This design comes from an exercise in tuning for small area and a short achievable clock period on the open sky130 flow, not from production work. RTL that was checked went through simulation tests only; none was proved equivalent to the original. The series may have gaps, and a smaller design here may also do less where the tests do not look. No functional check of the RTL was part of runs 2 to 7. The clock cells of runs 4 to 6 and 8 to 13 come from the design's own scripts or RTL, not from TritonCTS. The clock port is modelled as an ideal driver, which makes a skipped or thinned clock tree look cheaper than it is; a real chip needs a root buffer or a tree.

File: design/flow/run.sh
#!/bin/bash
# synth_recipe.tcl (not shown) runs the flow's synth.tcl, then flattens the netlist and writes it again
# the make line also repeats each setting of config.mk as NAME=value (left out here)
make -C /OpenROAD-flow-scripts/flow DESIGN_CONFIG=/design/flow/config.mk WORK_HOME=/design/flow/orfs CLKGATE_MAP_FILE= SYNTH_SCRIPT=/design/flow/synth_recipe.tcl finish
File: design/flow/design.v
module Registers  (
    input clk,
    input rst,
    input [31:0] in,
    output reg [31:0]  out
);
always @(posedge clk)
    if (rst) out <= 32'd0;
    else     out <= in;
endmodule
module FPM (
    input [31:0] A,
    input [31:0] B,
    output [31:0] product
    );
wire [47:0] p = {1'b1, A[22:0]} * {1'b1, B[22:0]};
wire [7:0] e = A[30:23] + B[30:23] + 8'd129 + {7'd0, p[47]};
wire [22:0] m = p[47] ? p[46:24] : p[45:23];
wire za = (A[30:0] == 31'd0) | (B[30:0] == 31'd0);
wire z  = (A == 32'd0) | (B == 32'd0);
assign product = z ? 32'd0 : {A[31] ^ B[31], za ? 8'd0 : e, m};
endmodule
module FPM_final (
input clk,
input rst,
input [31 : 0] in1,
input [31 : 0] in2,
output [31 : 0] OUT
);
wire [31 : 0]A;
wire [31 : 0]B;
wire [31 : 0]product;
Registers operand1_reg (clk,rst, in1, A);
Registers operand2_reg (clk, rst, in2, B);
FPM B1 ( A, B, product);
Registers output_reg (clk,rst, product, OUT);
endmodule
File: design/flow/constraint.sdc
create_clock -name core_clock -period 45.0 [get_ports {clk}]
set_input_delay 9.0000 -clock core_clock [delete_from_list [all_inputs] [get_ports {clk}]]
set_output_delay 9.0000 -clock core_clock [all_outputs]
set_load 0.01 [all_outputs]
File: design/flow/config.mk
export PLATFORM = sky130hd
export DESIGN_NAME = FPM_final
export DESIGN_NICKNAME = FPM_final
export VERILOG_FILES = /design/flow/design.v
export SDC_FILE = /design/flow/constraint.sdc
export NUM_CORES = 4
export LEC_CHECK = 0
export CAP_MARGIN = 20
export CORE_MARGIN = 2
export CORE_UTILIZATION = 40
export SLEW_MARGIN = 20
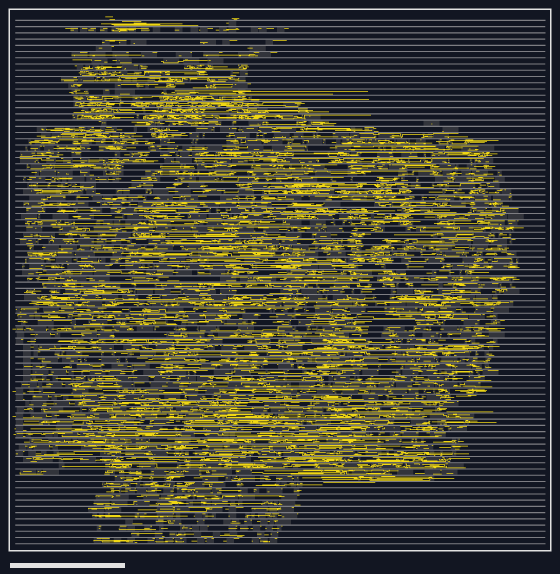
Fig. 1. The metal 1 layer (run 1).
Bar = 50 um. Supply wires on this layer in grey.
wire length on this layer: 23.4 mm
share of all routed wire: 39%
nets with wire on the layer: 2903
main direction: horizontal
longest straight run: 139 um

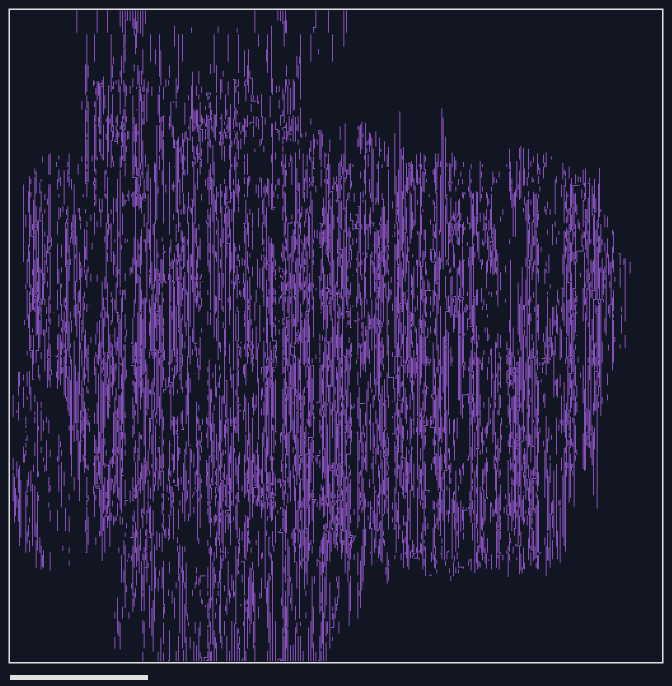
Fig. 2. The metal 2 layer (run 1).
Bar = 50 um.
wire length on this layer: 30.8 mm
nets with wire on the layer: 2706
share of all routed wire: 51%
main direction: vertical
longest straight run: 67.3 um

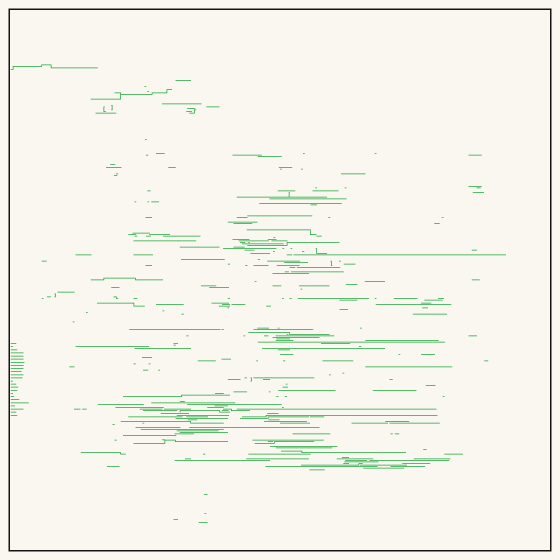
Fig. 3. Signal wires on met3 (run 1).
main direction: horizontal
nets with wire on the layer: 128
longest straight run: 92.5 um
wire length on this layer: 3350 um

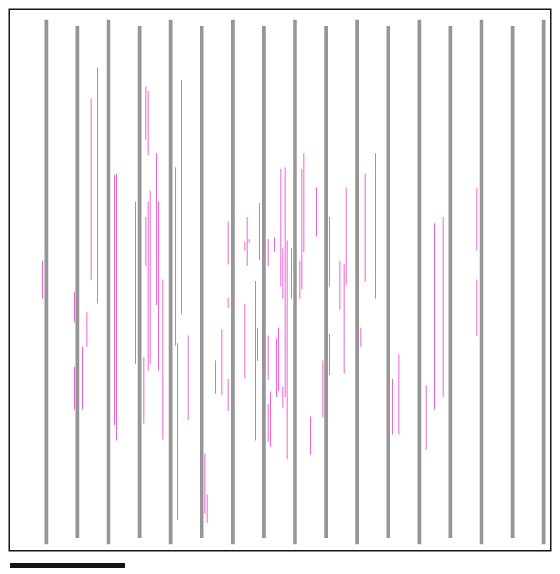
Fig. 4. The metal 4 layer (run 1).
Bar = 50 um. Supply wires on this layer in grey.
longest straight run: 116 um
share of all routed wire: 4.6%
wire length on this layer: 2780 um
main direction: vertical
nets with wire on the layer: 51

==> summary.txt, run 1 <==
- Final core area utilization: 44.57%
- Die Wd: 235.8 um
- Synthesis-stage register bit count: 96
- Post-synth EDFFs: 0
- Critical Path Stages: 5
- Hold depth: 2
- WL met1: 23410 um
- First-pass GRT wire length: 98360 um
- Layout cells sized above 1: 3.086%
- Post-Synthesis Cell Area: 21480 um^2
- Filler Cells Inserted: 5076
- Post-route cell area: 23560 um^2
- Register area share after synthesis: 8.946%
- CP cell instances: buf_2, buf_4, or3_1, or3_1, mux2i_1
- Worst slew pin tran: 1.108 ns
- Outcome: timing/DRC/antenna clean
- Min Hold Slack: 0.5687 ns
- Post-synth top cells: inv_1 (572), fa_1 (482), nand2_1 (318)
- Worst Setup SP: rst
- Seq area share: 8.161%
- Routed WL per cell: 19.36 um
- DR iter-0 viols: 815
- Signal buffers share of area: 5.597%
- Largest regs: operand1_reg.out x32, operand2_reg.out x32, output_reg.out x32
- Critical Path Max Stage Delay: 0.69 ns
- Total Wirelength: 60350 um
- WS Path Type: primary input to flip-flop
- Post-CTS setup repair buffer count: 0
- Max-cap violations: 0
- Root buffer cell: clkbuf_16
- Unique masters post-synth: 55
- Synth top area share: 44.92%
- Grt peak-use layer: met2
- Cell Count, Final, Fillers Out: 3118
- Worst path slowest cell: or3_1
- Minimum clock period: 10.44 ns
- F_max: 95.82 MHz
- Slew Limit Fails: 0
- Largest net degree at the start of global routing: 68
- Overall routing resource usage: 22.93%
- RR Endpoint: output_reg.out[30]
- Bufs w/o clock: 144
Fig. 5: run 1, the worst timing path
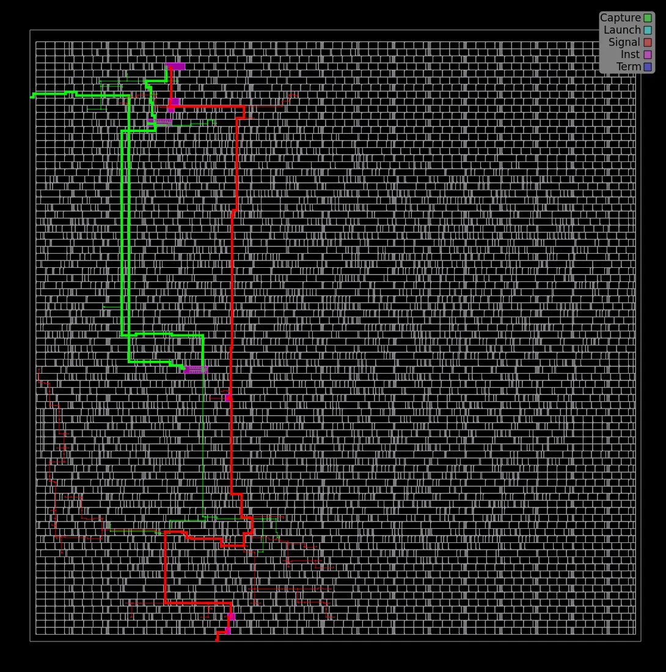

## Run 2: large edit since run 1, in outline
design/flow/design.v: 37 -> 2151 lines; modules unchanged: 0
  mant_mul: new, 2113 lines
  FPM: edited, 12 -> 18 lines
  FPM_final: edited, 15 -> 20 lines
  removed: Registers
==> module FPM as of run 2 <==
module FPM (
    input  [31:0] A,
    input  [31:0] B,
    input         kill,       
    output [31:0] product
    );
wire [47:0] p;
mant_mul mm (.a(A[22:0]), .b(B[22:0]), .p(p));
wire [7:0] e0 = A[30:23] + B[30:23] + 8'd129;
wire [7:0] e1 = A[30:23] + B[30:23] + 8'd130;
wire [7:0] e  = p[47] ? e1 : e0;
wire [22:0] m = p[47] ? p[46:24] : p[45:23];
wire za = (A[30:0] == 31'd0);
wire zb = (B[30:0] == 31'd0);
wire z  = kill | (za & ~A[31]) | (zb & ~B[31]);
wire ze = za | zb;
assign product = z ? 32'd0 : {A[31] ^ B[31], ze ? 8'd0 : e, m};
endmodule
==> module FPM_final as of run 2 <==
module FPM_final (
input clk,
input rst,
input [31 : 0] in1,
input [31 : 0] in2,
output [31 : 0] OUT
);
reg [31:0] A, B;
reg        rst_d;
reg [31:0] out_r;
wire [31:0] product;
FPM B1 (.A(A), .B(B), .kill(rst | rst_d), .product(product));
always @(posedge clk) begin
    A     <= in1;
    B     <= in2;
    rst_d <= rst;
    out_r <= product;
end
assign OUT = out_r;
endmodule
--- a/design/flow/config.mk
+++ b/design/flow/config.mk
@@ -6,4 +6,5 @@
 export NUM_CORES = 4
 export LEC_CHECK = 0
+export ABC_AREA = 1
 export CAP_MARGIN = 20
 export CORE_MARGIN = 2
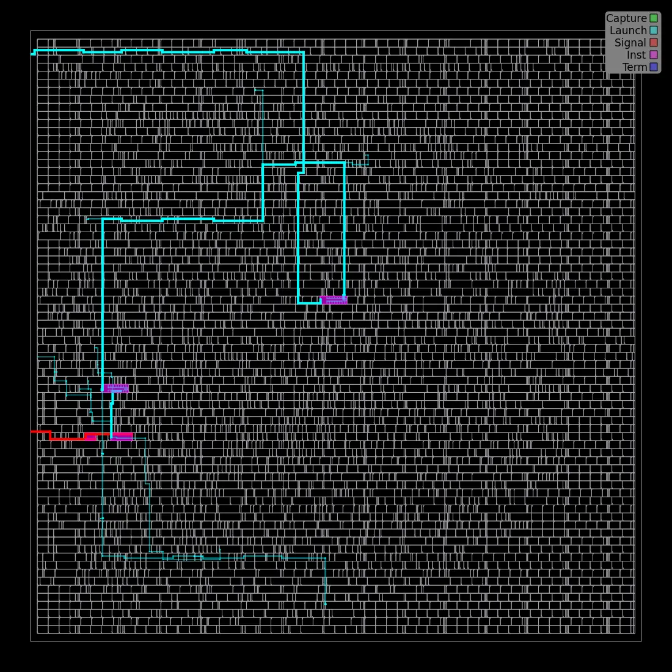
Fig. 6. The worst timing path (run 2).
final core area utilization: 44.59%
Cell Count, Final, Fillers Out: 2476
minimum clock period: 10.27 ns

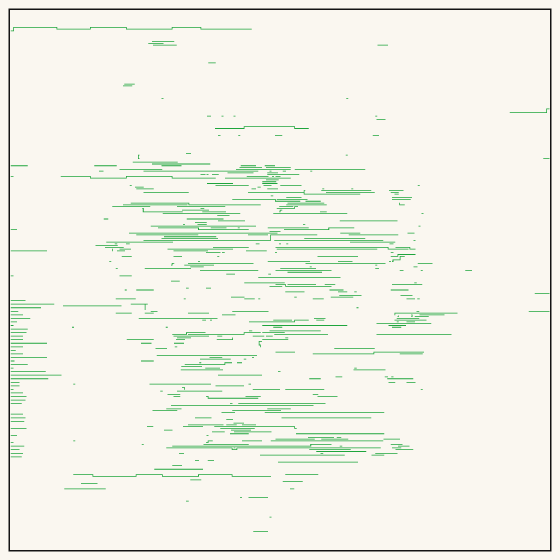
Fig. 7. Signal wires on met3 (run 2).
share of all routed wire: 8.2%
longest straight run: 56.6 um
wire length on this layer: 4140 um
main direction: horizontal
nets with wire on the layer: 206

==> run 2 against run 1 <==
Effect of this change: still clean; critical endpoint is now OUT[28]; area after synthesis is 23% lower; via count down 14%; sequential share of layout area up 2.5 points.
==> summary.txt, run 2 <==
- Outcome: timing/DRC/antenna clean
- Unique masters post-synth: 50
- GRT Residual Overflow: 0
- CP cell instances: clkdlybuf4s50_1
- Synthesis-stage register bit count: 97
- Synth top area share: 32.58%
- Total Wirelength: 50410 um
- Overall routing resource usage: 24.83%
- Final worst slack: 34.73 ns
- CORE AREA: 40740 um^2
- Top cells by area, synth: fa_1 (33%), xor2_1 (15%), dfxtp_1 (12%)
- Post-CTS setup repair buffer count: 0
- Min Hold Slack: 0.5447 ns
- F_max: 97.39 MHz
- Largest net degree at the start of global routing: 28
- Root buffer cell: clkbuf_16
- P&R area growth vs syn: 10.30%
- Pre-antenna DRT Iters: 7
- Slew Limit Headroom: 28.12%
- RSZ-0062 raised after global routing: false
- Setup total negative slack: 0 ns
- Post-Synthesis Cell Area: 16470 um^2
- Max-cap violations: 0
- # H-tree levels: 3
- Post-synth top cells: inv_1 (396), xor2_1 (277), fa_1 (268)
- Worst slew pin tran: 1.076 ns
- Skew final: 0.01243 ns
- Layout cells sized above 1: 4.424%
- Post-CTS sizing: 0
- Routed WL per cell: 20.36 um
- Largest class: multi-input combinational cells
- Critical Path Max Stage Delay: 0.56 ns
- Clock-pin slew on the worst setup and hold paths: 0.08 ns
- Mean Syn Cell Area: 8.537 um^2
- YS warnings: 1
- Slew Limit Fails: 0
- Ys flop type: dfxtp_1
- Critical Path Stages: 1
- Signal buffers share of area: 6.627%
- WS Path Type: flip-flop to output port
- Worst Setup SP: out_r[28]
- Hold depth: 2
- Row Count: 74
- Largest regs: A x32, B x32, out_r x32
- Die Wd: 206.9 um
- Register area share after synthesis: 11.79%
- Worst path slowest cell: clkdlybuf4s50_1
- Post-synth EDFFs: 0
- Bufs w/o clock: 128
- Filler Cells Inserted: 3997
- RR Endpoint: out_r[29]
- Post-route cell area: 18160 um^2
- WL met1: 19500 um
- Grt peak-use layer: met2
- Seq area share: 10.69%
- DR iter-0 viols: 1282
- Hold Fails Final Rpt: 0
- First-pass GRT wire length: 80990 um
- Cell family with most CP delay: buffers and inverters
Fig. 8: run 2, the metal 1 layer
Bar = 50 um. Supply wires on this layer in grey.
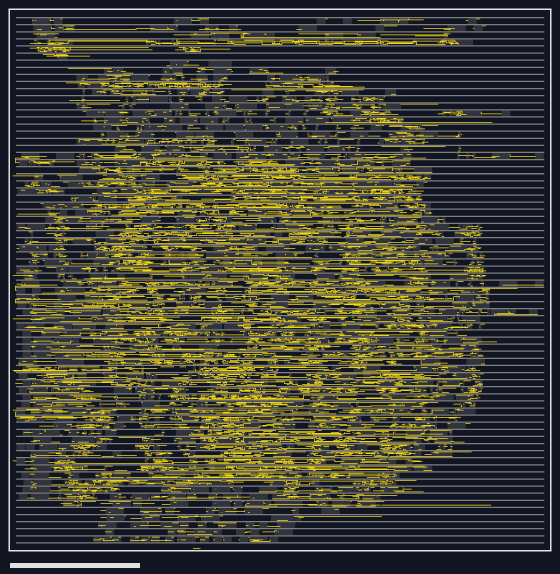

==> run 2 -> run 3 <==
==> design/flow/flow/run.sh (new file) <==
#!/bin/bash
# The standard layout, with plain buffers (buf_2) as the port buffers instead of
# the delay buffers buffer_ports picks by default.
set -euo pipefail
export BUFFER_PORTS_ARGS="-buffer_cell sky130_fd_sc_hd__buf_2"
bash standard.sh > standard_flow.log 2>&1
==> design/flow/standard.sh (new file) <==
#!/bin/bash
# synth_recipe.tcl (not shown) runs the flow's synth.tcl, then flattens the netlist and writes it again
# the make line also repeats each setting of config.mk as NAME=value (left out here)
make -C /OpenROAD-flow-scripts/flow DESIGN_CONFIG=/design/flow/config.mk WORK_HOME=/design/flow/orfs CLKGATE_MAP_FILE= SYNTH_SCRIPT=/design/flow/synth_recipe.tcl "${@:-finish}"
removed: design/flow/run.sh
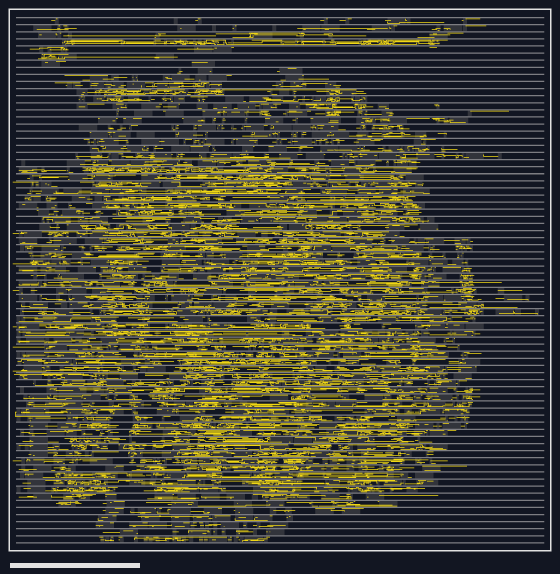
Fig. 9. The metal 1 layer (run 3).
Bar = 50 um. Supply wires on this layer in grey.
main direction: horizontal
longest straight run: 62.8 um
share of all routed wire: 39%

==> run 3 against run 2 <==
Effect of this change: via count shrank 0.56%; critical path depth is the same; clock skew grew 0.0077 ns; synthesized cell count is the same; routed wire length is 0.77% lower; register-to-register slack got worse by 0.05 ns; sequential share of layout area up 0.30 points; worst setup slack improved by 0.41 ns; cell count hardly changed; global-route usage decreased by 0.25 points; highest routed layer is now met4.
==> summary.txt, run 3 <==
- Outcome: timing/DRC/antenna clean
- Unique masters post-synth: 50
- Adder-Cell Fraction of Synth Area: 39.57%
- Die Wd: 206.9 um
- RSZ-0062 raised after global routing: false
- Die area: 42810 um^2
- Signal buffers share of area: 4.152%
- Most frequent cells in the layout: inv_1 (396), xor2_1 (277), fa_1 (268), o22ai_1 (264), nand2_1 (159)
- Post-route cell area: 17660 um^2
- Total Wirelength: 50020 um
- F_max: 101.4 MHz
- Overall routing resource usage: 24.58%
- Skew final: 0.02016 ns
- Top Layer Used: met4
- # H-tree levels: 3
- Final core area utilization: 43.35%
- Filler Cells Inserted: 4035
- Global Route met1 Usage: 30.19%
- Post-DP HPWL: 36200 um
- DR iter-0 viols: 1189
- Largest family of logic cells by synthesized area: adder cells
- Layout cells sized above 1: 9.507%
- Grt peak-use layer: met2
- Slew Limit Headroom: 30.41%
- Post-Place Cell Area: 17350 um^2
- Max-cap violations: 0
- Largest regs: A x32, B x32, out_r x32
- FF-to-FF Start: B[7]
- Routed WL per cell: 20.18 um
- Worst slew pin tran: 1.041 ns
- Largest class: multi-input combinational cells
- Top cells by area, synth: fa_1 (33%), xor2_1 (15%), dfxtp_1 (12%)
- Placed Cells incl. Taps: 2462
- Final worst slack: 35.14 ns
- WS Path Type: flip-flop to output port
- CP cell instances: buf_2
- Hold Fails Final Rpt: 0
- Register area share after synthesis: 11.79%
- Worst path arrival time: 0.86 ns
- Post-Synthesis Cell Area: 16470 um^2
- Largest net degree at the start of global routing: 28
- Cell family with most CP delay: flip-flops
- Cell Count, Final, Fillers Out: 2478
- Mean Syn Cell Area: 8.537 um^2
- Multi-input gate share of the layout cell area: 70.38%
- XOR/XNOR share of the synthesized area: 14.89%
- GRT Residual Overflow: 0
- Worst Setup SP: out_r[26]
- WL met1: 19580 um
- Row Count: 74
- Synthesis-stage register bit count: 97
- RR Endpoint: out_r[29]
- Clock-pin slew on the worst setup and hold paths: 0.06 ns
- Setup total negative slack: 0 ns
- Post-CTS setup repair buffer count: 0
- Post-synth EDFFs: 0
- Via Count: 13650
- YS warnings: 1
- Min Hold Slack: 0.5324 ns
- Post-synth top cells: inv_1 (396), xor2_1 (277), fa_1 (268)
- Seq area share: 11.00%
- Starting density of the core: 40.42%
- Startpoint Class: flip-flop
- Number of global-route vias before repair: 14390
- First-pass GRT wire length: 79610 um
- Multi-input gates: 1284
- Synth top area share: 32.58%
- Minimum clock period: 9.858 ns
- Root buffer cell: clkbuf_16
- Critical Path Max Stage Delay: 0.34 ns
- Bufs w/o clock: 130
- Hold depth: 2
- Tcrit/Tclk final: 21.91%
- Slew Limit Fails: 0
- Critical Path Stages: 1
- Largest area contributor in the netlist: fa_1
- Seq Cell Count: 97
- Commonest non-fill, non-tap cell in the layout: inv_1
- CTS Buffer Depth: 2
- CTS hold repair buffers: 0
- Pre-antenna DRT Iters: 7
- Worst path slowest cell: dfxtp_1
- P&R area growth vs syn: 7.249%
- CORE AREA: 40740 um^2
- Ys flop type: dfxtp_1
- Post-CTS sizing: 0
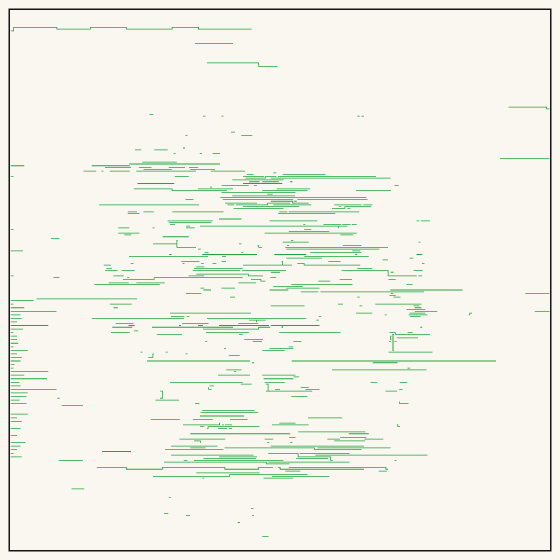
Fig. 10. Signal wires on met3 (run 3).
main direction: horizontal
nets with wire on the layer: 185
longest straight run: 78.0 um

Fig. 11: run 3, clock wiring as the flow saved it
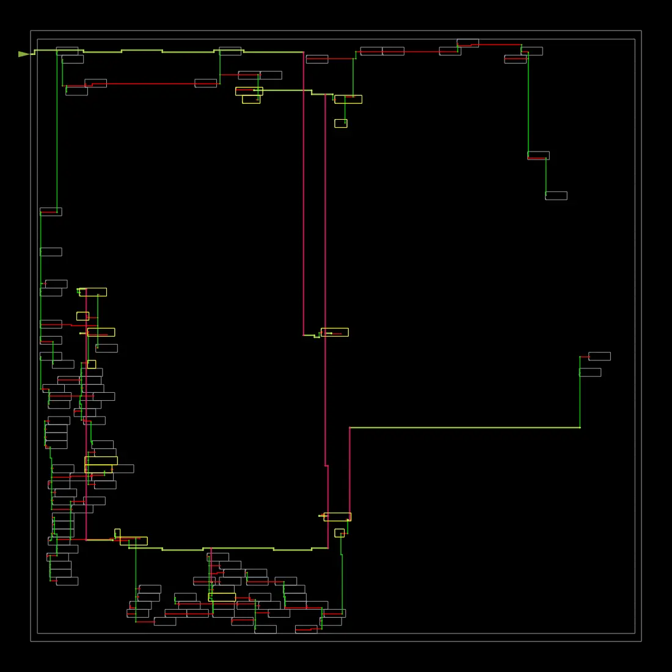

==> run 4: too many edits to list; what changed since run 3 <==
design/flow/design.v: 2151 -> 1588 lines; modules unchanged: 0
  fa_vec: new, 4 lines
  ha_vec: new, 4 lines
  rst_gate: new, 3 lines
  FPM: edited, 18 -> 1557 lines
  FPM_final: edited, 20 -> 20 lines
  removed: mant_mul
==> module ha_vec as of run 4 <==
module ha_vec #(parameter N = 1) (input [N-1:0] a, input [N-1:0] b, output [N-1:0] s, output [N-1:0] co);
assign s = a ^ b;
assign co = a & b;
endmodule
==> module FPM_final as of run 4 <==
module FPM_final (
input clk,
input rst,
input [31 : 0] in1,
input [31 : 0] in2,
output [31 : 0] OUT
);
reg [31:0] A, B;
reg        rst_d;
reg [31:0] out_r;
wire [31:0] product;
FPM B1 (.A(A), .B(B), .rst(rst), .rst_d(rst_d), .product(product));
always @(posedge clk) begin
    A     <= in1;
    B     <= in2;
    rst_d <= rst;
    out_r <= product;
end
assign OUT = out_r;
endmodule
==> module rst_gate as of run 4 <==
module rst_gate (input rst, input [31:0] nr, output [31:0] d);
assign d = ~({32{rst}} | nr);
endmodule
==> module fa_vec as of run 4 <==
module fa_vec #(parameter N = 1) (input [N-1:0] a, input [N-1:0] b, input [N-1:0] c, output [N-1:0] s, output [N-1:0] co);
assign s = a ^ b ^ c;
assign co = (a & b) | (a & c) | (b & c);
endmodule
==> design/flow/flow/run.sh (replaced) <==
#!/bin/bash
# The standard layout, with two changes:
#  * plain buffers (buf_2) as the port buffers instead of the delay buffers
#    buffer_ports picks by default;
#  * after CTS, flow/post_cts.tcl replaces the clock tree with a one-level tree
#    of four clkbuf_16, each driving a quarter of the flip-flops.
set -euo pipefail
export BUFFER_PORTS_ARGS="-buffer_cell sky130_fd_sc_hd__buf_2"
export POST_CTS_TCL="$PWD/flow/post_cts.tcl"
bash standard.sh > standard_flow.log 2>&1
==> design/flow/flow/post_cts.tcl (new file) <==
# Replace the clock tree CTS built with a shallow balanced tree: the clk port
# drives NL1 clock buffers; each drives NL2 leaf clock buffers, and each leaf
# buffer drives the clock pins of one cluster of nearby flip-flops (clusters
# of about equal size, found by k-means on the flip-flop positions).
if {![info exists l1_master_name]} { set l1_master_name sky130_fd_sc_hd__clkbuf_16 }
if {![info exists l2_master_name]} { set l2_master_name sky130_fd_sc_hd__clkbuf_16 }
set block [ord::get_db_block]
set db [ord::get_db]
set clk_net [$block findNet clk]

# balanced k-means: returns (assignment list, centre list)
proc bal_kmeans {pts k} {
  set n [llength $pts]
  set cap [expr {int(ceil(double($n) / $k))}]
  set cx 0; set cy 0
  foreach p $pts { set cx [expr {$cx + [lindex $p 0]}]; set cy [expr {$cy + [lindex $p 1]}] }
  set cx [expr {$cx / $n}]; set cy [expr {$cy / $n}]
  set centres {}
  for {set c 0} {$c < $k} {incr c} {
    set a [expr {2 * 3.14159265 * ($c + 0.5) / $k}]
    lappend centres [list [expr {$cx + 20000 * cos($a)}] [expr {$cy + 20000 * sin($a)}]]
  }
  for {set iter 0} {$iter < 40} {incr iter} {
    set pairs {}
    for {set i 0} {$i < $n} {incr i} {
      for {set c 0} {$c < $k} {incr c} {
        set p [lindex $pts $i]; set q [lindex $centres $c]
        lappend pairs [list [expr {hypot([lindex $p 0] - [lindex $q 0], [lindex $p 1] - [lindex $q 1])}] $i $c]
      }
    }
    set assign [lrepeat $n -1]
    set count [lrepeat $k 0]
    foreach pr [lsort -real -index 0 $pairs] {
      lassign $pr d i c
      if {[lindex $assign $i] >= 0 || [lindex $count $c] >= $cap} { continue }
      lset assign $i $c
      lset count $c [expr {[lindex $count $c] + 1}]
    }
    set newc {}
    for {set c 0} {$c < $k} {incr c} {
      set sx 0; set sy 0; set m 0
      for {set i 0} {$i < $n} {incr i} {
        if {[lindex $assign $i] == $c} {
          set sx [expr {$sx + [lindex $pts $i 0]}]; set sy [expr {$sy + [lindex $pts $i 1]}]; incr m
        }
      }
      if {$m} { lappend newc [list [expr {$sx / $m}] [expr {$sy / $m}]] } else { lappend newc [lindex $centres $c] }
    }
    set centres $newc
  }
  return [list $assign $centres]
}

proc add_buf {block master name x y in_net} {
  set inst [odb::dbInst_create $block $master $name]
  $inst setLocation [expr {int($x)}] [expr {int($y)}]
  $inst setPlacementStatus PLACED
  set net [odb::dbNet_create $block "${name}_net"]
  $net setSigType CLOCK
  foreach it [$inst getITerms] {
    set mn [[$it getMTerm] getName]
    if {$mn eq "A"} { $it connect $in_net }
    if {$mn eq "X"} { $it connect $net }
  }
  return $net
}

# estimated load of a cluster in fF: clock pins plus a star of wires to its centre
proc cluster_cost {pts assign k} {
  set worst 0
  for {set c 0} {$c < $k} {incr c} {
    set sx 0; set sy 0; set m 0
    foreach p $pts a $assign { if {$a == $c} { set sx [expr {$sx + [lindex $p 0]}]; set sy [expr {$sy + [lindex $p 1]}]; incr m } }
    if {!$m} { continue }
    set sx [expr {$sx / $m}]; set sy [expr {$sy / $m}]
    set w 0
    foreach p $pts a $assign { if {$a == $c} { set w [expr {$w + abs([lindex $p 0] - $sx) + abs([lindex $p 1] - $sy)}] } }
    set load [expr {1.8 * $m + 0.215 * 0.5 * $w / 1000.0}]
    if {$load > $worst} { set worst $load }
  }
  return $worst
}

proc lloyd {pts k seed} {
  expr {srand($seed)}
  set n [llength $pts]
  set centres {}
  for {set c 0} {$c < $k} {incr c} { lappend centres [lindex $pts [expr {int(rand() * $n)}]] }
  for {set iter 0} {$iter < 50} {incr iter} {
    set assign {}
    foreach p $pts {
      set best -1; set bd 1e18
      for {set c 0} {$c < $k} {incr c} {
        set q [lindex $centres $c]
        set d [expr {hypot([lindex $p 0] - [lindex $q 0], [lindex $p 1] - [lindex $q 1])}]
        if {$d < $bd} { set bd $d; set best $c }
      }
      lappend assign $best
    }
    set newc {}
    for {set c 0} {$c < $k} {incr c} {
      set sx 0; set sy 0; set m 0
      foreach p $pts a $assign { if {$a == $c} { set sx [expr {$sx + [lindex $p 0]}]; set sy [expr {$sy + [lindex $p 1]}]; incr m } }
      if {$m} { lappend newc [list [expr {$sx / $m}] [expr {$sy / $m}]] } else { lappend newc [lindex $centres $c] }
    }
    set centres $newc
  }
  return [list $assign $centres]
}

proc build_tree {nl1 nl2 l1_master_name l2_master_name} {
set block [ord::get_db_block]
set db [ord::get_db]
set clk_net [$block findNet clk]
set sinks {}
foreach inst [$block getInsts] {
  if {![[$inst getMaster] isSequential]} { continue }
  foreach it [$inst getITerms] {
    if {[[$it getMTerm] getName] eq "CLK"} { lappend sinks $it }
  }
}
puts "post_cts: [llength $sinks] flip-flop clock pins"

# remove the CTS tree: every cell reached from clk before the flip-flops
set old_insts {}
set old_nets {}
set frontier [list $clk_net]
while {[llength $frontier]} {
  set next {}
  foreach net $frontier {
    foreach it [$net getITerms] {
      set inst [$it getInst]
      if {[[$inst getMaster] isSequential]} { continue }
      if {[$it isOutputSignal]} { continue }
      if {[lsearch -exact $old_insts $inst] >= 0} { continue }
      lappend old_insts $inst
      foreach ot [$inst getITerms] {
        if {[$ot isOutputSignal] && [$ot getNet] ne "NULL"} {
          lappend next [$ot getNet]
          lappend old_nets [$ot getNet]
        }
      }
    }
  }
  set frontier $next
}
puts "post_cts: removing [llength $old_insts] clock-tree cells"
foreach it $sinks { $it disconnect }
foreach inst $old_insts { odb::dbInst_destroy $inst }
foreach net [lsort -unique $old_nets] {
  if {[llength [$net getITerms]] == 0} { odb::dbNet_destroy $net }
}



set pts {}
foreach it $sinks {
  set box [[$it getInst] getBBox]
  lappend pts [list [expr {([$box xMin] + [$box xMax]) / 2.0}] [expr {([$box yMin] + [$box yMax]) / 2.0}]]
}
set nleaf [expr {$nl1 > 0 ? $nl1 * $nl2 : $nl2}]
lassign [bal_kmeans $pts $nleaf] leaf_of leaf_centres
set best_cost [cluster_cost $pts $leaf_of $nleaf]
puts "post_cts: balanced clustering, worst load [format %.1f $best_cost] fF"
for {set seed 1} {$seed <= 200} {incr seed} {
  lassign [lloyd $pts $nleaf $seed] a c
  set cost [cluster_cost $pts $a $nleaf]
  if {$cost < $best_cost} { set best_cost $cost; set leaf_of $a; set leaf_centres $c }
}
puts "post_cts: chosen clustering, worst load [format %.1f $best_cost] fF"
set l1m [$db findMaster $l1_master_name]
set l2m [$db findMaster $l2_master_name]
if {$nl1 > 0} {
  lassign [bal_kmeans $leaf_centres $nl1] top_of top_centres
} else {
  set top_of [lrepeat $nleaf 0]
}
for {set t 0} {$t < max($nl1, 1)} {incr t} {
  if {$nl1 > 0} {
    set c [lindex $top_centres $t]
    set tnet [add_buf $block $l1m "clkbuf_t$t" [lindex $c 0] [lindex $c 1] $clk_net]
  } else {
    set tnet $clk_net
  }
  for {set l 0} {$l < $nleaf} {incr l} {
    if {[lindex $top_of $l] != $t} { continue }
    set c [lindex $leaf_centres $l]
    set lnet [add_buf $block $l2m "clkbuf_t${t}_l$l" [lindex $c 0] [lindex $c 1] $tnet]
    set m 0
    for {set i 0} {$i < [llength $sinks]} {incr i} {
      if {[lindex $leaf_of $i] == $l} { [lindex $sinks $i] connect $lnet; incr m }
    }
    puts "post_cts: clkbuf_t${t}_l$l drives $m flip-flops"
  }
}
}

proc max_clk_slew {} {
  set mx 0
  foreach pin [get_pins -of_objects [all_registers] -filter "name==CLK"] {
    foreach e {rise fall} { foreach a {min max} {
      set s [get_property $pin slew_${a}_$e]
      if {$s > $mx} { set mx $s }
    } }
  }
  return $mx
}

set_propagated_clock [all_clocks]
build_tree 0 4 $l1_master_name $l2_master_name
detailed_placement
estimate_parasitics -placement
set s [max_clk_slew]
puts "post_cts: one-level tree, worst clock-pin slew $s"
if {$s > 0.115} {
  build_tree 4 2 $l1_master_name $l2_master_name
  detailed_placement
  estimate_parasitics -placement
  puts "post_cts: two-level tree, worst clock-pin slew [max_clk_slew]"
}
check_placement -verbose
report_clock_latency
--- a/design/flow/config.mk
+++ b/design/flow/config.mk
@@ -9,4 +9,6 @@
 export CAP_MARGIN = 20
 export CORE_MARGIN = 2
-export CORE_UTILIZATION = 40
+export CORE_UTILIZATION = 60
 export SLEW_MARGIN = 20
+export SYNTH_HIERARCHICAL = 1
+export SYNTH_MINIMUM_KEEP_SIZE = 0
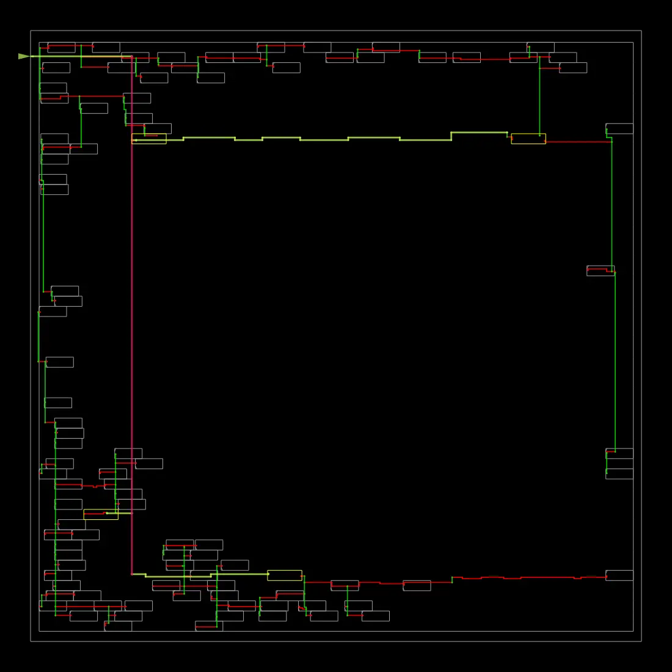
Fig. 12. Clock wiring as the flow saved it (run 4).
worst skew pair latency: 0.17 ns
skew final: 0.02690 ns

==> run 4 against run 3 <==
Effect of this change: die area decreased by 37%; routed wire length down 10%; sequential share of layout area increased by 1.2 points; critical endpoint is now OUT[22]; final area shrank 9.8%; largest cell class unchanged; still clean.
==> summary.txt, run 4 <==
- First-pass GRT wire length: 71150 um
- Most frequent cells in the layout: xor2_1 (279), fa_1 (265), o22ai_1 (263), nand2_1 (149)
- Post-synth top cells: xor2_1 (279), fa_1 (265), o22ai_1 (263)
- Die area: 26780 um^2
- Post-synth EDFFs: 0
- Die Wd: 163.6 um
- Routed WL per cell: 23.08 um
- Hold depth: 3
- Multi-input gate share of the layout cell area: 77.86%
- Commonest non-fill, non-tap cell in the layout: xor2_1
- Synth top area share: 34.69%
- CP cell instances: buf_2
- Top cells by area, synth: fa_1 (35%), xor2_1 (16%), dfxtp_1 (13%)
- Filler Cells Inserted: 2207
- P&R area growth vs syn: 4.173%
- Final worst slack: 35.39 ns
- Worst Setup SP: out_r[22]
- Post-DP HPWL: 31940 um
- WL met1: 16760 um
- Total Wirelength: 44780 um
- Overall routing resource usage: 35.15%
- Mean Syn Cell Area: 9.515 um^2
- CORE AREA: 25110 um^2
- Ys flop type: dfxtp_1
- Post-route cell area: 15930 um^2
- Max-cap violations: 0
- Worst slew pin tran: 1.206 ns
- Row Count: 58
- Unique masters post-synth: 45
- Startpoint Class: flip-flop
- Cell Count, Final, Fillers Out: 1940
- GRT Residual Overflow: 0
- Slew Limit Fails: 0
- Register area share after synthesis: 12.70%
- Slew Limit Headroom: 19.43%
- XOR/XNOR share of the synthesized area: 16.10%
- Outcome: timing/DRC/antenna clean
- Worst path slowest cell: dfxtp_1
- Largest regs: A x32, B x32, out_r x32
- Global Route met1 Usage: 43.25%
- Critical Path Stages: 1
- Post-Place Cell Area: 15830 um^2
- Worst path arrival time: 0.61 ns
- Synthesis-stage register bit count: 97
- Placed Cells incl. Taps: 1936
- Layout cells sized above 1: 9.565%
- Pre-antenna DRT Iters: 5
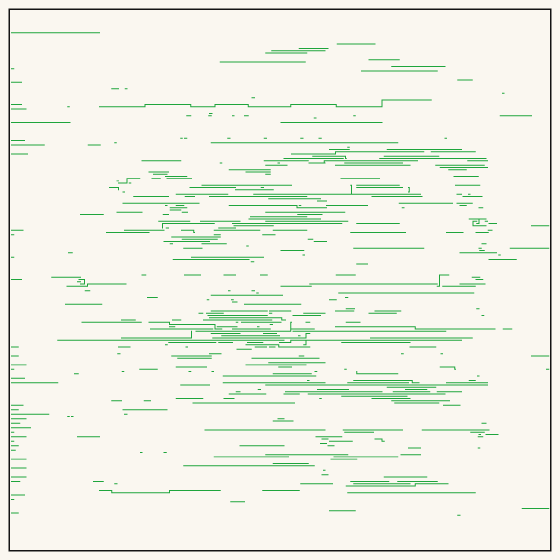
Fig. 13. Signal wires on met3 (run 4).
nets with wire on the layer: 180
share of all routed wire: 8.4%
main direction: horizontal
wire length on this layer: 3750 um

Fig. 14: run 4, the metal 4 layer
Bar = 50 um. Supply wires on this layer in grey.
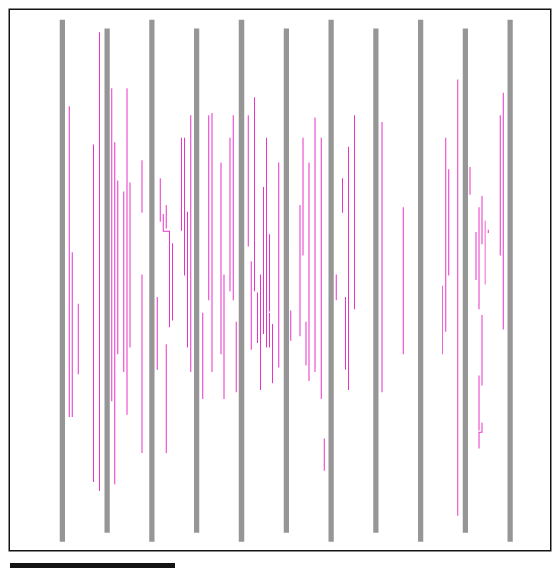

==> run 4 -> run 5 <==
--- a/design/flow/design.v
+++ b/design/flow/design.v
@@ -1339,8 +1339,30 @@
 wire [47:0] g, t;
 wire [48:0] cy;
 assign cy[0] = 1'b0;
+assign g[0] = x[0] & y[0]; assign t[0] = x[0] | y[0];
 assign g[1] = 1'b0; assign t[1] = x[1];
-ha_vec #(.N(47)) hcpa (.a({x[0], x[2], x[3], x[4], x[5], x[6], x[7], x[8], x[9], x[10], x[11], x[12], x[13], x[14], x[15], x[16], x[17], x[18], x[19], x[20], x[21], x[22], x[23], x[24], x[25], x[26], x[27], x[28], x[29], x[30], x[31], x[32], x[33], x[34], x[35], x[36], x[37], x[38], x[39], x[40], x[41], x[42], x[43], x[44], x[45], x[46], x[47]}), .b({y[0], y[2], y[3], y[4], y[5], y[6], y[7], y[8], y[9], y[10], y[11], y[12], y[13], y[14], y[15], y[16], y[17], y[18], y[19], y[20], y[21], y[22], y[23], y[24], y[25], y[26], y[27], y[28], y[29], y[30], y[31], y[32], y[33], y[34], y[35], y[36], y[37], y[38], y[39], y[40], y[41], y[42], y[43], y[44], y[45], y[46], y[47]}), .s({t[0], t[2], t[3], t[4], t[5], t[6], t[7], t[8], t[9], t[10], t[11], t[12], t[13], t[14], t[15], t[16], t[17], t[18], t[19], t[20], t[21], t[22], t[23], t[24], t[25], t[26], t[27], t[28], t[29], t[30], t[31], t[32], t[33], t[34], t[35], t[36], t[37], t[38], t[39], t[40], t[41], t[42], t[43], t[44], t[45], t[46], t[47]}), .co({g[0], g[2], g[3], g[4], g[5], g[6], g[7], g[8], g[9], g[10], g[11], g[12], g[13], g[14], g[15], g[16], g[17], g[18], g[19], g[20], g[21], g[22], g[23], g[24], g[25], g[26], g[27], g[28], g[29], g[30], g[31], g[32], g[33], g[34], g[35], g[36], g[37], g[38], g[39], g[40], g[41], g[42], g[43], g[44], g[45], g[46], g[47]}));
+assign g[2] = x[2] & y[2]; assign t[2] = x[2] | y[2];
+assign g[3] = x[3] & y[3]; assign t[3] = x[3] | y[3];
+assign g[4] = x[4] & y[4]; assign t[4] = x[4] | y[4];
+assign g[5] = x[5] & y[5]; assign t[5] = x[5] | y[5];
+assign g[6] = x[6] & y[6]; assign t[6] = x[6] | y[6];
+assign g[7] = x[7] & y[7]; assign t[7] = x[7] | y[7];
+assign g[8] = x[8] & y[8]; assign t[8] = x[8] | y[8];
+assign g[9] = x[9] & y[9]; assign t[9] = x[9] | y[9];
+assign g[10] = x[10] & y[10]; assign t[10] = x[10] | y[10];
+assign g[11] = x[11] & y[11]; assign t[11] = x[11] | y[11];
+assign g[12] = x[12] & y[12]; assign t[12] = x[12] | y[12];
+assign g[13] = x[13] & y[13]; assign t[13] = x[13] | y[13];
+assign g[14] = x[14] & y[14]; assign t[14] = x[14] | y[14];
+assign g[15] = x[15] & y[15]; assign t[15] = x[15] | y[15];
+assign g[16] = x[16] & y[16]; assign t[16] = x[16] | y[16];
+assign g[17] = x[17] & y[17]; assign t[17] = x[17] | y[17];
+assign g[18] = x[18] & y[18]; assign t[18] = x[18] | y[18];
+assign g[19] = x[19] & y[19]; assign t[19] = x[19] | y[19];
+assign g[20] = x[20] & y[20]; assign t[20] = x[20] | y[20];
+assign g[21] = x[21] & y[21]; assign t[21] = x[21] | y[21];
+assign g[22] = x[22] & y[22]; assign t[22] = x[22] | y[22];
+ha_vec #(.N(25)) hcpa (.a({x[23], x[24], x[25], x[26], x[27], x[28], x[29], x[30], x[31], x[32], x[33], x[34], x[35], x[36], x[37], x[38], x[39], x[40], x[41], x[42], x[43], x[44], x[45], x[46], x[47]}), .b({y[23], y[24], y[25], y[26], y[27], y[28], y[29], y[30], y[31], y[32], y[33], y[34], y[35], y[36], y[37], y[38], y[39], y[40], y[41], y[42], y[43], y[44], y[45], y[46], y[47]}), .s({t[23], t[24], t[25], t[26], t[27], t[28], t[29], t[30], t[31], t[32], t[33], t[34], t[35], t[36], t[37], t[38], t[39], t[40], t[41], t[42], t[43], t[44], t[45], t[46], t[47]}), .co({g[23], g[24], g[25], g[26], g[27], g[28], g[29], g[30], g[31], g[32], g[33], g[34], g[35], g[36], g[37], g[38], g[39], g[40], g[41], g[42], g[43], g[44], g[45], g[46], g[47]}));
 wire G1 = g[1] | (t[1] & g[0]);
 wire P1 = t[1] & t[0];
 wire G2 = g[3] | (t[3] & g[2]);
@@ -1556,7 +1578,7 @@
 assign cy[47] = G83;
 assign p = t ^ cy[47:0];
 wire [7:0] e0 = A[30:23] + B[30:23] + 8'd129;
-wire [7:0] e1 = A[30:23] + B[30:23] + 8'd130;
+wire [7:0] e1 = e0 + 8'd1;
 wire [7:0] e  = p[47] ? e1 : e0;
 wire [22:0] m = p[47] ? p[46:24] : p[45:23];
 wire za = (A[30:0] == 31'd0);
==> design/flow/flow/run.sh (replaced) <==
#!/bin/bash
# The standard layout, with two changes:
#  * buffer_ports uses buf_1 as the port buffer (not the delay buffer it picks
#    by default); flow/post_cts.tcl later makes the output buffers buf_2 and
#    the rst buffer buf_4;
#  * after CTS, flow/post_cts.tcl replaces the clock tree with a shallow
#    balanced tree of clkbuf_16 (one level of four buffers when the clock-pin
#    slew allows it, else two levels).
set -euo pipefail
export BUFFER_PORTS_ARGS="-buffer_cell sky130_fd_sc_hd__buf_1"
export POST_CTS_TCL="$PWD/flow/post_cts.tcl"
bash standard.sh > standard_flow.log 2>&1
--- a/design/flow/flow/post_cts.tcl
+++ b/design/flow/flow/post_cts.tcl
@@ -220,3 +220,31 @@
 }
 check_placement -verbose
 report_clock_latency
+
+# Port buffers: buffer_ports made every port buffer a buf_1; the output
+# buffers drive the pins' load better as buf_2, and the rst buffer fans out to
+# the whole output register.
+proc port_buffer {bt} {
+  foreach it [[$bt getNet] getITerms] {
+    set inst [$it getInst]
+    if {[$bt getIoType] eq "OUTPUT" && [$it isOutputSignal]} { return $inst }
+    if {[$bt getIoType] eq "INPUT" && [$it isInputSignal] && [string match "*buf*" [[$inst getMaster] getName]]} { return $inst }
+  }
+  return ""
+}
+foreach bt [[ord::get_db_block] getBTerms] {
+  set name [$bt getName]
+  if {$name eq "clk"} { continue }
+  set inst [port_buffer $bt]
+  if {$inst eq ""} { continue }
+  if {[$bt getIoType] eq "OUTPUT"} {
+    replace_cell [get_cells [$inst getName]] sky130_fd_sc_hd__buf_2
+  } elseif {$name eq "rst"} {
+    replace_cell [get_cells [$inst getName]] sky130_fd_sc_hd__buf_4
+  }
+}
+detailed_placement
+check_placement -verbose
+estimate_parasitics -placement
+report_checks -from [all_inputs] -to [all_registers -data_pins] -format end -group_path_count 2
+report_checks -from [all_registers -clock_pins] -to [all_outputs] -format end -group_path_count 2
--- a/design/flow/config.mk
+++ b/design/flow/config.mk
@@ -6,9 +6,9 @@
 export NUM_CORES = 4
 export LEC_CHECK = 0
 export ABC_AREA = 1
-export CAP_MARGIN = 20
+export CAP_MARGIN = 0
 export CORE_MARGIN = 2
 export CORE_UTILIZATION = 60
-export SLEW_MARGIN = 20
+export SLEW_MARGIN = 0
 export SYNTH_HIERARCHICAL = 1
 export SYNTH_MINIMUM_KEEP_SIZE = 0
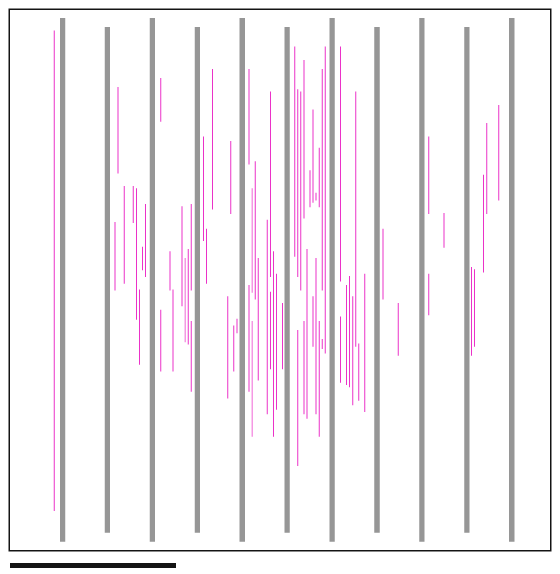
Fig. 15. The metal 4 layer (run 5).
Bar = 50 um. Supply wires on this layer in grey.
longest straight run: 145 um
main direction: vertical
share of all routed wire: 5.2%
nets with wire on the layer: 57

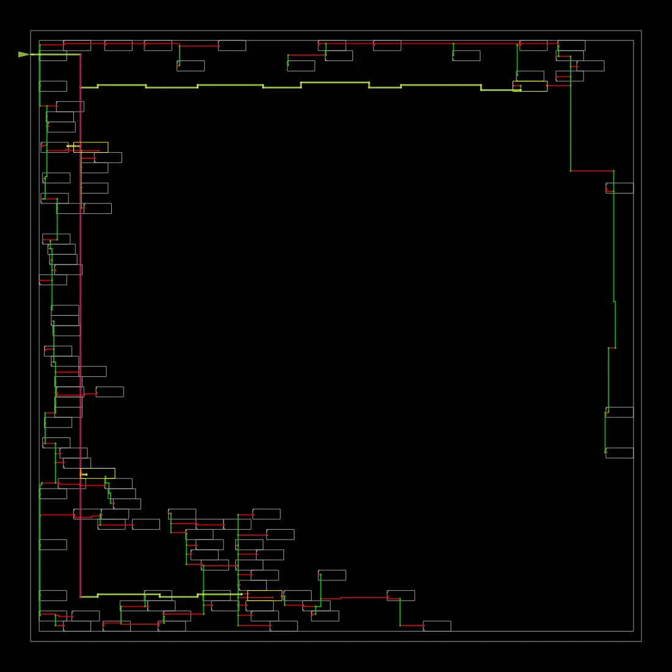
Fig. 16. Clock wiring as the flow saved it (run 5).
skew final: 0.02783 ns
clock sink total: 97

==> run 5 against run 4 <==
Effect of this change: area after synthesis decreased by 0.65%; sequential share of layout area increased by 0.095 points; worst setup slack got worse by 0.0074 ns; core utilization decreased by 0.31 points; maximum frequency about the same; flip-flop and latch count unchanged; clock skew increased by 0.00093 ns; synthesized cell count increased by 0.87%; register-to-register slack got worse by 0.04 ns.
==> summary.txt, run 5 <==
- First-pass GRT wire length: 72320 um
- Largest class: multi-input combinational cells
- FF-to-FF Start: B[11]
- Commonest non-fill, non-tap cell in the layout: xor2_1
- Adder-Cell Fraction of Synth Area: 41.51%
- Top Layer Used: met4
- Overall routing resource usage: 35.83%
- Register area share after synthesis: 12.78%
- CP cell instances: buf_2
- Largest area contributor in the netlist: fa_1
- Via Count: 12420
- P&R area growth vs syn: 4.036%
- CORE AREA: 25040 um^2
- Minimum clock period: 9.618 ns
- Worst path arrival time: 0.62 ns
- Post-Place Cell Area: 15660 um^2
- Number of global-route vias before repair: 13200
- Row Count: 58
- Die Ht: 163.1 um
- Die Wd: 163.1 um
- Grt peak-use layer: met2
- WL met1: 18030 um
- YS warnings: 7
- Largest net degree at the start of global routing: 32
- Placed Cells incl. Taps: 1953
- Critical Path Stages: 1
- RSZ-0062 raised after global routing: false
- Cell Count, Final, Fillers Out: 1957
- RR Endpoint: out_r[29]
- Simple-gate share of the synthesized area: 8.425%
- IO Count: 98
- Startpoint Class: flip-flop
- Multi-input gate share of the layout cell area: 77.53%
- Post-synth top cells: xor2_1 (278), fa_1 (265), o22ai_1 (263)
- DR iter-0 viols: 1072
- Setup total negative slack: 0 ns
- Max-cap violations: 0
- Routed wl met2: 21080 um
- Seq area share: 12.29%
- M2 GR Usage: 58.47%
- Final core area utilization: 63.13%
- Unique masters post-synth: 42
- Largest family of logic cells by synthesized area: adder cells
- Worst slew pin tran: 1.145 ns
- F_max: 104.0 MHz
- Post-Synthesis Cell Area: 15190 um^2
- Post-route cell area: 15810 um^2
- Starting density of the core: 60.68%
- Multi-input gates: 1280
- Clock-pin slew on the worst setup and hold paths: 0.10 ns
- Hold Fails Final Rpt: 0
- Crit path buf inv count: 1
- Top cells by area, synth: fa_1 (35%), xor2_1 (16%), dfxtp_1 (13%)
- Synthesis-stage register bit count: 97
- Slew Limit Fails: 0
- Hold depth: 3
- Worst skew pair latency: 0.17 ns
- Worst Setup SP: out_r[28]
- Mean Syn Cell Area: 9.372 um^2
- Min Hold Slack: 0.5448 ns
- Die area: 26610 um^2
- GRT Residual Overflow: 0
- Routed WL per cell: 23.11 um
- Critical Path Max Stage Delay: 0.33 ns
- XOR/XNOR share of the synthesized area: 16.20%
- Most frequent cells in the layout: xor2_1 (278), fa_1 (265), o22ai_1 (263), nand2_1 (143), inv_1 (108)
- Global Route met1 Usage: 46.58%
- Post-synth EDFFs: 0
- Largest regs: A x32, B x32, out_r x32
- Cell family with most CP delay: flip-flops
- Outcome: timing/DRC/antenna clean
- Final worst slack: 35.38 ns
- Tcrit/Tclk final: 21.37%
- Synth top area share: 34.92%
- Post-DP HPWL: 32010 um
- Ys flop type: dfxtp_1
- Total Wirelength: 45230 um
- WS Path Type: flip-flop to output port
Fig. 17: run 5, the metal 2 layer
Bar = 50 um.
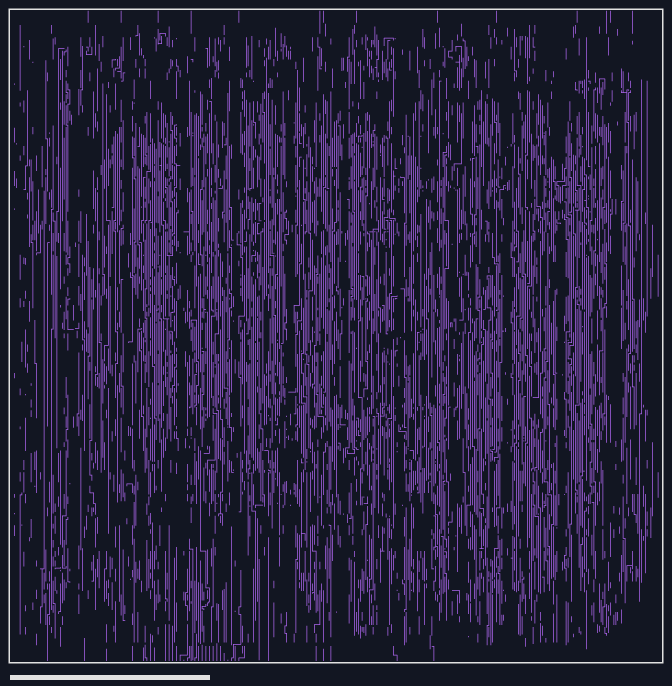

==> run 5 -> run 6 <==
--- a/design/flow/config.mk
+++ b/design/flow/config.mk
@@ -6,9 +6,9 @@
 export NUM_CORES = 4
 export LEC_CHECK = 0
 export ABC_AREA = 1
-export CAP_MARGIN = 0
+export CAP_MARGIN = 20
 export CORE_MARGIN = 2
 export CORE_UTILIZATION = 60
-export SLEW_MARGIN = 0
+export SLEW_MARGIN = 20
 export SYNTH_HIERARCHICAL = 1
 export SYNTH_MINIMUM_KEEP_SIZE = 0
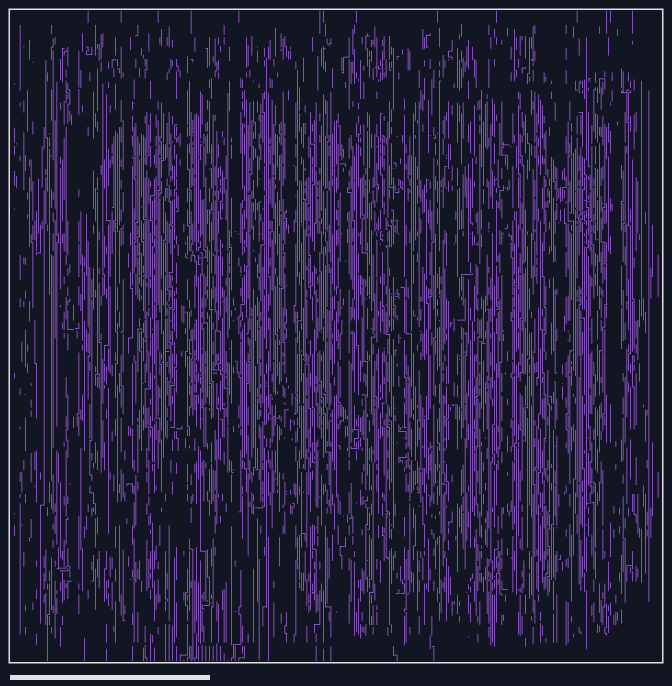
Fig. 18. The metal 2 layer (run 6).
Bar = 50 um.
main direction: vertical
longest straight run: 128 um
wire length on this layer: 21.0 mm
nets with wire on the layer: 1693

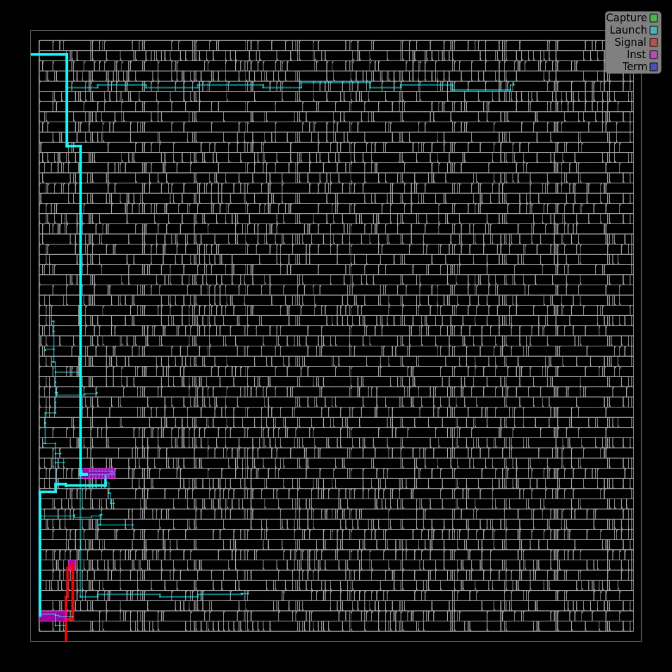
Fig. 19. The worst timing path (run 6).
final core area utilization: 63.13%
Cell Count, Final, Fillers Out: 1957
setup total negative slack: 0 ns
minimum clock period: 9.618 ns

==> run 6 against run 5 <==
Effect of this change: global-route usage is the same; register-to-register slack worse by 0.08 ns; still clean; final area is the same; highest routed layer unchanged; worst hold slack worse by 0.0021 ns; routed wire length shrank 0.11%; critical path type unchanged; largest cell class unchanged; first-iteration DRC count increased by 4.6%.
==> summary.txt, run 6 <==
- Outcome: timing/DRC/antenna clean
- Worst path arrival time: 0.62 ns
- WS Path Type: flip-flop to output port
- CP cell instances: buf_2
- Placed Cells incl. Taps: 1953
- Hold depth: 3
- Worst path slowest cell: dfxtp_1
- Row Count: 58
- F_max: 104.0 MHz
- Post-Place Cell Area: 15660 um^2
- Largest area contributor in the netlist: fa_1
- Final worst slack: 35.38 ns
- Tcrit/Tclk final: 21.37%
- Pre-antenna DRT Iters: 7
- Worst slew pin tran: 1.147 ns
- First-pass GRT wire length: 72320 um
- Synth top area share: 34.92%
- DR iter-0 viols: 1121
- IO Count: 98
- Die Ht: 163.1 um
- XOR/XNOR share of the synthesized area: 16.20%
- Min Hold Slack: 0.5427 ns
- Total Wirelength: 45180 um
- Critical Path Stages: 1
- Seq area share: 12.29%
- Die area: 26610 um^2
- Commonest non-fill, non-tap cell in the layout: xor2_1
- FF-to-FF Start: B[11]
- Synthesis-stage register bit count: 97
- Routed wl met2: 21030 um
- Post-route cell area: 15810 um^2
- Hold Fails Final Rpt: 0
- Worst skew pair latency: 0.17 ns
- Cell family with most CP delay: flip-flops
- GRT Residual Overflow: 0
- Unique masters post-synth: 42
- Post-synth top cells: xor2_1 (278), fa_1 (265), o22ai_1 (263)
- Critical Path Max Stage Delay: 0.33 ns
- CORE AREA: 25040 um^2
- Die Wd: 163.1 um
- Via Count: 12440
- Skew final: 0.02819 ns
- Register area share after synthesis: 12.78%
- Number of global-route vias before repair: 13200
- Overall routing resource usage: 35.83%
- M2 GR Usage: 58.47%
- Startpoint Class: flip-flop
- YS warnings: 7
- Post-synth EDFFs: 0
- Ys flop type: dfxtp_1
- Multi-input gates: 1280
- Grt peak-use layer: met2
- Crit path buf inv count: 1
- Top cells by area, synth: fa_1 (35%), xor2_1 (16%), dfxtp_1 (13%)
- Largest net degree at the start of global routing: 32
- Most frequent cells in the layout: xor2_1 (278), fa_1 (265), o22ai_1 (263), nand2_1 (143), inv_1 (108)
- Worst Setup SP: out_r[28]
- Global Route met1 Usage: 46.58%
- Multi-input gate share of the layout cell area: 77.53%
- Mean Syn Cell Area: 9.372 um^2
Fig. 20: run 6, the metal 4 layer
Bar = 50 um. Supply wires on this layer in grey.
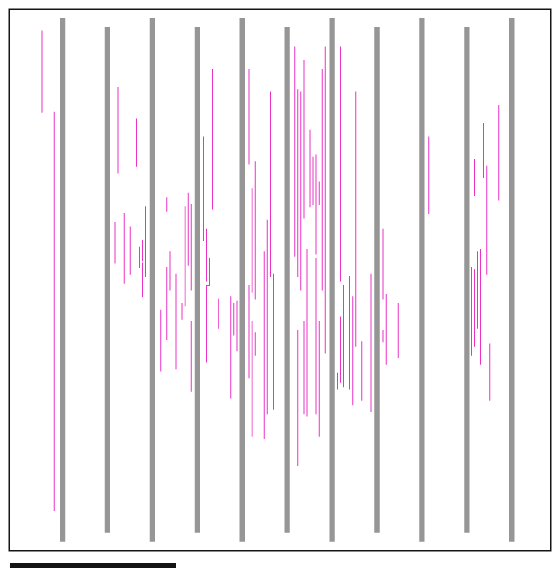

==> run 6 -> run 7 <==
--- a/design/flow/design.v
+++ b/design/flow/design.v
@@ -1339,30 +1339,8 @@
 wire [47:0] g, t;
 wire [48:0] cy;
 assign cy[0] = 1'b0;
-assign g[0] = x[0] & y[0]; assign t[0] = x[0] | y[0];
 assign g[1] = 1'b0; assign t[1] = x[1];
-assign g[2] = x[2] & y[2]; assign t[2] = x[2] | y[2];
-assign g[3] = x[3] & y[3]; assign t[3] = x[3] | y[3];
-assign g[4] = x[4] & y[4]; assign t[4] = x[4] | y[4];
-assign g[5] = x[5] & y[5]; assign t[5] = x[5] | y[5];
-assign g[6] = x[6] & y[6]; assign t[6] = x[6] | y[6];
-assign g[7] = x[7] & y[7]; assign t[7] = x[7] | y[7];
-assign g[8] = x[8] & y[8]; assign t[8] = x[8] | y[8];
-assign g[9] = x[9] & y[9]; assign t[9] = x[9] | y[9];
-assign g[10] = x[10] & y[10]; assign t[10] = x[10] | y[10];
-assign g[11] = x[11] & y[11]; assign t[11] = x[11] | y[11];
-assign g[12] = x[12] & y[12]; assign t[12] = x[12] | y[12];
-assign g[13] = x[13] & y[13]; assign t[13] = x[13] | y[13];
-assign g[14] = x[14] & y[14]; assign t[14] = x[14] | y[14];
-assign g[15] = x[15] & y[15]; assign t[15] = x[15] | y[15];
-assign g[16] = x[16] & y[16]; assign t[16] = x[16] | y[16];
-assign g[17] = x[17] & y[17]; assign t[17] = x[17] | y[17];
-assign g[18] = x[18] & y[18]; assign t[18] = x[18] | y[18];
-assign g[19] = x[19] & y[19]; assign t[19] = x[19] | y[19];
-assign g[20] = x[20] & y[20]; assign t[20] = x[20] | y[20];
-assign g[21] = x[21] & y[21]; assign t[21] = x[21] | y[21];
-assign g[22] = x[22] & y[22]; assign t[22] = x[22] | y[22];
-ha_vec #(.N(25)) hcpa (.a({x[23], x[24], x[25], x[26], x[27], x[28], x[29], x[30], x[31], x[32], x[33], x[34], x[35], x[36], x[37], x[38], x[39], x[40], x[41], x[42], x[43], x[44], x[45], x[46], x[47]}), .b({y[23], y[24], y[25], y[26], y[27], y[28], y[29], y[30], y[31], y[32], y[33], y[34], y[35], y[36], y[37], y[38], y[39], y[40], y[41], y[42], y[43], y[44], y[45], y[46], y[47]}), .s({t[23], t[24], t[25], t[26], t[27], t[28], t[29], t[30], t[31], t[32], t[33], t[34], t[35], t[36], t[37], t[38], t[39], t[40], t[41], t[42], t[43], t[44], t[45], t[46], t[47]}), .co({g[23], g[24], g[25], g[26], g[27], g[28], g[29], g[30], g[31], g[32], g[33], g[34], g[35], g[36], g[37], g[38], g[39], g[40], g[41], g[42], g[43], g[44], g[45], g[46], g[47]}));
+ha_vec #(.N(47)) hcpa (.a({x[0], x[2], x[3], x[4], x[5], x[6], x[7], x[8], x[9], x[10], x[11], x[12], x[13], x[14], x[15], x[16], x[17], x[18], x[19], x[20], x[21], x[22], x[23], x[24], x[25], x[26], x[27], x[28], x[29], x[30], x[31], x[32], x[33], x[34], x[35], x[36], x[37], x[38], x[39], x[40], x[41], x[42], x[43], x[44], x[45], x[46], x[47]}), .b({y[0], y[2], y[3], y[4], y[5], y[6], y[7], y[8], y[9], y[10], y[11], y[12], y[13], y[14], y[15], y[16], y[17], y[18], y[19], y[20], y[21], y[22], y[23], y[24], y[25], y[26], y[27], y[28], y[29], y[30], y[31], y[32], y[33], y[34], y[35], y[36], y[37], y[38], y[39], y[40], y[41], y[42], y[43], y[44], y[45], y[46], y[47]}), .s({t[0], t[2], t[3], t[4], t[5], t[6], t[7], t[8], t[9], t[10], t[11], t[12], t[13], t[14], t[15], t[16], t[17], t[18], t[19], t[20], t[21], t[22], t[23], t[24], t[25], t[26], t[27], t[28], t[29], t[30], t[31], t[32], t[33], t[34], t[35], t[36], t[37], t[38], t[39], t[40], t[41], t[42], t[43], t[44], t[45], t[46], t[47]}), .co({g[0], g[2], g[3], g[4], g[5], g[6], g[7], g[8], g[9], g[10], g[11], g[12], g[13], g[14], g[15], g[16], g[17], g[18], g[19], g[20], g[21], g[22], g[23], g[24], g[25], g[26], g[27], g[28], g[29], g[30], g[31], g[32], g[33], g[34], g[35], g[36], g[37], g[38], g[39], g[40], g[41], g[42], g[43], g[44], g[45], g[46], g[47]}));
 wire G1 = g[1] | (t[1] & g[0]);
 wire P1 = t[1] & t[0];
 wire G2 = g[3] | (t[3] & g[2]);
@@ -1578,7 +1556,7 @@
 assign cy[47] = G83;
 assign p = t ^ cy[47:0];
 wire [7:0] e0 = A[30:23] + B[30:23] + 8'd129;
-wire [7:0] e1 = e0 + 8'd1;
+wire [7:0] e1 = A[30:23] + B[30:23] + 8'd130;
 wire [7:0] e  = p[47] ? e1 : e0;
 wire [22:0] m = p[47] ? p[46:24] : p[45:23];
 wire za = (A[30:0] == 31'd0);
==> design/flow/flow/run.sh (replaced) <==
#!/bin/bash
# The standard layout, with plain buffers (buf_2) as the port buffers instead of
# the delay buffers buffer_ports picks by default.
set -euo pipefail
export BUFFER_PORTS_ARGS="-buffer_cell sky130_fd_sc_hd__buf_2"
bash standard.sh > standard_flow.log 2>&1
removed: design/flow/flow/post_cts.tcl
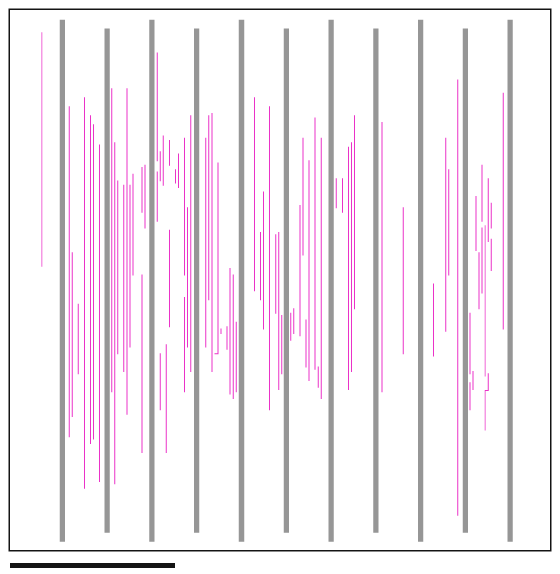
Fig. 21. The metal 4 layer (run 7).
Bar = 50 um. Supply wires on this layer in grey.
share of all routed wire: 7.6%
wire length on this layer: 3440 um
main direction: vertical

==> run 7 against run 6 <==
Effect of this change: still clean; final area up 2.1%; sequential share of layout area down 0.25 points; clock skew down 0.017 ns.
==> summary.txt, run 7 <==
- CP cell instances: buf_2
- Filler Cells Inserted: 2196
- CTS Buffer Depth: 2
- Register area share after synthesis: 12.70%
- Post-route cell area: 16140 um^2
- Commonest non-fill, non-tap cell in the layout: xor2_1
- P&R area growth vs syn: 5.540%
- Die Wd: 163.6 um
- DR iter-0 viols: 1127
- Final core area utilization: 64.27%
- Post-Synthesis Cell Area: 15290 um^2
- Cell family with most CP delay: flip-flops
- Largest regs: A x32, B x32, out_r x32
- Number of global-route vias before repair: 13090
- Worst path slowest cell: dfxtp_1
- Die Ht: 163.6 um
- Slew Limit Fails: 0
- XOR/XNOR share of the synthesized area: 16.10%
- Minimum clock period: 9.808 ns
- Worst Setup SP: out_r[30]
- Post-CTS sizing: 0
- Outcome: timing/DRC/antenna clean
- Unique masters post-synth: 45
- Global Route met1 Usage: 43.65%
- Largest class: multi-input combinational cells
- Crit path buf inv count: 1
- Cell Count, Final, Fillers Out: 1952
- YS warnings: 7
- Min Hold Slack: 0.5832 ns
- Grt peak-use layer: met2
- Largest family of logic cells by synthesized area: adder cells
- Critical Path Stages: 1
- F_max: 102.0 MHz
- RSZ-0062 raised after global routing: false
- Routed wl met2: 21150 um
- IO Count: 98
- Tcrit/Tclk final: 21.80%
- Synth top area share: 34.69%
- Routed WL per cell: 23.28 um
- Max-cap violations: 0
- WS Path Type: flip-flop to output port
- Post-Place Cell Area: 15830 um^2
- Starting density of the core: 60.90%
- Multi-input gates: 1287
- Worst path arrival time: 0.81 ns
- Adder-Cell Fraction of Synth Area: 42.63%
- Largest net degree at the start of global routing: 34
- Root buffer cell: clkbuf_16
- Most frequent cells in the layout: xor2_1 (279), fa_1 (265), o22ai_1 (263), nand2_1 (149)
- RR Endpoint: out_r[30]
- Post-synth top cells: xor2_1 (279), fa_1 (265), o22ai_1 (263)
- Final worst slack: 35.19 ns
- Top Layer Used: met4
- Via Count: 12380
- Post-DP HPWL: 31940 um
- Critical Path Max Stage Delay: 0.32 ns
- Layout cells sized above 1: 10.23%
- Clock sink total: 97
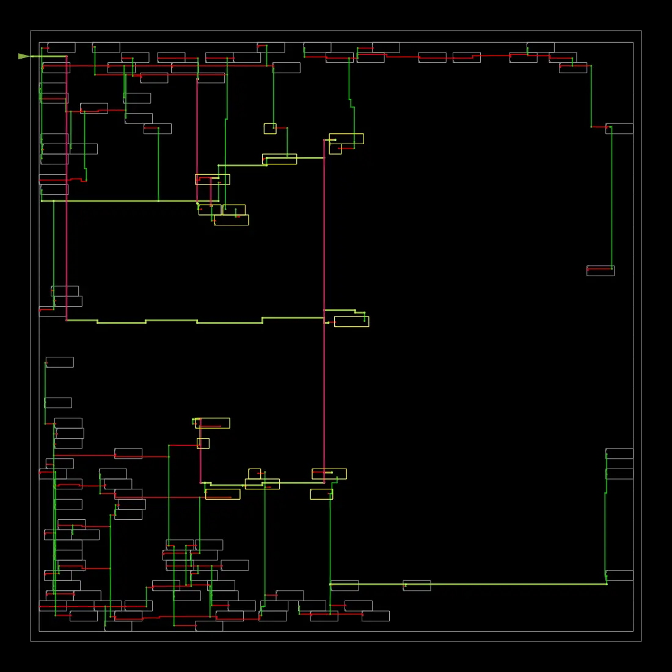
Fig. 22. Clock wiring as the flow saved it (run 7).
skew final: 0.01076 ns
Clock buffer cells: 9
Seq Cell Count: 97
worst skew pair latency: 0.37 ns

Fig. 23: run 7, signal wires on met3
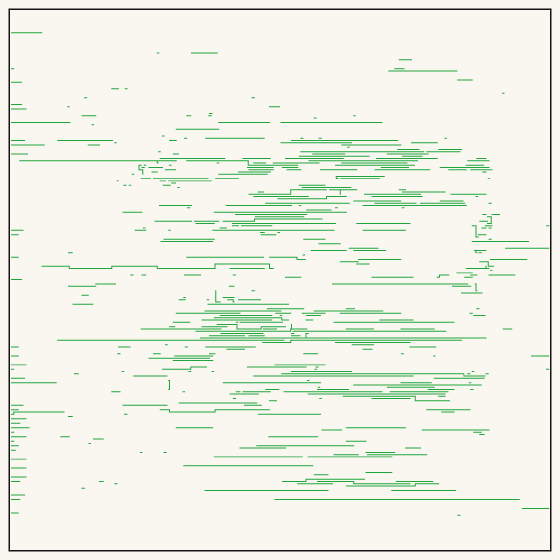

## Run 8: large edit since run 7, in outline
design/flow/design.v: 1588 -> 1599 lines; modules unchanged: 4
  FPM: edited, 1557 -> 1568 lines
==> design/flow/flow/run.sh (replaced) <==
#!/bin/bash
# The standard layout, with two changes:
#  * buffer_ports uses buf_1 as the port buffer (not the delay buffer it picks
#    by default); flow/post_cts.tcl later makes the output buffers buf_2 and
#    the rst buffer buf_4;
#  * after CTS, flow/post_cts.tcl replaces the clock tree with a shallow
#    balanced tree of clkbuf_16 (one level of four buffers when the clock-pin
#    slew allows it, else two levels).
set -euo pipefail
export BUFFER_PORTS_ARGS="-buffer_cell sky130_fd_sc_hd__buf_1"
export POST_CTS_TCL="$PWD/flow/post_cts.tcl"
bash standard.sh > standard_flow.log 2>&1
==> design/flow/flow/post_cts.tcl (new file) <==
# Replace the clock tree CTS built with a shallow balanced tree: the clk port
# drives NL1 clock buffers; each drives NL2 leaf clock buffers, and each leaf
# buffer drives the clock pins of one cluster of nearby flip-flops (clusters
# of about equal size, found by k-means on the flip-flop positions).
if {![info exists l1_master_name]} { set l1_master_name sky130_fd_sc_hd__clkbuf_16 }
if {![info exists l2_master_name]} { set l2_master_name sky130_fd_sc_hd__clkbuf_16 }
set block [ord::get_db_block]
set db [ord::get_db]
set clk_net [$block findNet clk]

# balanced k-means: returns (assignment list, centre list)
proc bal_kmeans {pts k} {
  set n [llength $pts]
  set cap [expr {int(ceil(double($n) / $k))}]
  set cx 0; set cy 0
  foreach p $pts { set cx [expr {$cx + [lindex $p 0]}]; set cy [expr {$cy + [lindex $p 1]}] }
  set cx [expr {$cx / $n}]; set cy [expr {$cy / $n}]
  set centres {}
  for {set c 0} {$c < $k} {incr c} {
    set a [expr {2 * 3.14159265 * ($c + 0.5) / $k}]
    lappend centres [list [expr {$cx + 20000 * cos($a)}] [expr {$cy + 20000 * sin($a)}]]
  }
  for {set iter 0} {$iter < 40} {incr iter} {
    set pairs {}
    for {set i 0} {$i < $n} {incr i} {
      for {set c 0} {$c < $k} {incr c} {
        set p [lindex $pts $i]; set q [lindex $centres $c]
        lappend pairs [list [expr {hypot([lindex $p 0] - [lindex $q 0], [lindex $p 1] - [lindex $q 1])}] $i $c]
      }
    }
    set assign [lrepeat $n -1]
    set count [lrepeat $k 0]
    foreach pr [lsort -real -index 0 $pairs] {
      lassign $pr d i c
      if {[lindex $assign $i] >= 0 || [lindex $count $c] >= $cap} { continue }
      lset assign $i $c
      lset count $c [expr {[lindex $count $c] + 1}]
    }
    set newc {}
    for {set c 0} {$c < $k} {incr c} {
      set sx 0; set sy 0; set m 0
      for {set i 0} {$i < $n} {incr i} {
        if {[lindex $assign $i] == $c} {
          set sx [expr {$sx + [lindex $pts $i 0]}]; set sy [expr {$sy + [lindex $pts $i 1]}]; incr m
        }
      }
      if {$m} { lappend newc [list [expr {$sx / $m}] [expr {$sy / $m}]] } else { lappend newc [lindex $centres $c] }
    }
    set centres $newc
  }
  return [list $assign $centres]
}

proc add_buf {block master name x y in_net} {
  set inst [odb::dbInst_create $block $master $name]
  $inst setLocation [expr {int($x)}] [expr {int($y)}]
  $inst setPlacementStatus PLACED
  set net [odb::dbNet_create $block "${name}_net"]
  $net setSigType CLOCK
  foreach it [$inst getITerms] {
    set mn [[$it getMTerm] getName]
    if {$mn eq "A"} { $it connect $in_net }
    if {$mn eq "X"} { $it connect $net }
  }
  return $net
}

# estimated load of a cluster in fF: clock pins plus a star of wires to its centre
proc cluster_cost {pts assign k} {
  set worst 0
  for {set c 0} {$c < $k} {incr c} {
    set sx 0; set sy 0; set m 0
    foreach p $pts a $assign { if {$a == $c} { set sx [expr {$sx + [lindex $p 0]}]; set sy [expr {$sy + [lindex $p 1]}]; incr m } }
    if {!$m} { continue }
    set sx [expr {$sx / $m}]; set sy [expr {$sy / $m}]
    set w 0
    foreach p $pts a $assign { if {$a == $c} { set w [expr {$w + abs([lindex $p 0] - $sx) + abs([lindex $p 1] - $sy)}] } }
    set load [expr {1.8 * $m + 0.215 * 0.5 * $w / 1000.0}]
    if {$load > $worst} { set worst $load }
  }
  return $worst
}

proc lloyd {pts k seed} {
  expr {srand($seed)}
  set n [llength $pts]
  set centres {}
  for {set c 0} {$c < $k} {incr c} { lappend centres [lindex $pts [expr {int(rand() * $n)}]] }
  for {set iter 0} {$iter < 50} {incr iter} {
    set assign {}
    foreach p $pts {
      set best -1; set bd 1e18
      for {set c 0} {$c < $k} {incr c} {
        set q [lindex $centres $c]
        set d [expr {hypot([lindex $p 0] - [lindex $q 0], [lindex $p 1] - [lindex $q 1])}]
        if {$d < $bd} { set bd $d; set best $c }
      }
      lappend assign $best
    }
    set newc {}
    for {set c 0} {$c < $k} {incr c} {
      set sx 0; set sy 0; set m 0
      foreach p $pts a $assign { if {$a == $c} { set sx [expr {$sx + [lindex $p 0]}]; set sy [expr {$sy + [lindex $p 1]}]; incr m } }
      if {$m} { lappend newc [list [expr {$sx / $m}] [expr {$sy / $m}]] } else { lappend newc [lindex $centres $c] }
    }
    set centres $newc
  }
  return [list $assign $centres]
}

proc build_tree {nl1 nl2 l1_master_name l2_master_name} {
set block [ord::get_db_block]
set db [ord::get_db]
set clk_net [$block findNet clk]
set sinks {}
foreach inst [$block getInsts] {
  if {![[$inst getMaster] isSequential]} { continue }
  foreach it [$inst getITerms] {
    if {[[$it getMTerm] getName] eq "CLK"} { lappend sinks $it }
  }
}
puts "post_cts: [llength $sinks] flip-flop clock pins"

# remove the CTS tree: every cell reached from clk before the flip-flops
set old_insts {}
set old_nets {}
set frontier [list $clk_net]
while {[llength $frontier]} {
  set next {}
  foreach net $frontier {
    foreach it [$net getITerms] {
      set inst [$it getInst]
      if {[[$inst getMaster] isSequential]} { continue }
      if {[$it isOutputSignal]} { continue }
      if {[lsearch -exact $old_insts $inst] >= 0} { continue }
      lappend old_insts $inst
      foreach ot [$inst getITerms] {
        if {[$ot isOutputSignal] && [$ot getNet] ne "NULL"} {
          lappend next [$ot getNet]
          lappend old_nets [$ot getNet]
        }
      }
    }
  }
  set frontier $next
}
puts "post_cts: removing [llength $old_insts] clock-tree cells"
foreach it $sinks { $it disconnect }
foreach inst $old_insts { odb::dbInst_destroy $inst }
foreach net [lsort -unique $old_nets] {
  if {[llength [$net getITerms]] == 0} { odb::dbNet_destroy $net }
}



set pts {}
foreach it $sinks {
  set box [[$it getInst] getBBox]
  lappend pts [list [expr {([$box xMin] + [$box xMax]) / 2.0}] [expr {([$box yMin] + [$box yMax]) / 2.0}]]
}
set nleaf [expr {$nl1 > 0 ? $nl1 * $nl2 : $nl2}]
lassign [bal_kmeans $pts $nleaf] leaf_of leaf_centres
set best_cost [cluster_cost $pts $leaf_of $nleaf]
puts "post_cts: balanced clustering, worst load [format %.1f $best_cost] fF"
for {set seed 1} {$seed <= 200} {incr seed} {
  lassign [lloyd $pts $nleaf $seed] a c
  set cost [cluster_cost $pts $a $nleaf]
  if {$cost < $best_cost} { set best_cost $cost; set leaf_of $a; set leaf_centres $c }
}
puts "post_cts: chosen clustering, worst load [format %.1f $best_cost] fF"
set l1m [$db findMaster $l1_master_name]
set l2m [$db findMaster $l2_master_name]
if {$nl1 > 0} {
  lassign [bal_kmeans $leaf_centres $nl1] top_of top_centres
} else {
  set top_of [lrepeat $nleaf 0]
}
for {set t 0} {$t < max($nl1, 1)} {incr t} {
  if {$nl1 > 0} {
    set c [lindex $top_centres $t]
    set tnet [add_buf $block $l1m "clkbuf_t$t" [lindex $c 0] [lindex $c 1] $clk_net]
  } else {
    set tnet $clk_net
  }
  for {set l 0} {$l < $nleaf} {incr l} {
    if {[lindex $top_of $l] != $t} { continue }
    set c [lindex $leaf_centres $l]
    set lnet [add_buf $block $l2m "clkbuf_t${t}_l$l" [lindex $c 0] [lindex $c 1] $tnet]
    set m 0
    for {set i 0} {$i < [llength $sinks]} {incr i} {
      if {[lindex $leaf_of $i] == $l} { [lindex $sinks $i] connect $lnet; incr m }
    }
    puts "post_cts: clkbuf_t${t}_l$l drives $m flip-flops"
  }
}
}

proc max_clk_slew {} {
  set mx 0
  foreach pin [get_pins -of_objects [all_registers] -filter "name==CLK"] {
    foreach e {rise fall} { foreach a {min max} {
      set s [get_property $pin slew_${a}_$e]
      if {$s > $mx} { set mx $s }
    } }
  }
  return $mx
}

set_propagated_clock [all_clocks]
build_tree 0 4 $l1_master_name $l2_master_name
detailed_placement
estimate_parasitics -placement
set s [max_clk_slew]
puts "post_cts: one-level tree, worst clock-pin slew $s"
if {$s > 0.115} {
  build_tree 4 2 $l1_master_name $l2_master_name
  detailed_placement
  estimate_parasitics -placement
  puts "post_cts: two-level tree, worst clock-pin slew [max_clk_slew]"
}
check_placement -verbose
report_clock_latency

# Port buffers: buffer_ports made every port buffer a buf_1; the output
# buffers drive the pins' load better as buf_2, and the rst buffer fans out to
# the whole output register.
proc port_buffer {bt} {
  foreach it [[$bt getNet] getITerms] {
    set inst [$it getInst]
    if {[$bt getIoType] eq "OUTPUT" && [$it isOutputSignal]} { return $inst }
    if {[$bt getIoType] eq "INPUT" && [$it isInputSignal] && [string match "*buf*" [[$inst getMaster] getName]]} { return $inst }
  }
  return ""
}
foreach bt [[ord::get_db_block] getBTerms] {
  set name [$bt getName]
  if {$name eq "clk"} { continue }
  set inst [port_buffer $bt]
  if {$inst eq ""} { continue }
  if {[$bt getIoType] eq "OUTPUT"} {
    replace_cell [get_cells [$inst getName]] sky130_fd_sc_hd__buf_2
  } elseif {$name eq "rst"} {
    replace_cell [get_cells [$inst getName]] sky130_fd_sc_hd__buf_4
  }
}
detailed_placement
check_placement -verbose
estimate_parasitics -placement
report_checks -from [all_inputs] -to [all_registers -data_pins] -format end -group_path_count 2
report_checks -from [all_registers -clock_pins] -to [all_outputs] -format end -group_path_count 2
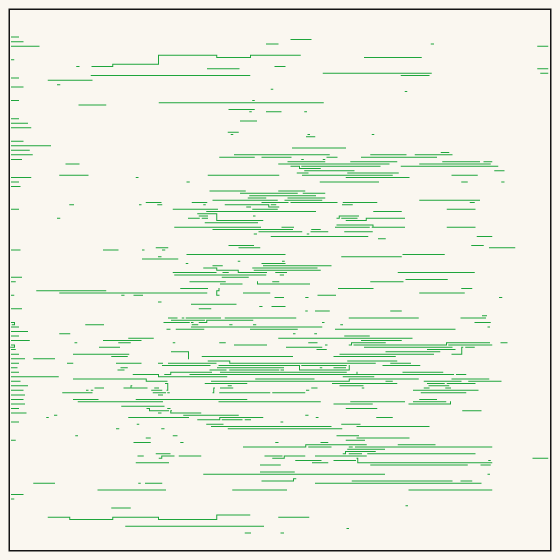
Fig. 24. Signal wires on met3 (run 8).
main direction: horizontal
wire length on this layer: 4200 um
share of all routed wire: 9.2%
longest straight run: 79.1 um
nets with wire on the layer: 196

==> run 8 against run 7 <==
Effect of this change: worst setup slack improved by 0.10 ns; critical path type unchanged; highest routed layer unchanged; first-iteration DRC count increased by 3.5%; synthesized cell count decreased by 0.62%; still clean on timing, DRC and antenna; critical endpoint is now OUT[26]; area after synthesis decreased by 1.8%; clock skew increased by 0.016 ns; via count about the same; register-to-register slack improved by 0.36 ns; flip-flop and latch count unchanged; routed wire length increased by 0.98%; maximum frequency increased by 1.0%; critical path depth unchanged.
==> summary.txt, run 8 <==
- Outcome: timing/DRC/antenna clean
- P&R area growth vs syn: 6.044%
- Worst path arrival time: 0.71 ns
- RR Endpoint: out_r[30]
- Simple-gate share of the synthesized area: 8.620%
- Hold depth: 3
- Cell Count, Final, Fillers Out: 1943
- Hold Fails Final Rpt: 0
- Clock sink total: 97
- Routed wl met2: 20760 um
- First-pass GRT wire length: 72150 um
- Die Ht: 162.2 um
- Worst slew pin tran: 1.090 ns
- Starting density of the core: 61.36%
- Final worst slack: 35.29 ns
- Unique masters post-synth: 40
- Post-route cell area: 15920 um^2
- Setup total negative slack: 0 ns
- Minimum clock period: 9.707 ns
- WL met1: 17420 um
- Tcrit/Tclk final: 21.57%
- Number of global-route vias before repair: 12930
- Total Wirelength: 45880 um
- WS Path Type: flip-flop to output port
- Layout cells sized above 1: 6.856%
- Overall routing resource usage: 36.06%
- GRT Residual Overflow: 0
- Row Count: 57
- FF-to-FF Start: B[0]
- Largest net degree at the start of global routing: 34
- Via Count: 12380
- Startpoint Class: flip-flop
- Synth top area share: 35.08%
- Clock-pin slew on the worst setup and hold paths: 0.06 ns
- Die area: 26300 um^2
- Cell family with most CP delay: flip-flops
- Post-synth EDFFs: 0
- Routed WL per cell: 23.61 um
- XOR/XNOR share of the synthesized area: 16.40%
- Mean Syn Cell Area: 9.398 um^2
- Slew Limit Fails: 0
- Pre-antenna DRT Iters: 5
- Top cells by area, synth: fa_1 (35%), xor2_1 (16%), dfxtp_1 (13%)
- Worst skew pair latency: 0.28 ns
- CP cell instances: buf_2
- F_max: 103.0 MHz
- Commonest non-fill, non-tap cell in the layout: xor2_1
- Multi-input gates: 1280
- Max-cap violations: 0
- Ys flop type: dfxtp_1
- Register area share after synthesis: 12.94%
- Largest area contributor in the netlist: fa_1
- Most frequent cells in the layout: xor2_1 (277), o22ai_1 (264), fa_1 (263), nand2_1 (149)
- IO Count: 98
- Post-DP HPWL: 32340 um
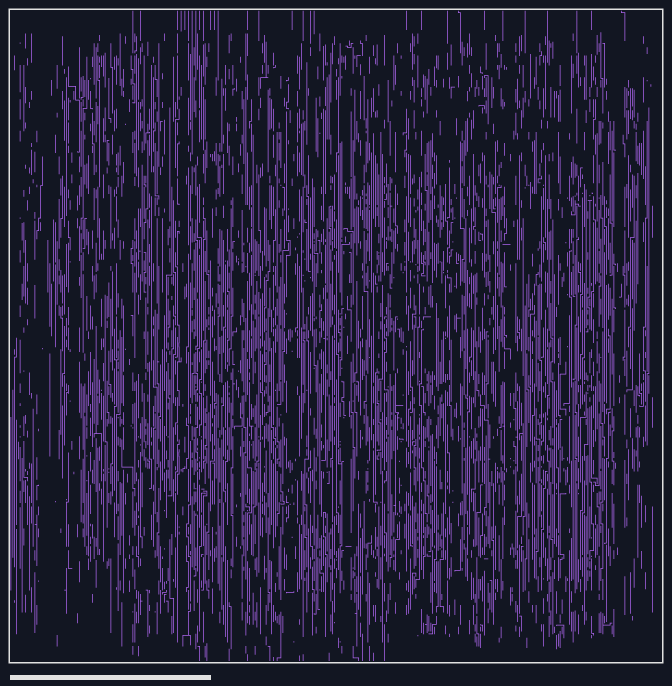
Fig. 25. The metal 2 layer (run 8).
Bar = 50 um.
share of all routed wire: 45%
main direction: vertical
longest straight run: 66.1 um
nets with wire on the layer: 1698
wire length on this layer: 20.8 mm

Fig. 26: run 8, clock wiring as the flow saved it
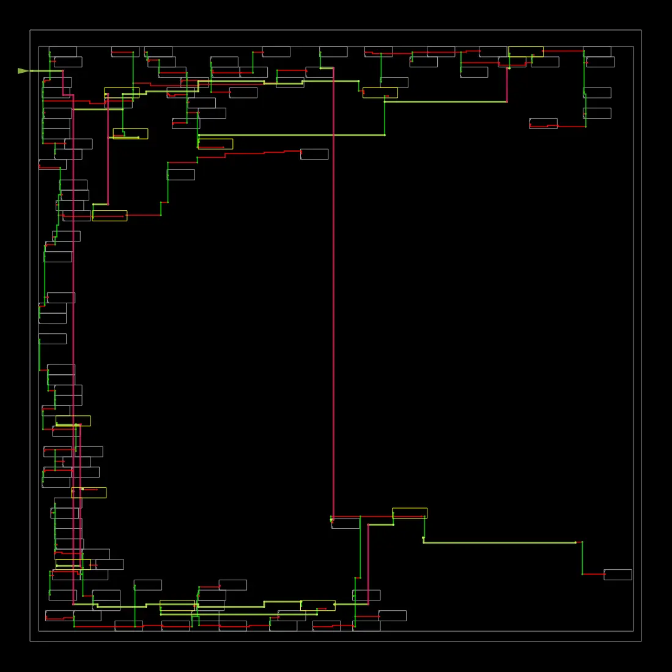

==> run 8 -> run 9 <==
--- a/design/flow/flow/post_cts.tcl
+++ b/design/flow/flow/post_cts.tcl
@@ -159,15 +159,25 @@
   lappend pts [list [expr {([$box xMin] + [$box xMax]) / 2.0}] [expr {([$box yMin] + [$box yMax]) / 2.0}]]
 }
 set nleaf [expr {$nl1 > 0 ? $nl1 * $nl2 : $nl2}]
-lassign [bal_kmeans $pts $nleaf] leaf_of leaf_centres
-set best_cost [cluster_cost $pts $leaf_of $nleaf]
-puts "post_cts: balanced clustering, worst load [format %.1f $best_cost] fF"
+set cands {}
+lassign [bal_kmeans $pts $nleaf] a c
+lappend cands [list [cluster_cost $pts $a $nleaf] $a $c]
 for {set seed 1} {$seed <= 200} {incr seed} {
   lassign [lloyd $pts $nleaf $seed] a c
-  set cost [cluster_cost $pts $a $nleaf]
-  if {$cost < $best_cost} { set best_cost $cost; set leaf_of $a; set leaf_centres $c }
-}
-puts "post_cts: chosen clustering, worst load [format %.1f $best_cost] fF"
+  lappend cands [list [cluster_cost $pts $a $nleaf] $a $c]
+}
+set cands [lsort -real -index 0 $cands]
+set uniq {}
+set seen {}
+foreach cd $cands {
+  set key [lindex $cd 0]
+  if {[lsearch -exact $seen $key] >= 0} { continue }
+  lappend seen $key
+  lappend uniq $cd
+}
+set pick [expr {min($::pick, [llength $uniq] - 1)}]
+lassign [lindex $uniq $pick] best_cost leaf_of leaf_centres
+puts "post_cts: clustering rank $pick, worst load [format %.1f $best_cost] fF"
 set l1m [$db findMaster $l1_master_name]
 set l2m [$db findMaster $l2_master_name]
 if {$nl1 > 0} {
@@ -207,12 +217,23 @@
 }
 
 set_propagated_clock [all_clocks]
+set best_pick 0
+set best_slew 1e9
+for {set ::pick 0} {$::pick < 8} {incr ::pick} {
+  build_tree 0 4 $l1_master_name $l2_master_name
+  estimate_parasitics -placement
+  set s [max_clk_slew]
+  puts "post_cts: candidate $::pick, worst clock-pin slew $s"
+  if {$s < $best_slew} { set best_slew $s; set best_pick $::pick }
+}
+set ::pick $best_pick
 build_tree 0 4 $l1_master_name $l2_master_name
 detailed_placement
 estimate_parasitics -placement
 set s [max_clk_slew]
 puts "post_cts: one-level tree, worst clock-pin slew $s"
-if {$s > 0.115} {
+if {$s > 0.12} {
+  set ::pick 0
   build_tree 4 2 $l1_master_name $l2_master_name
   detailed_placement
   estimate_parasitics -placement
--- a/design/flow/config.mk
+++ b/design/flow/config.mk
@@ -8,7 +8,7 @@
 export ABC_AREA = 1
 export CAP_MARGIN = 20
 export CORE_MARGIN = 2
-export CORE_UTILIZATION = 60
+export CORE_UTILIZATION = 72
 export SLEW_MARGIN = 20
 export SYNTH_HIERARCHICAL = 1
 export SYNTH_MINIMUM_KEEP_SIZE = 0
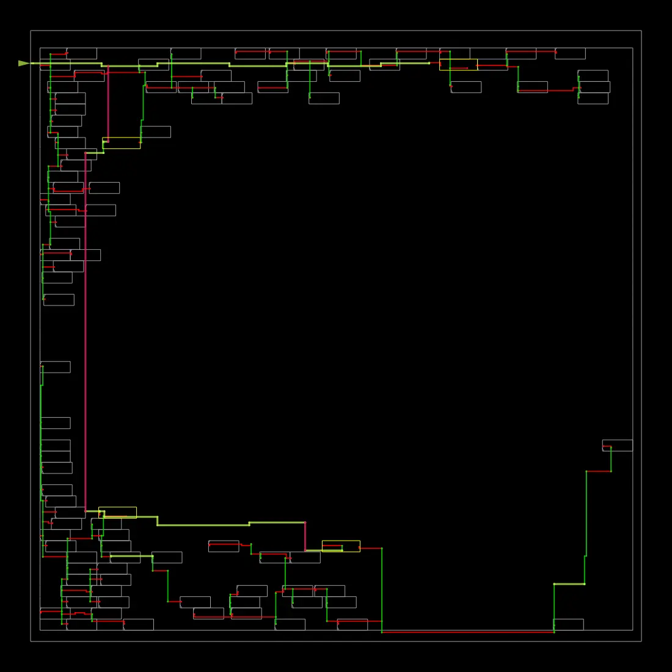
Fig. 27. Clock wiring as the flow saved it (run 9).
worst skew pair latency: 0.17 ns
skew final: 0.03107 ns

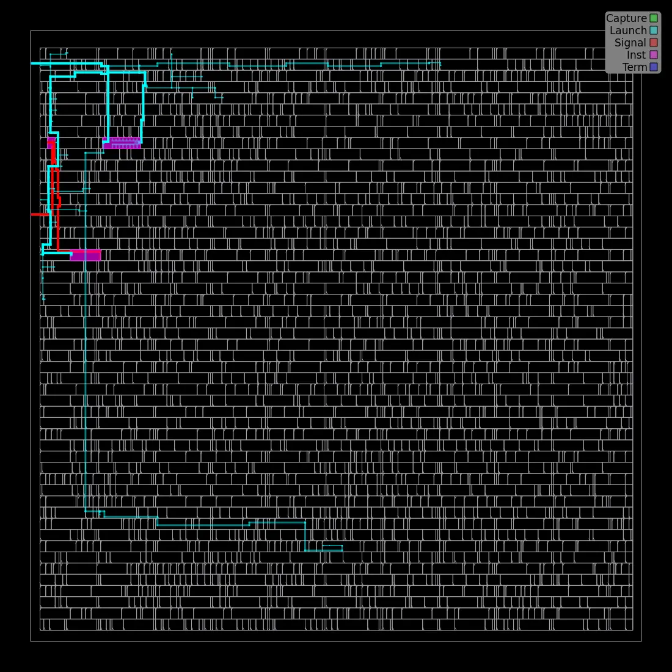
Fig. 28. The worst timing path (run 9).
final worst slack: 35.32 ns
final core area utilization: 76.59%
minimum clock period: 9.679 ns
Cell Count, Final, Fillers Out: 1875

==> run 9 against run 8 <==
Effect of this change: final area is 2.0% lower; critical path type unchanged; critical endpoint is now OUT[17]; routed wire length is 1.8% lower; sequential share of layout area is 0.25 points higher; synthesized cell count stayed put; core utilization is 12 points higher; flip-flop and latch count stayed put; worst setup slack better by 0.028 ns; via count is 3.7% higher; maximum frequency is 0.29% higher; global-route usage is 6.5 points higher.
==> summary.txt, run 9 <==
- Outcome: timing/DRC/antenna clean
- Worst path slowest cell: dfxtp_1
- Via Count: 12840
- Die Wd: 148.4 um
- RR Endpoint: out_r[30]
- Slew Limit Fails: 0
- Post-Place Cell Area: 15450 um^2
- Most frequent cells in the layout: xor2_1 (277), o22ai_1 (264), fa_1 (263), nand2_1 (149)
- Post-synth top cells: xor2_1 (277), o22ai_1 (264), fa_1 (263)
- Unique masters post-synth: 40
- RSZ-0062 raised after global routing: false
- Largest net degree at the start of global routing: 34
- Starting density of the core: 73.70%
- F_max: 103.3 MHz
- Critical Path Stages: 1
- Clock-pin slew on the worst setup and hold paths: 0.11 ns
- Placed Cells incl. Taps: 1871
- Number of global-route vias before repair: 13320
- YS warnings: 7
- Mean Syn Cell Area: 9.398 um^2
- Commonest non-fill, non-tap cell in the layout: xor2_1
- Grt peak-use layer: met2
- Total Wirelength: 45050 um
- Post-route cell area: 15600 um^2
- Register area share after synthesis: 12.94%
- Clock sink total: 97
- Largest family of logic cells by synthesized area: adder cells
- Hold Fails Final Rpt: 0
- Post-synth EDFFs: 0
- Filler Cells Inserted: 1458
- Worst Setup SP: out_r[17]
- Top Layer Used: met4
- Post-DP HPWL: 31130 um
- Simple-gate share of the synthesized area: 8.620%
- Largest area contributor in the netlist: fa_1
- Ys flop type: dfxtp_1
Fig. 29: run 9, the metal 2 layer
Bar = 50 um.
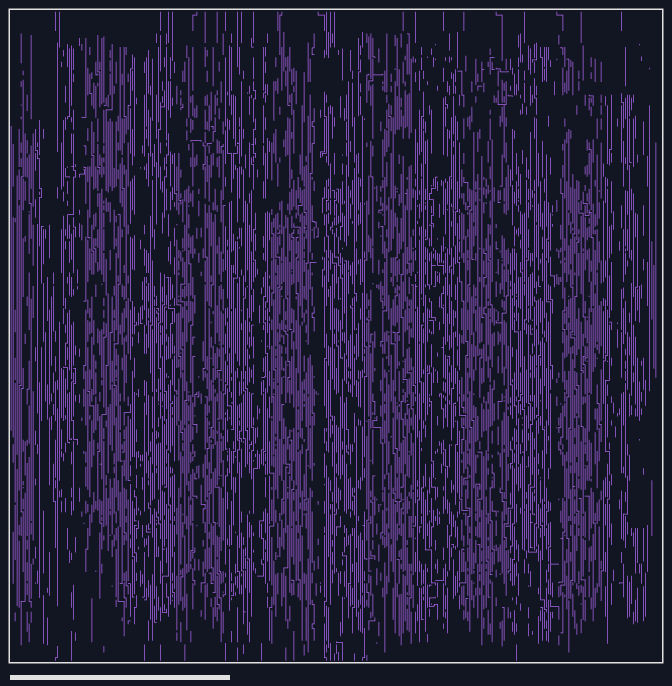

==> run 9 -> run 10 <==
--- a/design/flow/config.mk
+++ b/design/flow/config.mk
@@ -8,7 +8,8 @@
 export ABC_AREA = 1
 export CAP_MARGIN = 20
 export CORE_MARGIN = 2
-export CORE_UTILIZATION = 72
+export CORE_UTILIZATION = 60
+export GPL_TIMING_DRIVEN = 0
 export SLEW_MARGIN = 20
 export SYNTH_HIERARCHICAL = 1
 export SYNTH_MINIMUM_KEEP_SIZE = 0
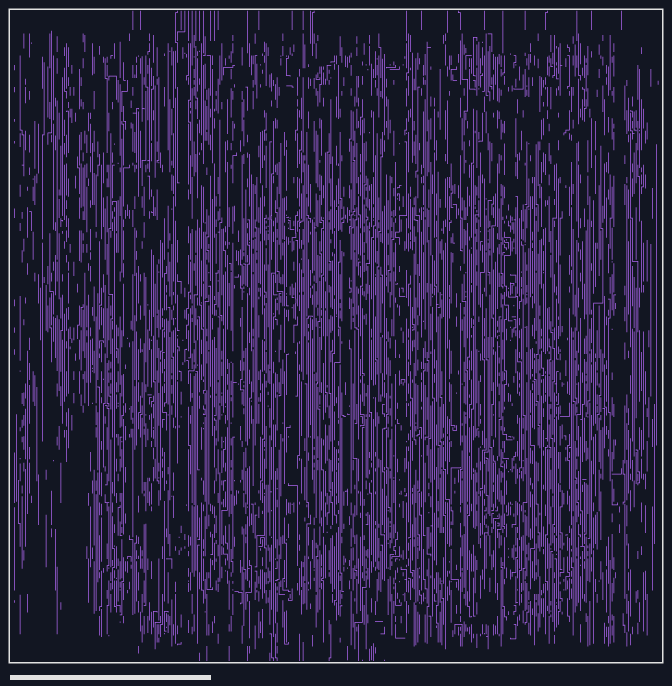
Fig. 30. The metal 2 layer (run 10).
Bar = 50 um.
main direction: vertical
wire length on this layer: 23.1 mm
nets with wire on the layer: 1847
longest straight run: 74.8 um

==> run 10 against run 9 <==
Effect of this change: still clean; via count increased by 5.0%; first-iteration DRC count increased by 14%; final area increased by 2.2%; worst hold slack got worse by 0.0017 ns; clock skew increased by 0.0054 ns; maximum frequency increased by 0.35%; flip-flop and latch count unchanged; worst setup slack improved by 0.034 ns; sequential share of layout area decreased by 0.27 points; critical endpoint is now OUT[18].
==> summary.txt, run 10 <==
- Largest net degree at the start of global routing: 36
- Critical Path Stages: 1
- Met3 routed WL: 6974 um
- RSZ-0062 raised after global routing: false
- Final core area utilization: 65.17%
- XOR/XNOR share of the synthesized area: 16.40%
- Placed Cells incl. Taps: 2023
- Async set-reset flop share out of synthesis: 0%
- Synth top area share: 35.08%
- Slew Limit Headroom: 37.32%
- Count of input and output buffers: 97
- DRT antenna net count: 0
- Number of global-route vias before repair: 13720
- Filler Cells Inserted: 2072
- Die Wd: 162.2 um
- Post-Synthesis Cell Area: 15010 um^2
- Via Count: 13480
- CORE AREA: 24460 um^2
- Cell Count, Final, Fillers Out: 2027
- Crit path buf inv count: 1
- First-pass GRT wire length: 82710 um
- IO Count: 98
- Worst path slowest cell: dfxtp_1
- Cell family with most CP delay: flip-flops
- Post-route cell area: 15940 um^2
- Starting density of the core: 61.36%
- Outcome: timing/DRC/antenna clean
- Register area share after synthesis: 12.94%
- Total Wirelength: 54600 um
- CP cell instances: buf_2
- Largest regs: A x32, B x32, out_r x32
- Row Count: 57
- Seq Cell Count: 97
- Multi-input gate share of the layout cell area: 76.45%
- Tcrit/Tclk final: 21.43%
- Largest family of logic cells by synthesized area: adder cells
- Overall routing resource usage: 42.95%
- Slew Limit Fails: 0
- Largest area contributor in the netlist: fa_1
- Most frequent cells in the layout: xor2_1 (277), o22ai_1 (264), fa_1 (263), nand2_1 (149), buf_1 (116)
- Clock-pin slew on the worst setup and hold paths: 0.11 ns
- Final worst slack: 35.35 ns
- P&R area growth vs syn: 6.210%
- Setup total negative slack: 0 ns
- ANT cells: 0
- Hold depth: 3
- Mean Syn Cell Area: 9.398 um^2
- Worst slew pin tran: 0.9403 ns
- RR Endpoint: out_r[30]
- GRT Residual Overflow: 0
- Worst path arrival time: 0.65 ns
- Seq area share: 12.18%
- Adder-Cell Fraction of Synth Area: 41.66%
- Layout cells sized above 1: 4.404%
- Post-Place Cell Area: 15800 um^2
- Dpl ws: 35.30 ns
- Pre-antenna DRT Iters: 6
- Routed WL per cell: 26.94 um
- Top cells by area, synth: fa_1 (35%), xor2_1 (16%), dfxtp_1 (13%)
- Min Hold Slack: 0.5329 ns
- Startpoint Class: flip-flop
- F_max: 103.7 MHz
- Top Layer Used: met4
- # Taps: 324
- FF-to-FF path depth: 38
- M2 GR Usage: 63.93%
- Largest class: multi-input combinational cells
- Clock sink total: 97
- Post-synth top cells: xor2_1 (277), o22ai_1 (264), fa_1 (263)
- WS Path Type: flip-flop to output port
- Commonest non-fill, non-tap cell in the layout: xor2_1
- Post-DP HPWL: 44060 um
- Hold endpoint: out_r[31]
- Grt peak-use layer: met2
- Die area: 26300 um^2
- Minimum clock period: 9.645 ns
- FF-to-FF Start: B[7]
- Multi-input gates: 1280
- Worst skew pair latency: 0.18 ns
- Hold Fails Final Rpt: 0
- Post-synth EDFFs: 0
- DR iter-0 viols: 1818
- Ys flop type: dfxtp_1
- Max-cap violations: 0
- YS warnings: 7
- Global Route met1 Usage: 54.87%
- Critical Path Max Stage Delay: 0.35 ns
- Unique masters post-synth: 40
- Skew final: 0.03643 ns
- Worst Setup SP: out_r[18]
- Die Ht: 162.2 um
- Synthesis-stage register bit count: 97
- WL met1: 19780 um
- Simple-gate share of the synthesized area: 8.620%
- Routed wl met2: 23090 um
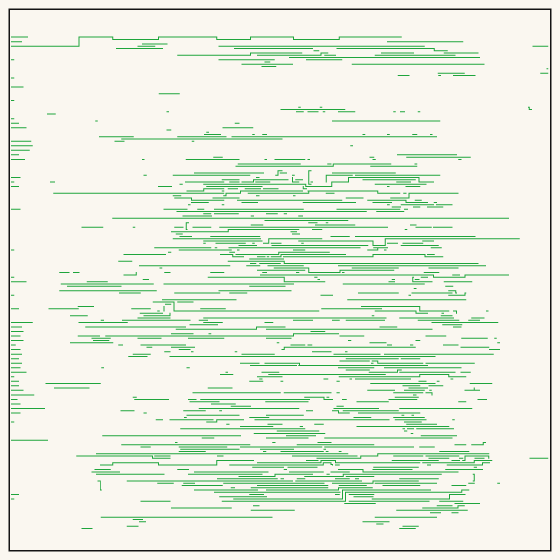
Fig. 31. Signal wires on met3 (run 10).
longest straight run: 119 um
wire length on this layer: 6970 um

Fig. 32: run 10, the worst timing path
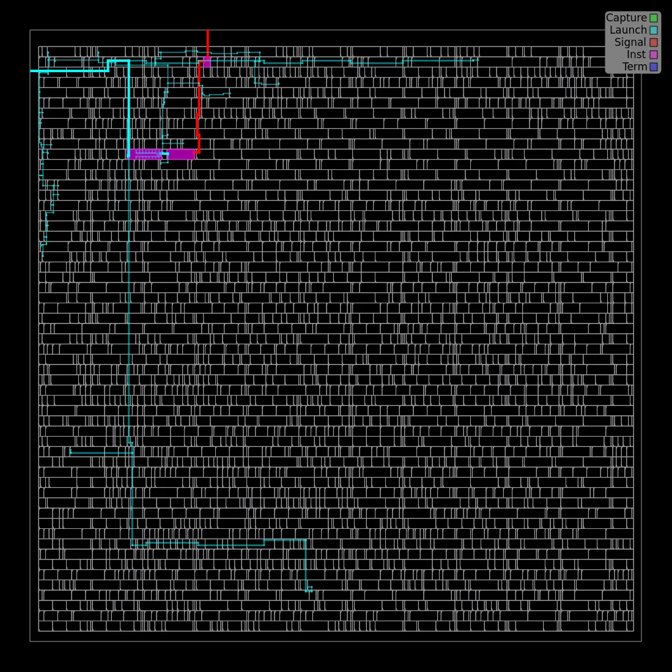

==> run 10 -> run 11 <==
--- a/design/flow/config.mk
+++ b/design/flow/config.mk
@@ -9,7 +9,6 @@
 export CAP_MARGIN = 20
 export CORE_MARGIN = 2
 export CORE_UTILIZATION = 60
-export GPL_TIMING_DRIVEN = 0
 export SLEW_MARGIN = 20
 export SYNTH_HIERARCHICAL = 1
 export SYNTH_MINIMUM_KEEP_SIZE = 0
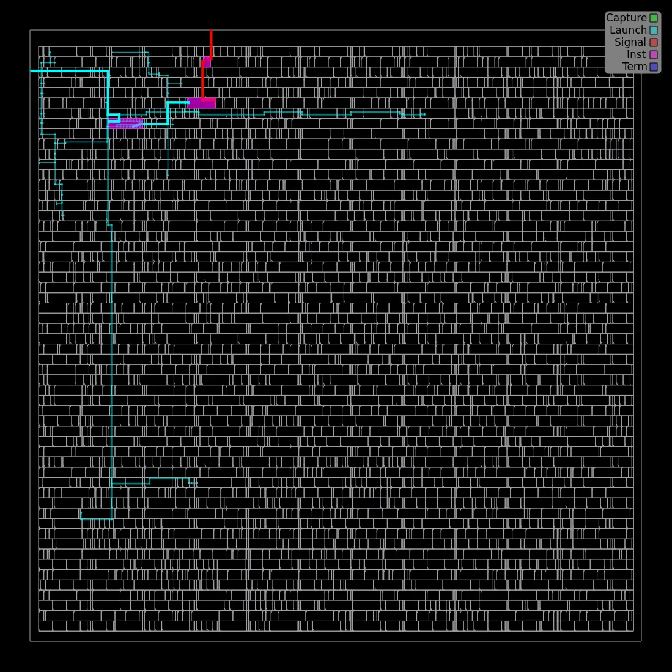
Fig. 33. The worst timing path (run 11).
minimum clock period: 9.603 ns
final worst slack: 35.40 ns

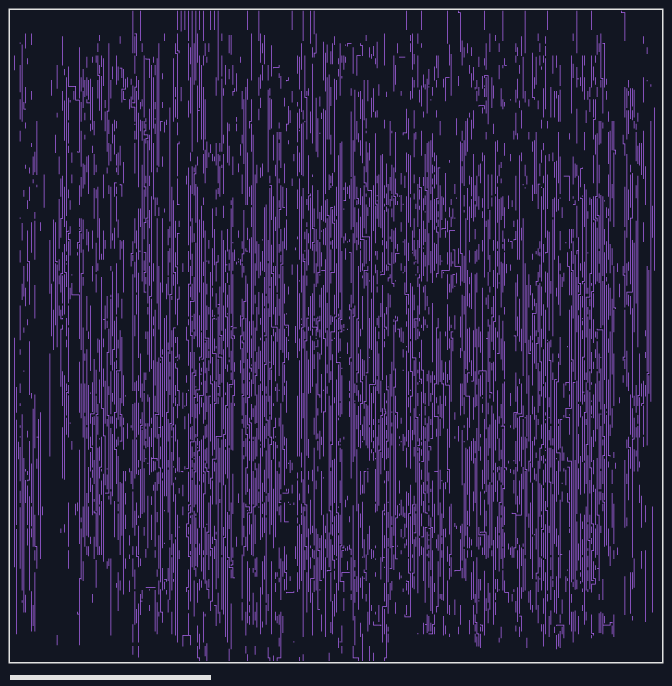
Fig. 34. The metal 2 layer (run 11).
Bar = 50 um.
longest straight run: 69.7 um
main direction: vertical

==> run 11 against run 10 <==
Effect of this change: still clean on timing, DRC and antenna; worst hold slack improved by 0.0038 ns; register-to-register slack improved by 0.28 ns; die area did not move; critical path type unchanged.
==> summary.txt, run 11 <==
- Outcome: timing/DRC/antenna clean
- First-pass GRT wire length: 71620 um
- ANT cells: 0
- Die Wd: 162.2 um
- Simple-gate share of the synthesized area: 8.620%
- DR iter-0 viols: 1323
- Top Layer Used: met4
- Setup total negative slack: 0 ns
- Filler Cells Inserted: 2070
- Skew final: 0.02506 ns
- Most frequent cells in the layout: xor2_1 (277), o22ai_1 (264), fa_1 (263), nand2_1 (149)
- Largest area contributor in the netlist: fa_1
- Cell Count, Final, Fillers Out: 1935
- Hold depth: 3
- Seq Cell Count: 97
- Ys flop type: dfxtp_1
- RR Endpoint: out_r[30]
- # Taps: 324
- Slew Limit Fails: 0
- Final core area utilization: 64.25%
- Via Count: 12390
- Tcrit/Tclk final: 21.34%
- GRT Residual Overflow: 0
- Met3 routed WL: 3980 um
- Global Route met1 Usage: 46.33%
- Register area: 1942 um^2
- Commonest non-fill, non-tap cell in the layout: xor2_1
- CORE AREA: 24460 um^2
- Post-DP HPWL: 32340 um
- RSZ-0062 raised after global routing: false
- M2 GR Usage: 55.96%
- Startpoint Class: flip-flop
- XOR/XNOR share of the synthesized area: 16.40%
- WS Path Type: flip-flop to output port
- Clock-pin slew on the worst setup and hold paths: 0.09 ns
- Number of global-route vias before repair: 12890
- Count leader, synth: xor2_1
- Total Wirelength: 45440 um
- Post-synth EDFFs: 0
- F_max: 104.1 MHz
- Post-Place Cell Area: 15560 um^2
- Slew Limit Headroom: 28.48%
- Grt peak-use layer: met2
- Overall routing resource usage: 35.62%
- Register area share after synthesis: 12.94%
- Worst path slowest cell: dfxtp_1
- Multi-input logic area: 12190 um^2
- Worst Path Max Fanout: 1
- Largest net degree at the start of global routing: 34
- Hold endpoint: out_r[31]
- Die area: 26300 um^2
- Largest family of logic cells by synthesized area: adder cells
- YS warnings: 7
- Met3 usage: 5.363%
- Unique masters post-synth: 40
- Routed WL per cell: 23.48 um
- Mean Syn Cell Area: 9.398 um^2
- Pre-antenna DRT Iters: 7
- Multi-input gate share of the layout cell area: 77.54%
- Placed Cells incl. Taps: 1930
- Critical Path Stages: 1
- Largest regs: A x32, B x32, out_r x32
- Top cells by area, synth: fa_1 (35%), xor2_1 (16%), dfxtp_1 (13%)
- Min Hold Slack: 0.5367 ns
- Multi-input gates: 1280
- Routed wl met2: 20640 um
- Post-route cell area: 15720 um^2
- CP cell instances: buf_2
- Adder-Cell Fraction of Synth Area: 41.66%
- Synth top area share: 35.08%
- Post-Synthesis Cell Area: 15010 um^2
- WL met1: 17450 um
- Die Ht: 162.2 um
- Critical Path Max Stage Delay: 0.33 ns
- IO Count: 98
- Post-synth top cells: xor2_1 (277), o22ai_1 (264), fa_1 (263)
- Count of input and output buffers: 97
- Row Count: 57
- Max-cap violations: 0
- Worst path arrival time: 0.60 ns
- Worst skew pair latency: 0.18 ns
- DRT antenna net count: 0
- Hold Fails Final Rpt: 0
- Dpl ws: 35.38 ns
- Seq area share: 12.36%
- Crit path buf inv count: 1
- Worst Setup SP: out_r[27]
Fig. 35: run 11, the metal 4 layer
Bar = 50 um. Supply wires on this layer in grey.
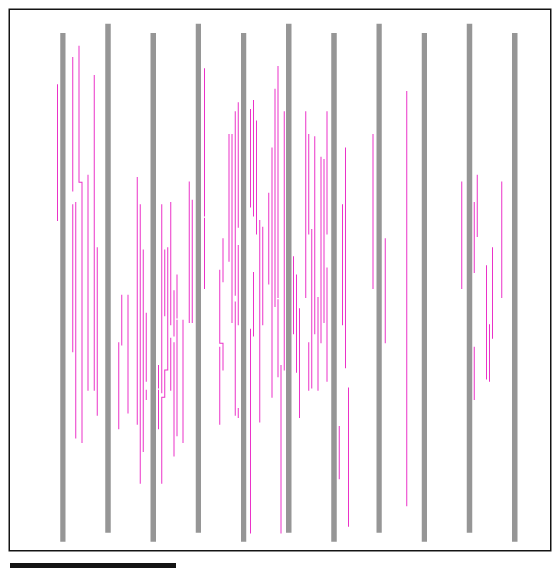

==> run 11 -> run 12 <==
--- a/design/flow/flow/run.sh
+++ b/design/flow/flow/run.sh
@@ -8,5 +8,6 @@
 #    slew allows it, else two levels).
 set -euo pipefail
 export BUFFER_PORTS_ARGS="-buffer_cell sky130_fd_sc_hd__buf_1"
+export MATCH_CELL_FOOTPRINT=0
 export POST_CTS_TCL="$PWD/flow/post_cts.tcl"
 bash standard.sh > standard_flow.log 2>&1
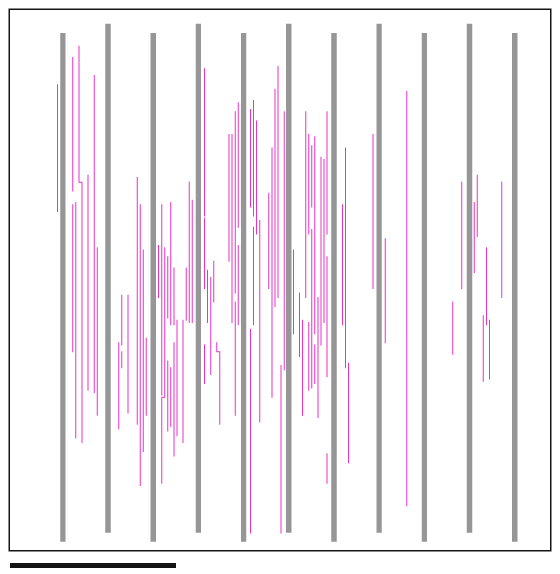
Fig. 36. The metal 4 layer (run 12).
Bar = 50 um. Supply wires on this layer in grey.
share of all routed wire: 7.5%
main direction: vertical

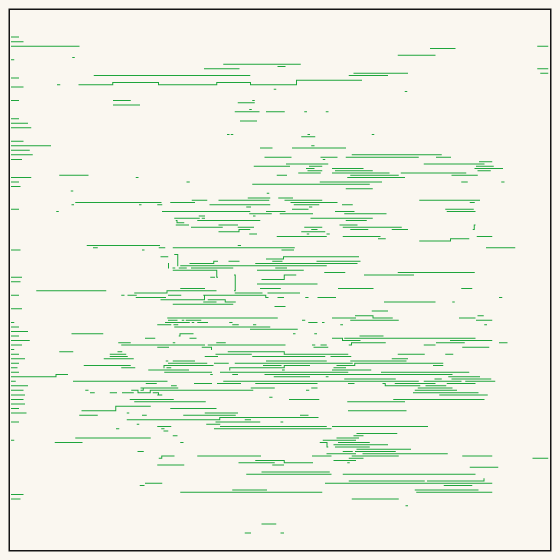
Fig. 37. Signal wires on met3 (run 12).
wire length on this layer: 3840 um
nets with wire on the layer: 195

==> run 12 against run 11 <==
Effect of this change: die area unchanged; cell count stayed put; maximum frequency about the same; highest routed layer unchanged; critical path type unchanged.
==> summary.txt, run 12 <==
- Outcome: timing/DRC/antenna clean
- Dpl ws: 35.38 ns
- Worst Path Max Fanout: 1
- Layout cells sized above 1: 6.394%
- Cell Count, Final, Fillers Out: 1935
- Post-synth top cells: xor2_1 (277), o22ai_1 (264), fa_1 (263)
- F_max: 104.1 MHz
- Tcrit/Tclk final: 21.34%
- Cell family with most CP delay: flip-flops
- Post-Place Cell Area: 15560 um^2
- Register area: 1942 um^2
- Commonest non-fill, non-tap cell in the layout: xor2_1
- Ys flop type: dfxtp_1
- Simple-gate share of the synthesized area: 8.620%
- RR Endpoint: out_r[30]
- RSZ-0062 raised after global routing: false
- Most frequent cells in the layout: xor2_1 (277), o22ai_1 (264), fa_1 (263), nand2_1 (149)
- Synth top area share: 35.08%
- Slew Limit Headroom: 30.21%
- XOR/XNOR share of the synthesized area: 16.40%
- DRT antenna net count: 0
- Min Hold Slack: 0.5404 ns
- Adder-Cell Fraction of Synth Area: 41.66%
- Largest family of logic cells by synthesized area: adder cells
- Grt peak-use layer: met2
- Post-DP HPWL: 32340 um
- Clock-pin slew on the worst setup and hold paths: 0.09 ns
- Worst slew pin tran: 1.046 ns
- Largest net degree at the start of global routing: 34
- Global Route met1 Usage: 46.33%
- Via Count: 12340
- Largest regs: A x32, B x32, out_r x32
- Met3 usage: 5.363%
- Die area: 26300 um^2
- Final core area utilization: 64.25%
- Placed Cells incl. Taps: 1930
- CP cell instances: buf_2
- Multi-input gate share of the layout cell area: 77.54%
- ANT cells: 0
- Worst Setup SP: out_r[27]
- Final worst slack: 35.40 ns
- Clock sink total: 97
- Worst path slowest cell: dfxtp_1
- Hold endpoint: out_r[31]
- First-pass GRT wire length: 71620 um
Fig. 38: run 12, the metal 1 layer
Bar = 50 um. Supply wires on this layer in grey.
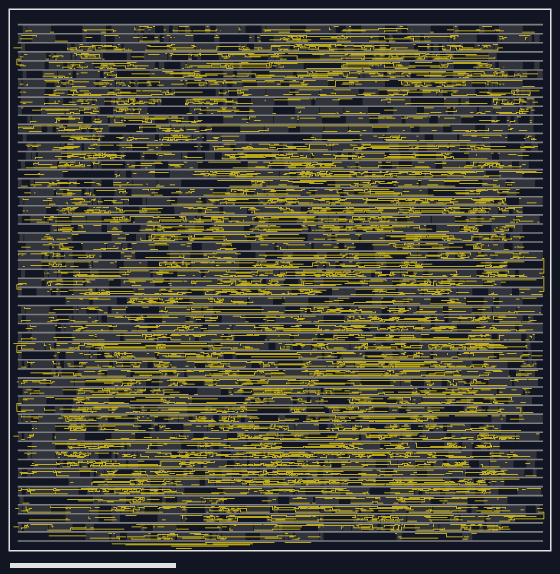

==> run 12 -> run 13 <==
--- a/design/flow/flow/run.sh
+++ b/design/flow/flow/run.sh
@@ -8,6 +8,5 @@
 #    slew allows it, else two levels).
 set -euo pipefail
 export BUFFER_PORTS_ARGS="-buffer_cell sky130_fd_sc_hd__buf_1"
-export MATCH_CELL_FOOTPRINT=0
 export POST_CTS_TCL="$PWD/flow/post_cts.tcl"
 bash standard.sh > standard_flow.log 2>&1
--- a/design/flow/flow/post_cts.tcl
+++ b/design/flow/flow/post_cts.tcl
@@ -269,3 +269,53 @@
 estimate_parasitics -placement
 report_checks -from [all_inputs] -to [all_registers -data_pins] -format end -group_path_count 2
 report_checks -from [all_registers -clock_pins] -to [all_outputs] -format end -group_path_count 2
+
+# Fold fanout buffers into their drivers: where a buf_4 inserted by the
+# resizer is the only load of a small cell, drop the buffer and give the
+# driver more drive strength instead (a smaller total area); repair_design then
+# re-buffers any net that still breaks a slew or capacitance limit.
+set upsize {
+  sky130_fd_sc_hd__inv_1 sky130_fd_sc_hd__inv_4
+  sky130_fd_sc_hd__inv_2 sky130_fd_sc_hd__inv_4
+  sky130_fd_sc_hd__nand2_1 sky130_fd_sc_hd__nand2_2
+  sky130_fd_sc_hd__nor2_1 sky130_fd_sc_hd__nor2_2
+  sky130_fd_sc_hd__dfxtp_1 sky130_fd_sc_hd__dfxtp_2
+}
+set block [ord::get_db_block]
+set db [ord::get_db]
+set merged 0
+foreach inst [$block getInsts] {
+  if {[[$inst getMaster] getName] ne "sky130_fd_sc_hd__buf_4"} { continue }
+  set in_it ""; set out_it ""
+  foreach it [$inst getITerms] {
+    if {[$it isInputSignal]} { set in_it $it }
+    if {[$it isOutputSignal]} { set out_it $it }
+  }
+  if {$in_it eq "" || $out_it eq ""} { continue }
+  set in [$in_it getNet]; set out [$out_it getNet]
+  if {$in eq "NULL" || $out eq "NULL"} { continue }
+  if {[llength [$in getBTerms]] || [llength [$out getBTerms]]} { continue }
+  if {[$in getSigType] ne "SIGNAL" || [$out getSigType] ne "SIGNAL"} { continue }
+  set its [$in getITerms]
+  if {[llength $its] != 2} { continue }
+  set drv ""
+  foreach it $its { if {[$it isOutputSignal]} { set drv [$it getInst] } }
+  if {$drv eq ""} { continue }
+  set dm [[$drv getMaster] getName]
+  if {![dict exists $upsize $dm]} { continue }
+  # move the buffer's loads onto the driver's net
+  set loads {}
+  foreach it [$out getITerms] { if {$it ne $out_it} { lappend loads $it } }
+  foreach it $loads { $it disconnect; $it connect $in }
+  $in_it disconnect
+  $out_it disconnect
+  odb::dbInst_destroy $inst
+  odb::dbNet_destroy $out
+  replace_cell [get_cells [$drv getName]] [dict get $upsize $dm]
+  incr merged
+}
+puts "merge_bufs: folded $merged buffers into their drivers"
+estimate_parasitics -placement
+repair_design -slew_margin 20 -cap_margin 20
+detailed_placement
+estimate_parasitics -placement
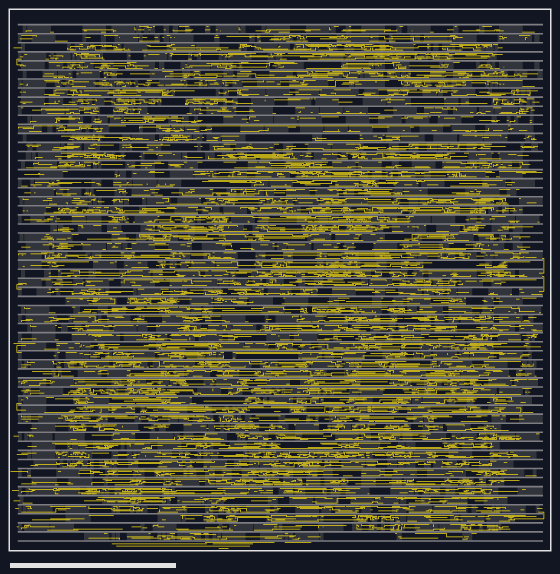
Fig. 39. The metal 1 layer (run 13).
Bar = 50 um. Supply wires on this layer in grey.
wire length on this layer: 17500 um
main direction: horizontal
share of all routed wire: 39%
longest straight run: 83.7 um
nets with wire on the layer: 1732

==> run 13 against run 12 <==
Effect of this change: still clean on timing, DRC and antenna; worst hold slack lost 0.0019 ns; routed wire length is essentially flat; flip-flop and latch count is the same; critical endpoint unchanged.
==> summary.txt, run 13 <==
- Outcome: timing/DRC/antenna clean
- FF-to-FF path depth: 38
- Worst path arrival time: 0.60 ns
- Hold endpoint: out_r[31]
- FF-to-FF Start: B[15]
- Post-synth top cells: xor2_1 (277), o22ai_1 (264), fa_1 (263)
- Routed WL per cell: 23.86 um
- Die area: 26300 um^2
- Multi-input gates: 1280
- Die Wd: 162.2 um
- Total Wirelength: 45260 um
- Top Layer Used: met4
- Minimum clock period: 9.601 ns
- DRT antenna net count: 0
- Largest family of logic cells by synthesized area: adder cells
- GRT Residual Overflow: 0
- Crit path buf inv count: 1
- Seq Cell Count: 97
- Global Route met1 Usage: 46.20%
- Register area: 1956 um^2
- Critical Path Max Stage Delay: 0.33 ns
- Critical Path Stages: 1
- Pre-antenna DRT Iters: 5
- Largest area contributor in the netlist: fa_1
- Setup total negative slack: 0 ns
- Overall routing resource usage: 35.61%
- Async set-reset flop share out of synthesis: 0%
- RSZ-0062 raised after global routing: false
- Skew final: 0.02126 ns
- M2 GR Usage: 56.21%
- Met3 usage: 5.618%
- Worst path slowest cell: dfxtp_1
- Slew Limit Fails: 0
- Clock sink total: 97
- Count leader, synth: xor2_1
- Worst slew pin tran: 1.123 ns
- YS warnings: 7
- Adder-Cell Fraction of Synth Area: 41.66%
- Cell family with most CP delay: flip-flops
- Most frequent cells in the layout: xor2_1 (277), o22ai_1 (264), fa_1 (263), nand2_1 (131), nor2_1 (97)
- Worst Setup SP: out_r[27]
- First-pass GRT wire length: 71570 um
- Max-cap violations: 0
- RR Endpoint: out_r[30]
- Top cells by area, synth: fa_1 (35%), xor2_1 (16%), dfxtp_1 (13%)
- Unique masters post-synth: 40
- ANT cells: 0
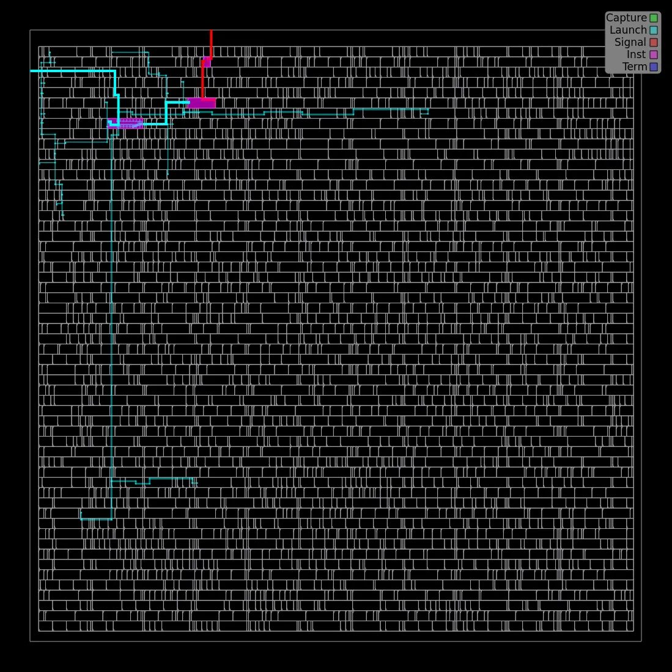
Fig. 40. The worst timing path (run 13).
final core area utilization: 63.41%
final worst slack: 35.40 ns
Cell Count, Final, Fillers Out: 1897

==> port drivers added, routing unchanged <==
No port has a modelled driver above. Below, the same layouts with a new extraction and two added sets of constraints.
Step 1 assumes that a clkbuf_16 drives the clock port and a buf_2 every other input.
Step 2 moves the port delays by t, midway between the first and last clock arrival at a register: inputs arrive t later, outputs are due t later. That takes back most of the time a late clock gives input paths.
Three values: no drivers, after step 1, after step 2; two values: the first two.
run	t, ns	slack for setup (ns)	worst slew at a driven data input, ns
run 1	0.420	34.563 / 34.592 / 34.172	0.05
run 2	0.432	34.732 / 34.679 / 34.601	0.05
run 3	0.437	35.142 / 35.089 / 34.931	0.04
run 4	0.255	35.390 / 35.288 / 35.258	0.04
run 5	0.264	35.382 / 35.274 / 35.322	0.05
run 6	0.264	35.382 / 35.274 / 35.320	0.05
run 7	0.415	35.192 / 35.139 / 35.253	0.04
run 8	0.367	35.293 / 35.194 / 35.335	0.07
run 9	0.258	35.321 / 35.220 / 35.365	0.05
run 10	0.265	35.355 / 35.247 / 35.491	0.04
run 11	0.259	35.397 / 35.302 / 35.348	0.06
run 12	0.259	35.397 / 35.301 / 35.347	0.07
run 13	0.257	35.399 / 35.303 / 35.351	0.06
After both steps every run listed still meets setup and hold. For run 1, which loses most, drivers alone change the setup slack by +0.029 ns; drivers and shift together by -0.391 ns.
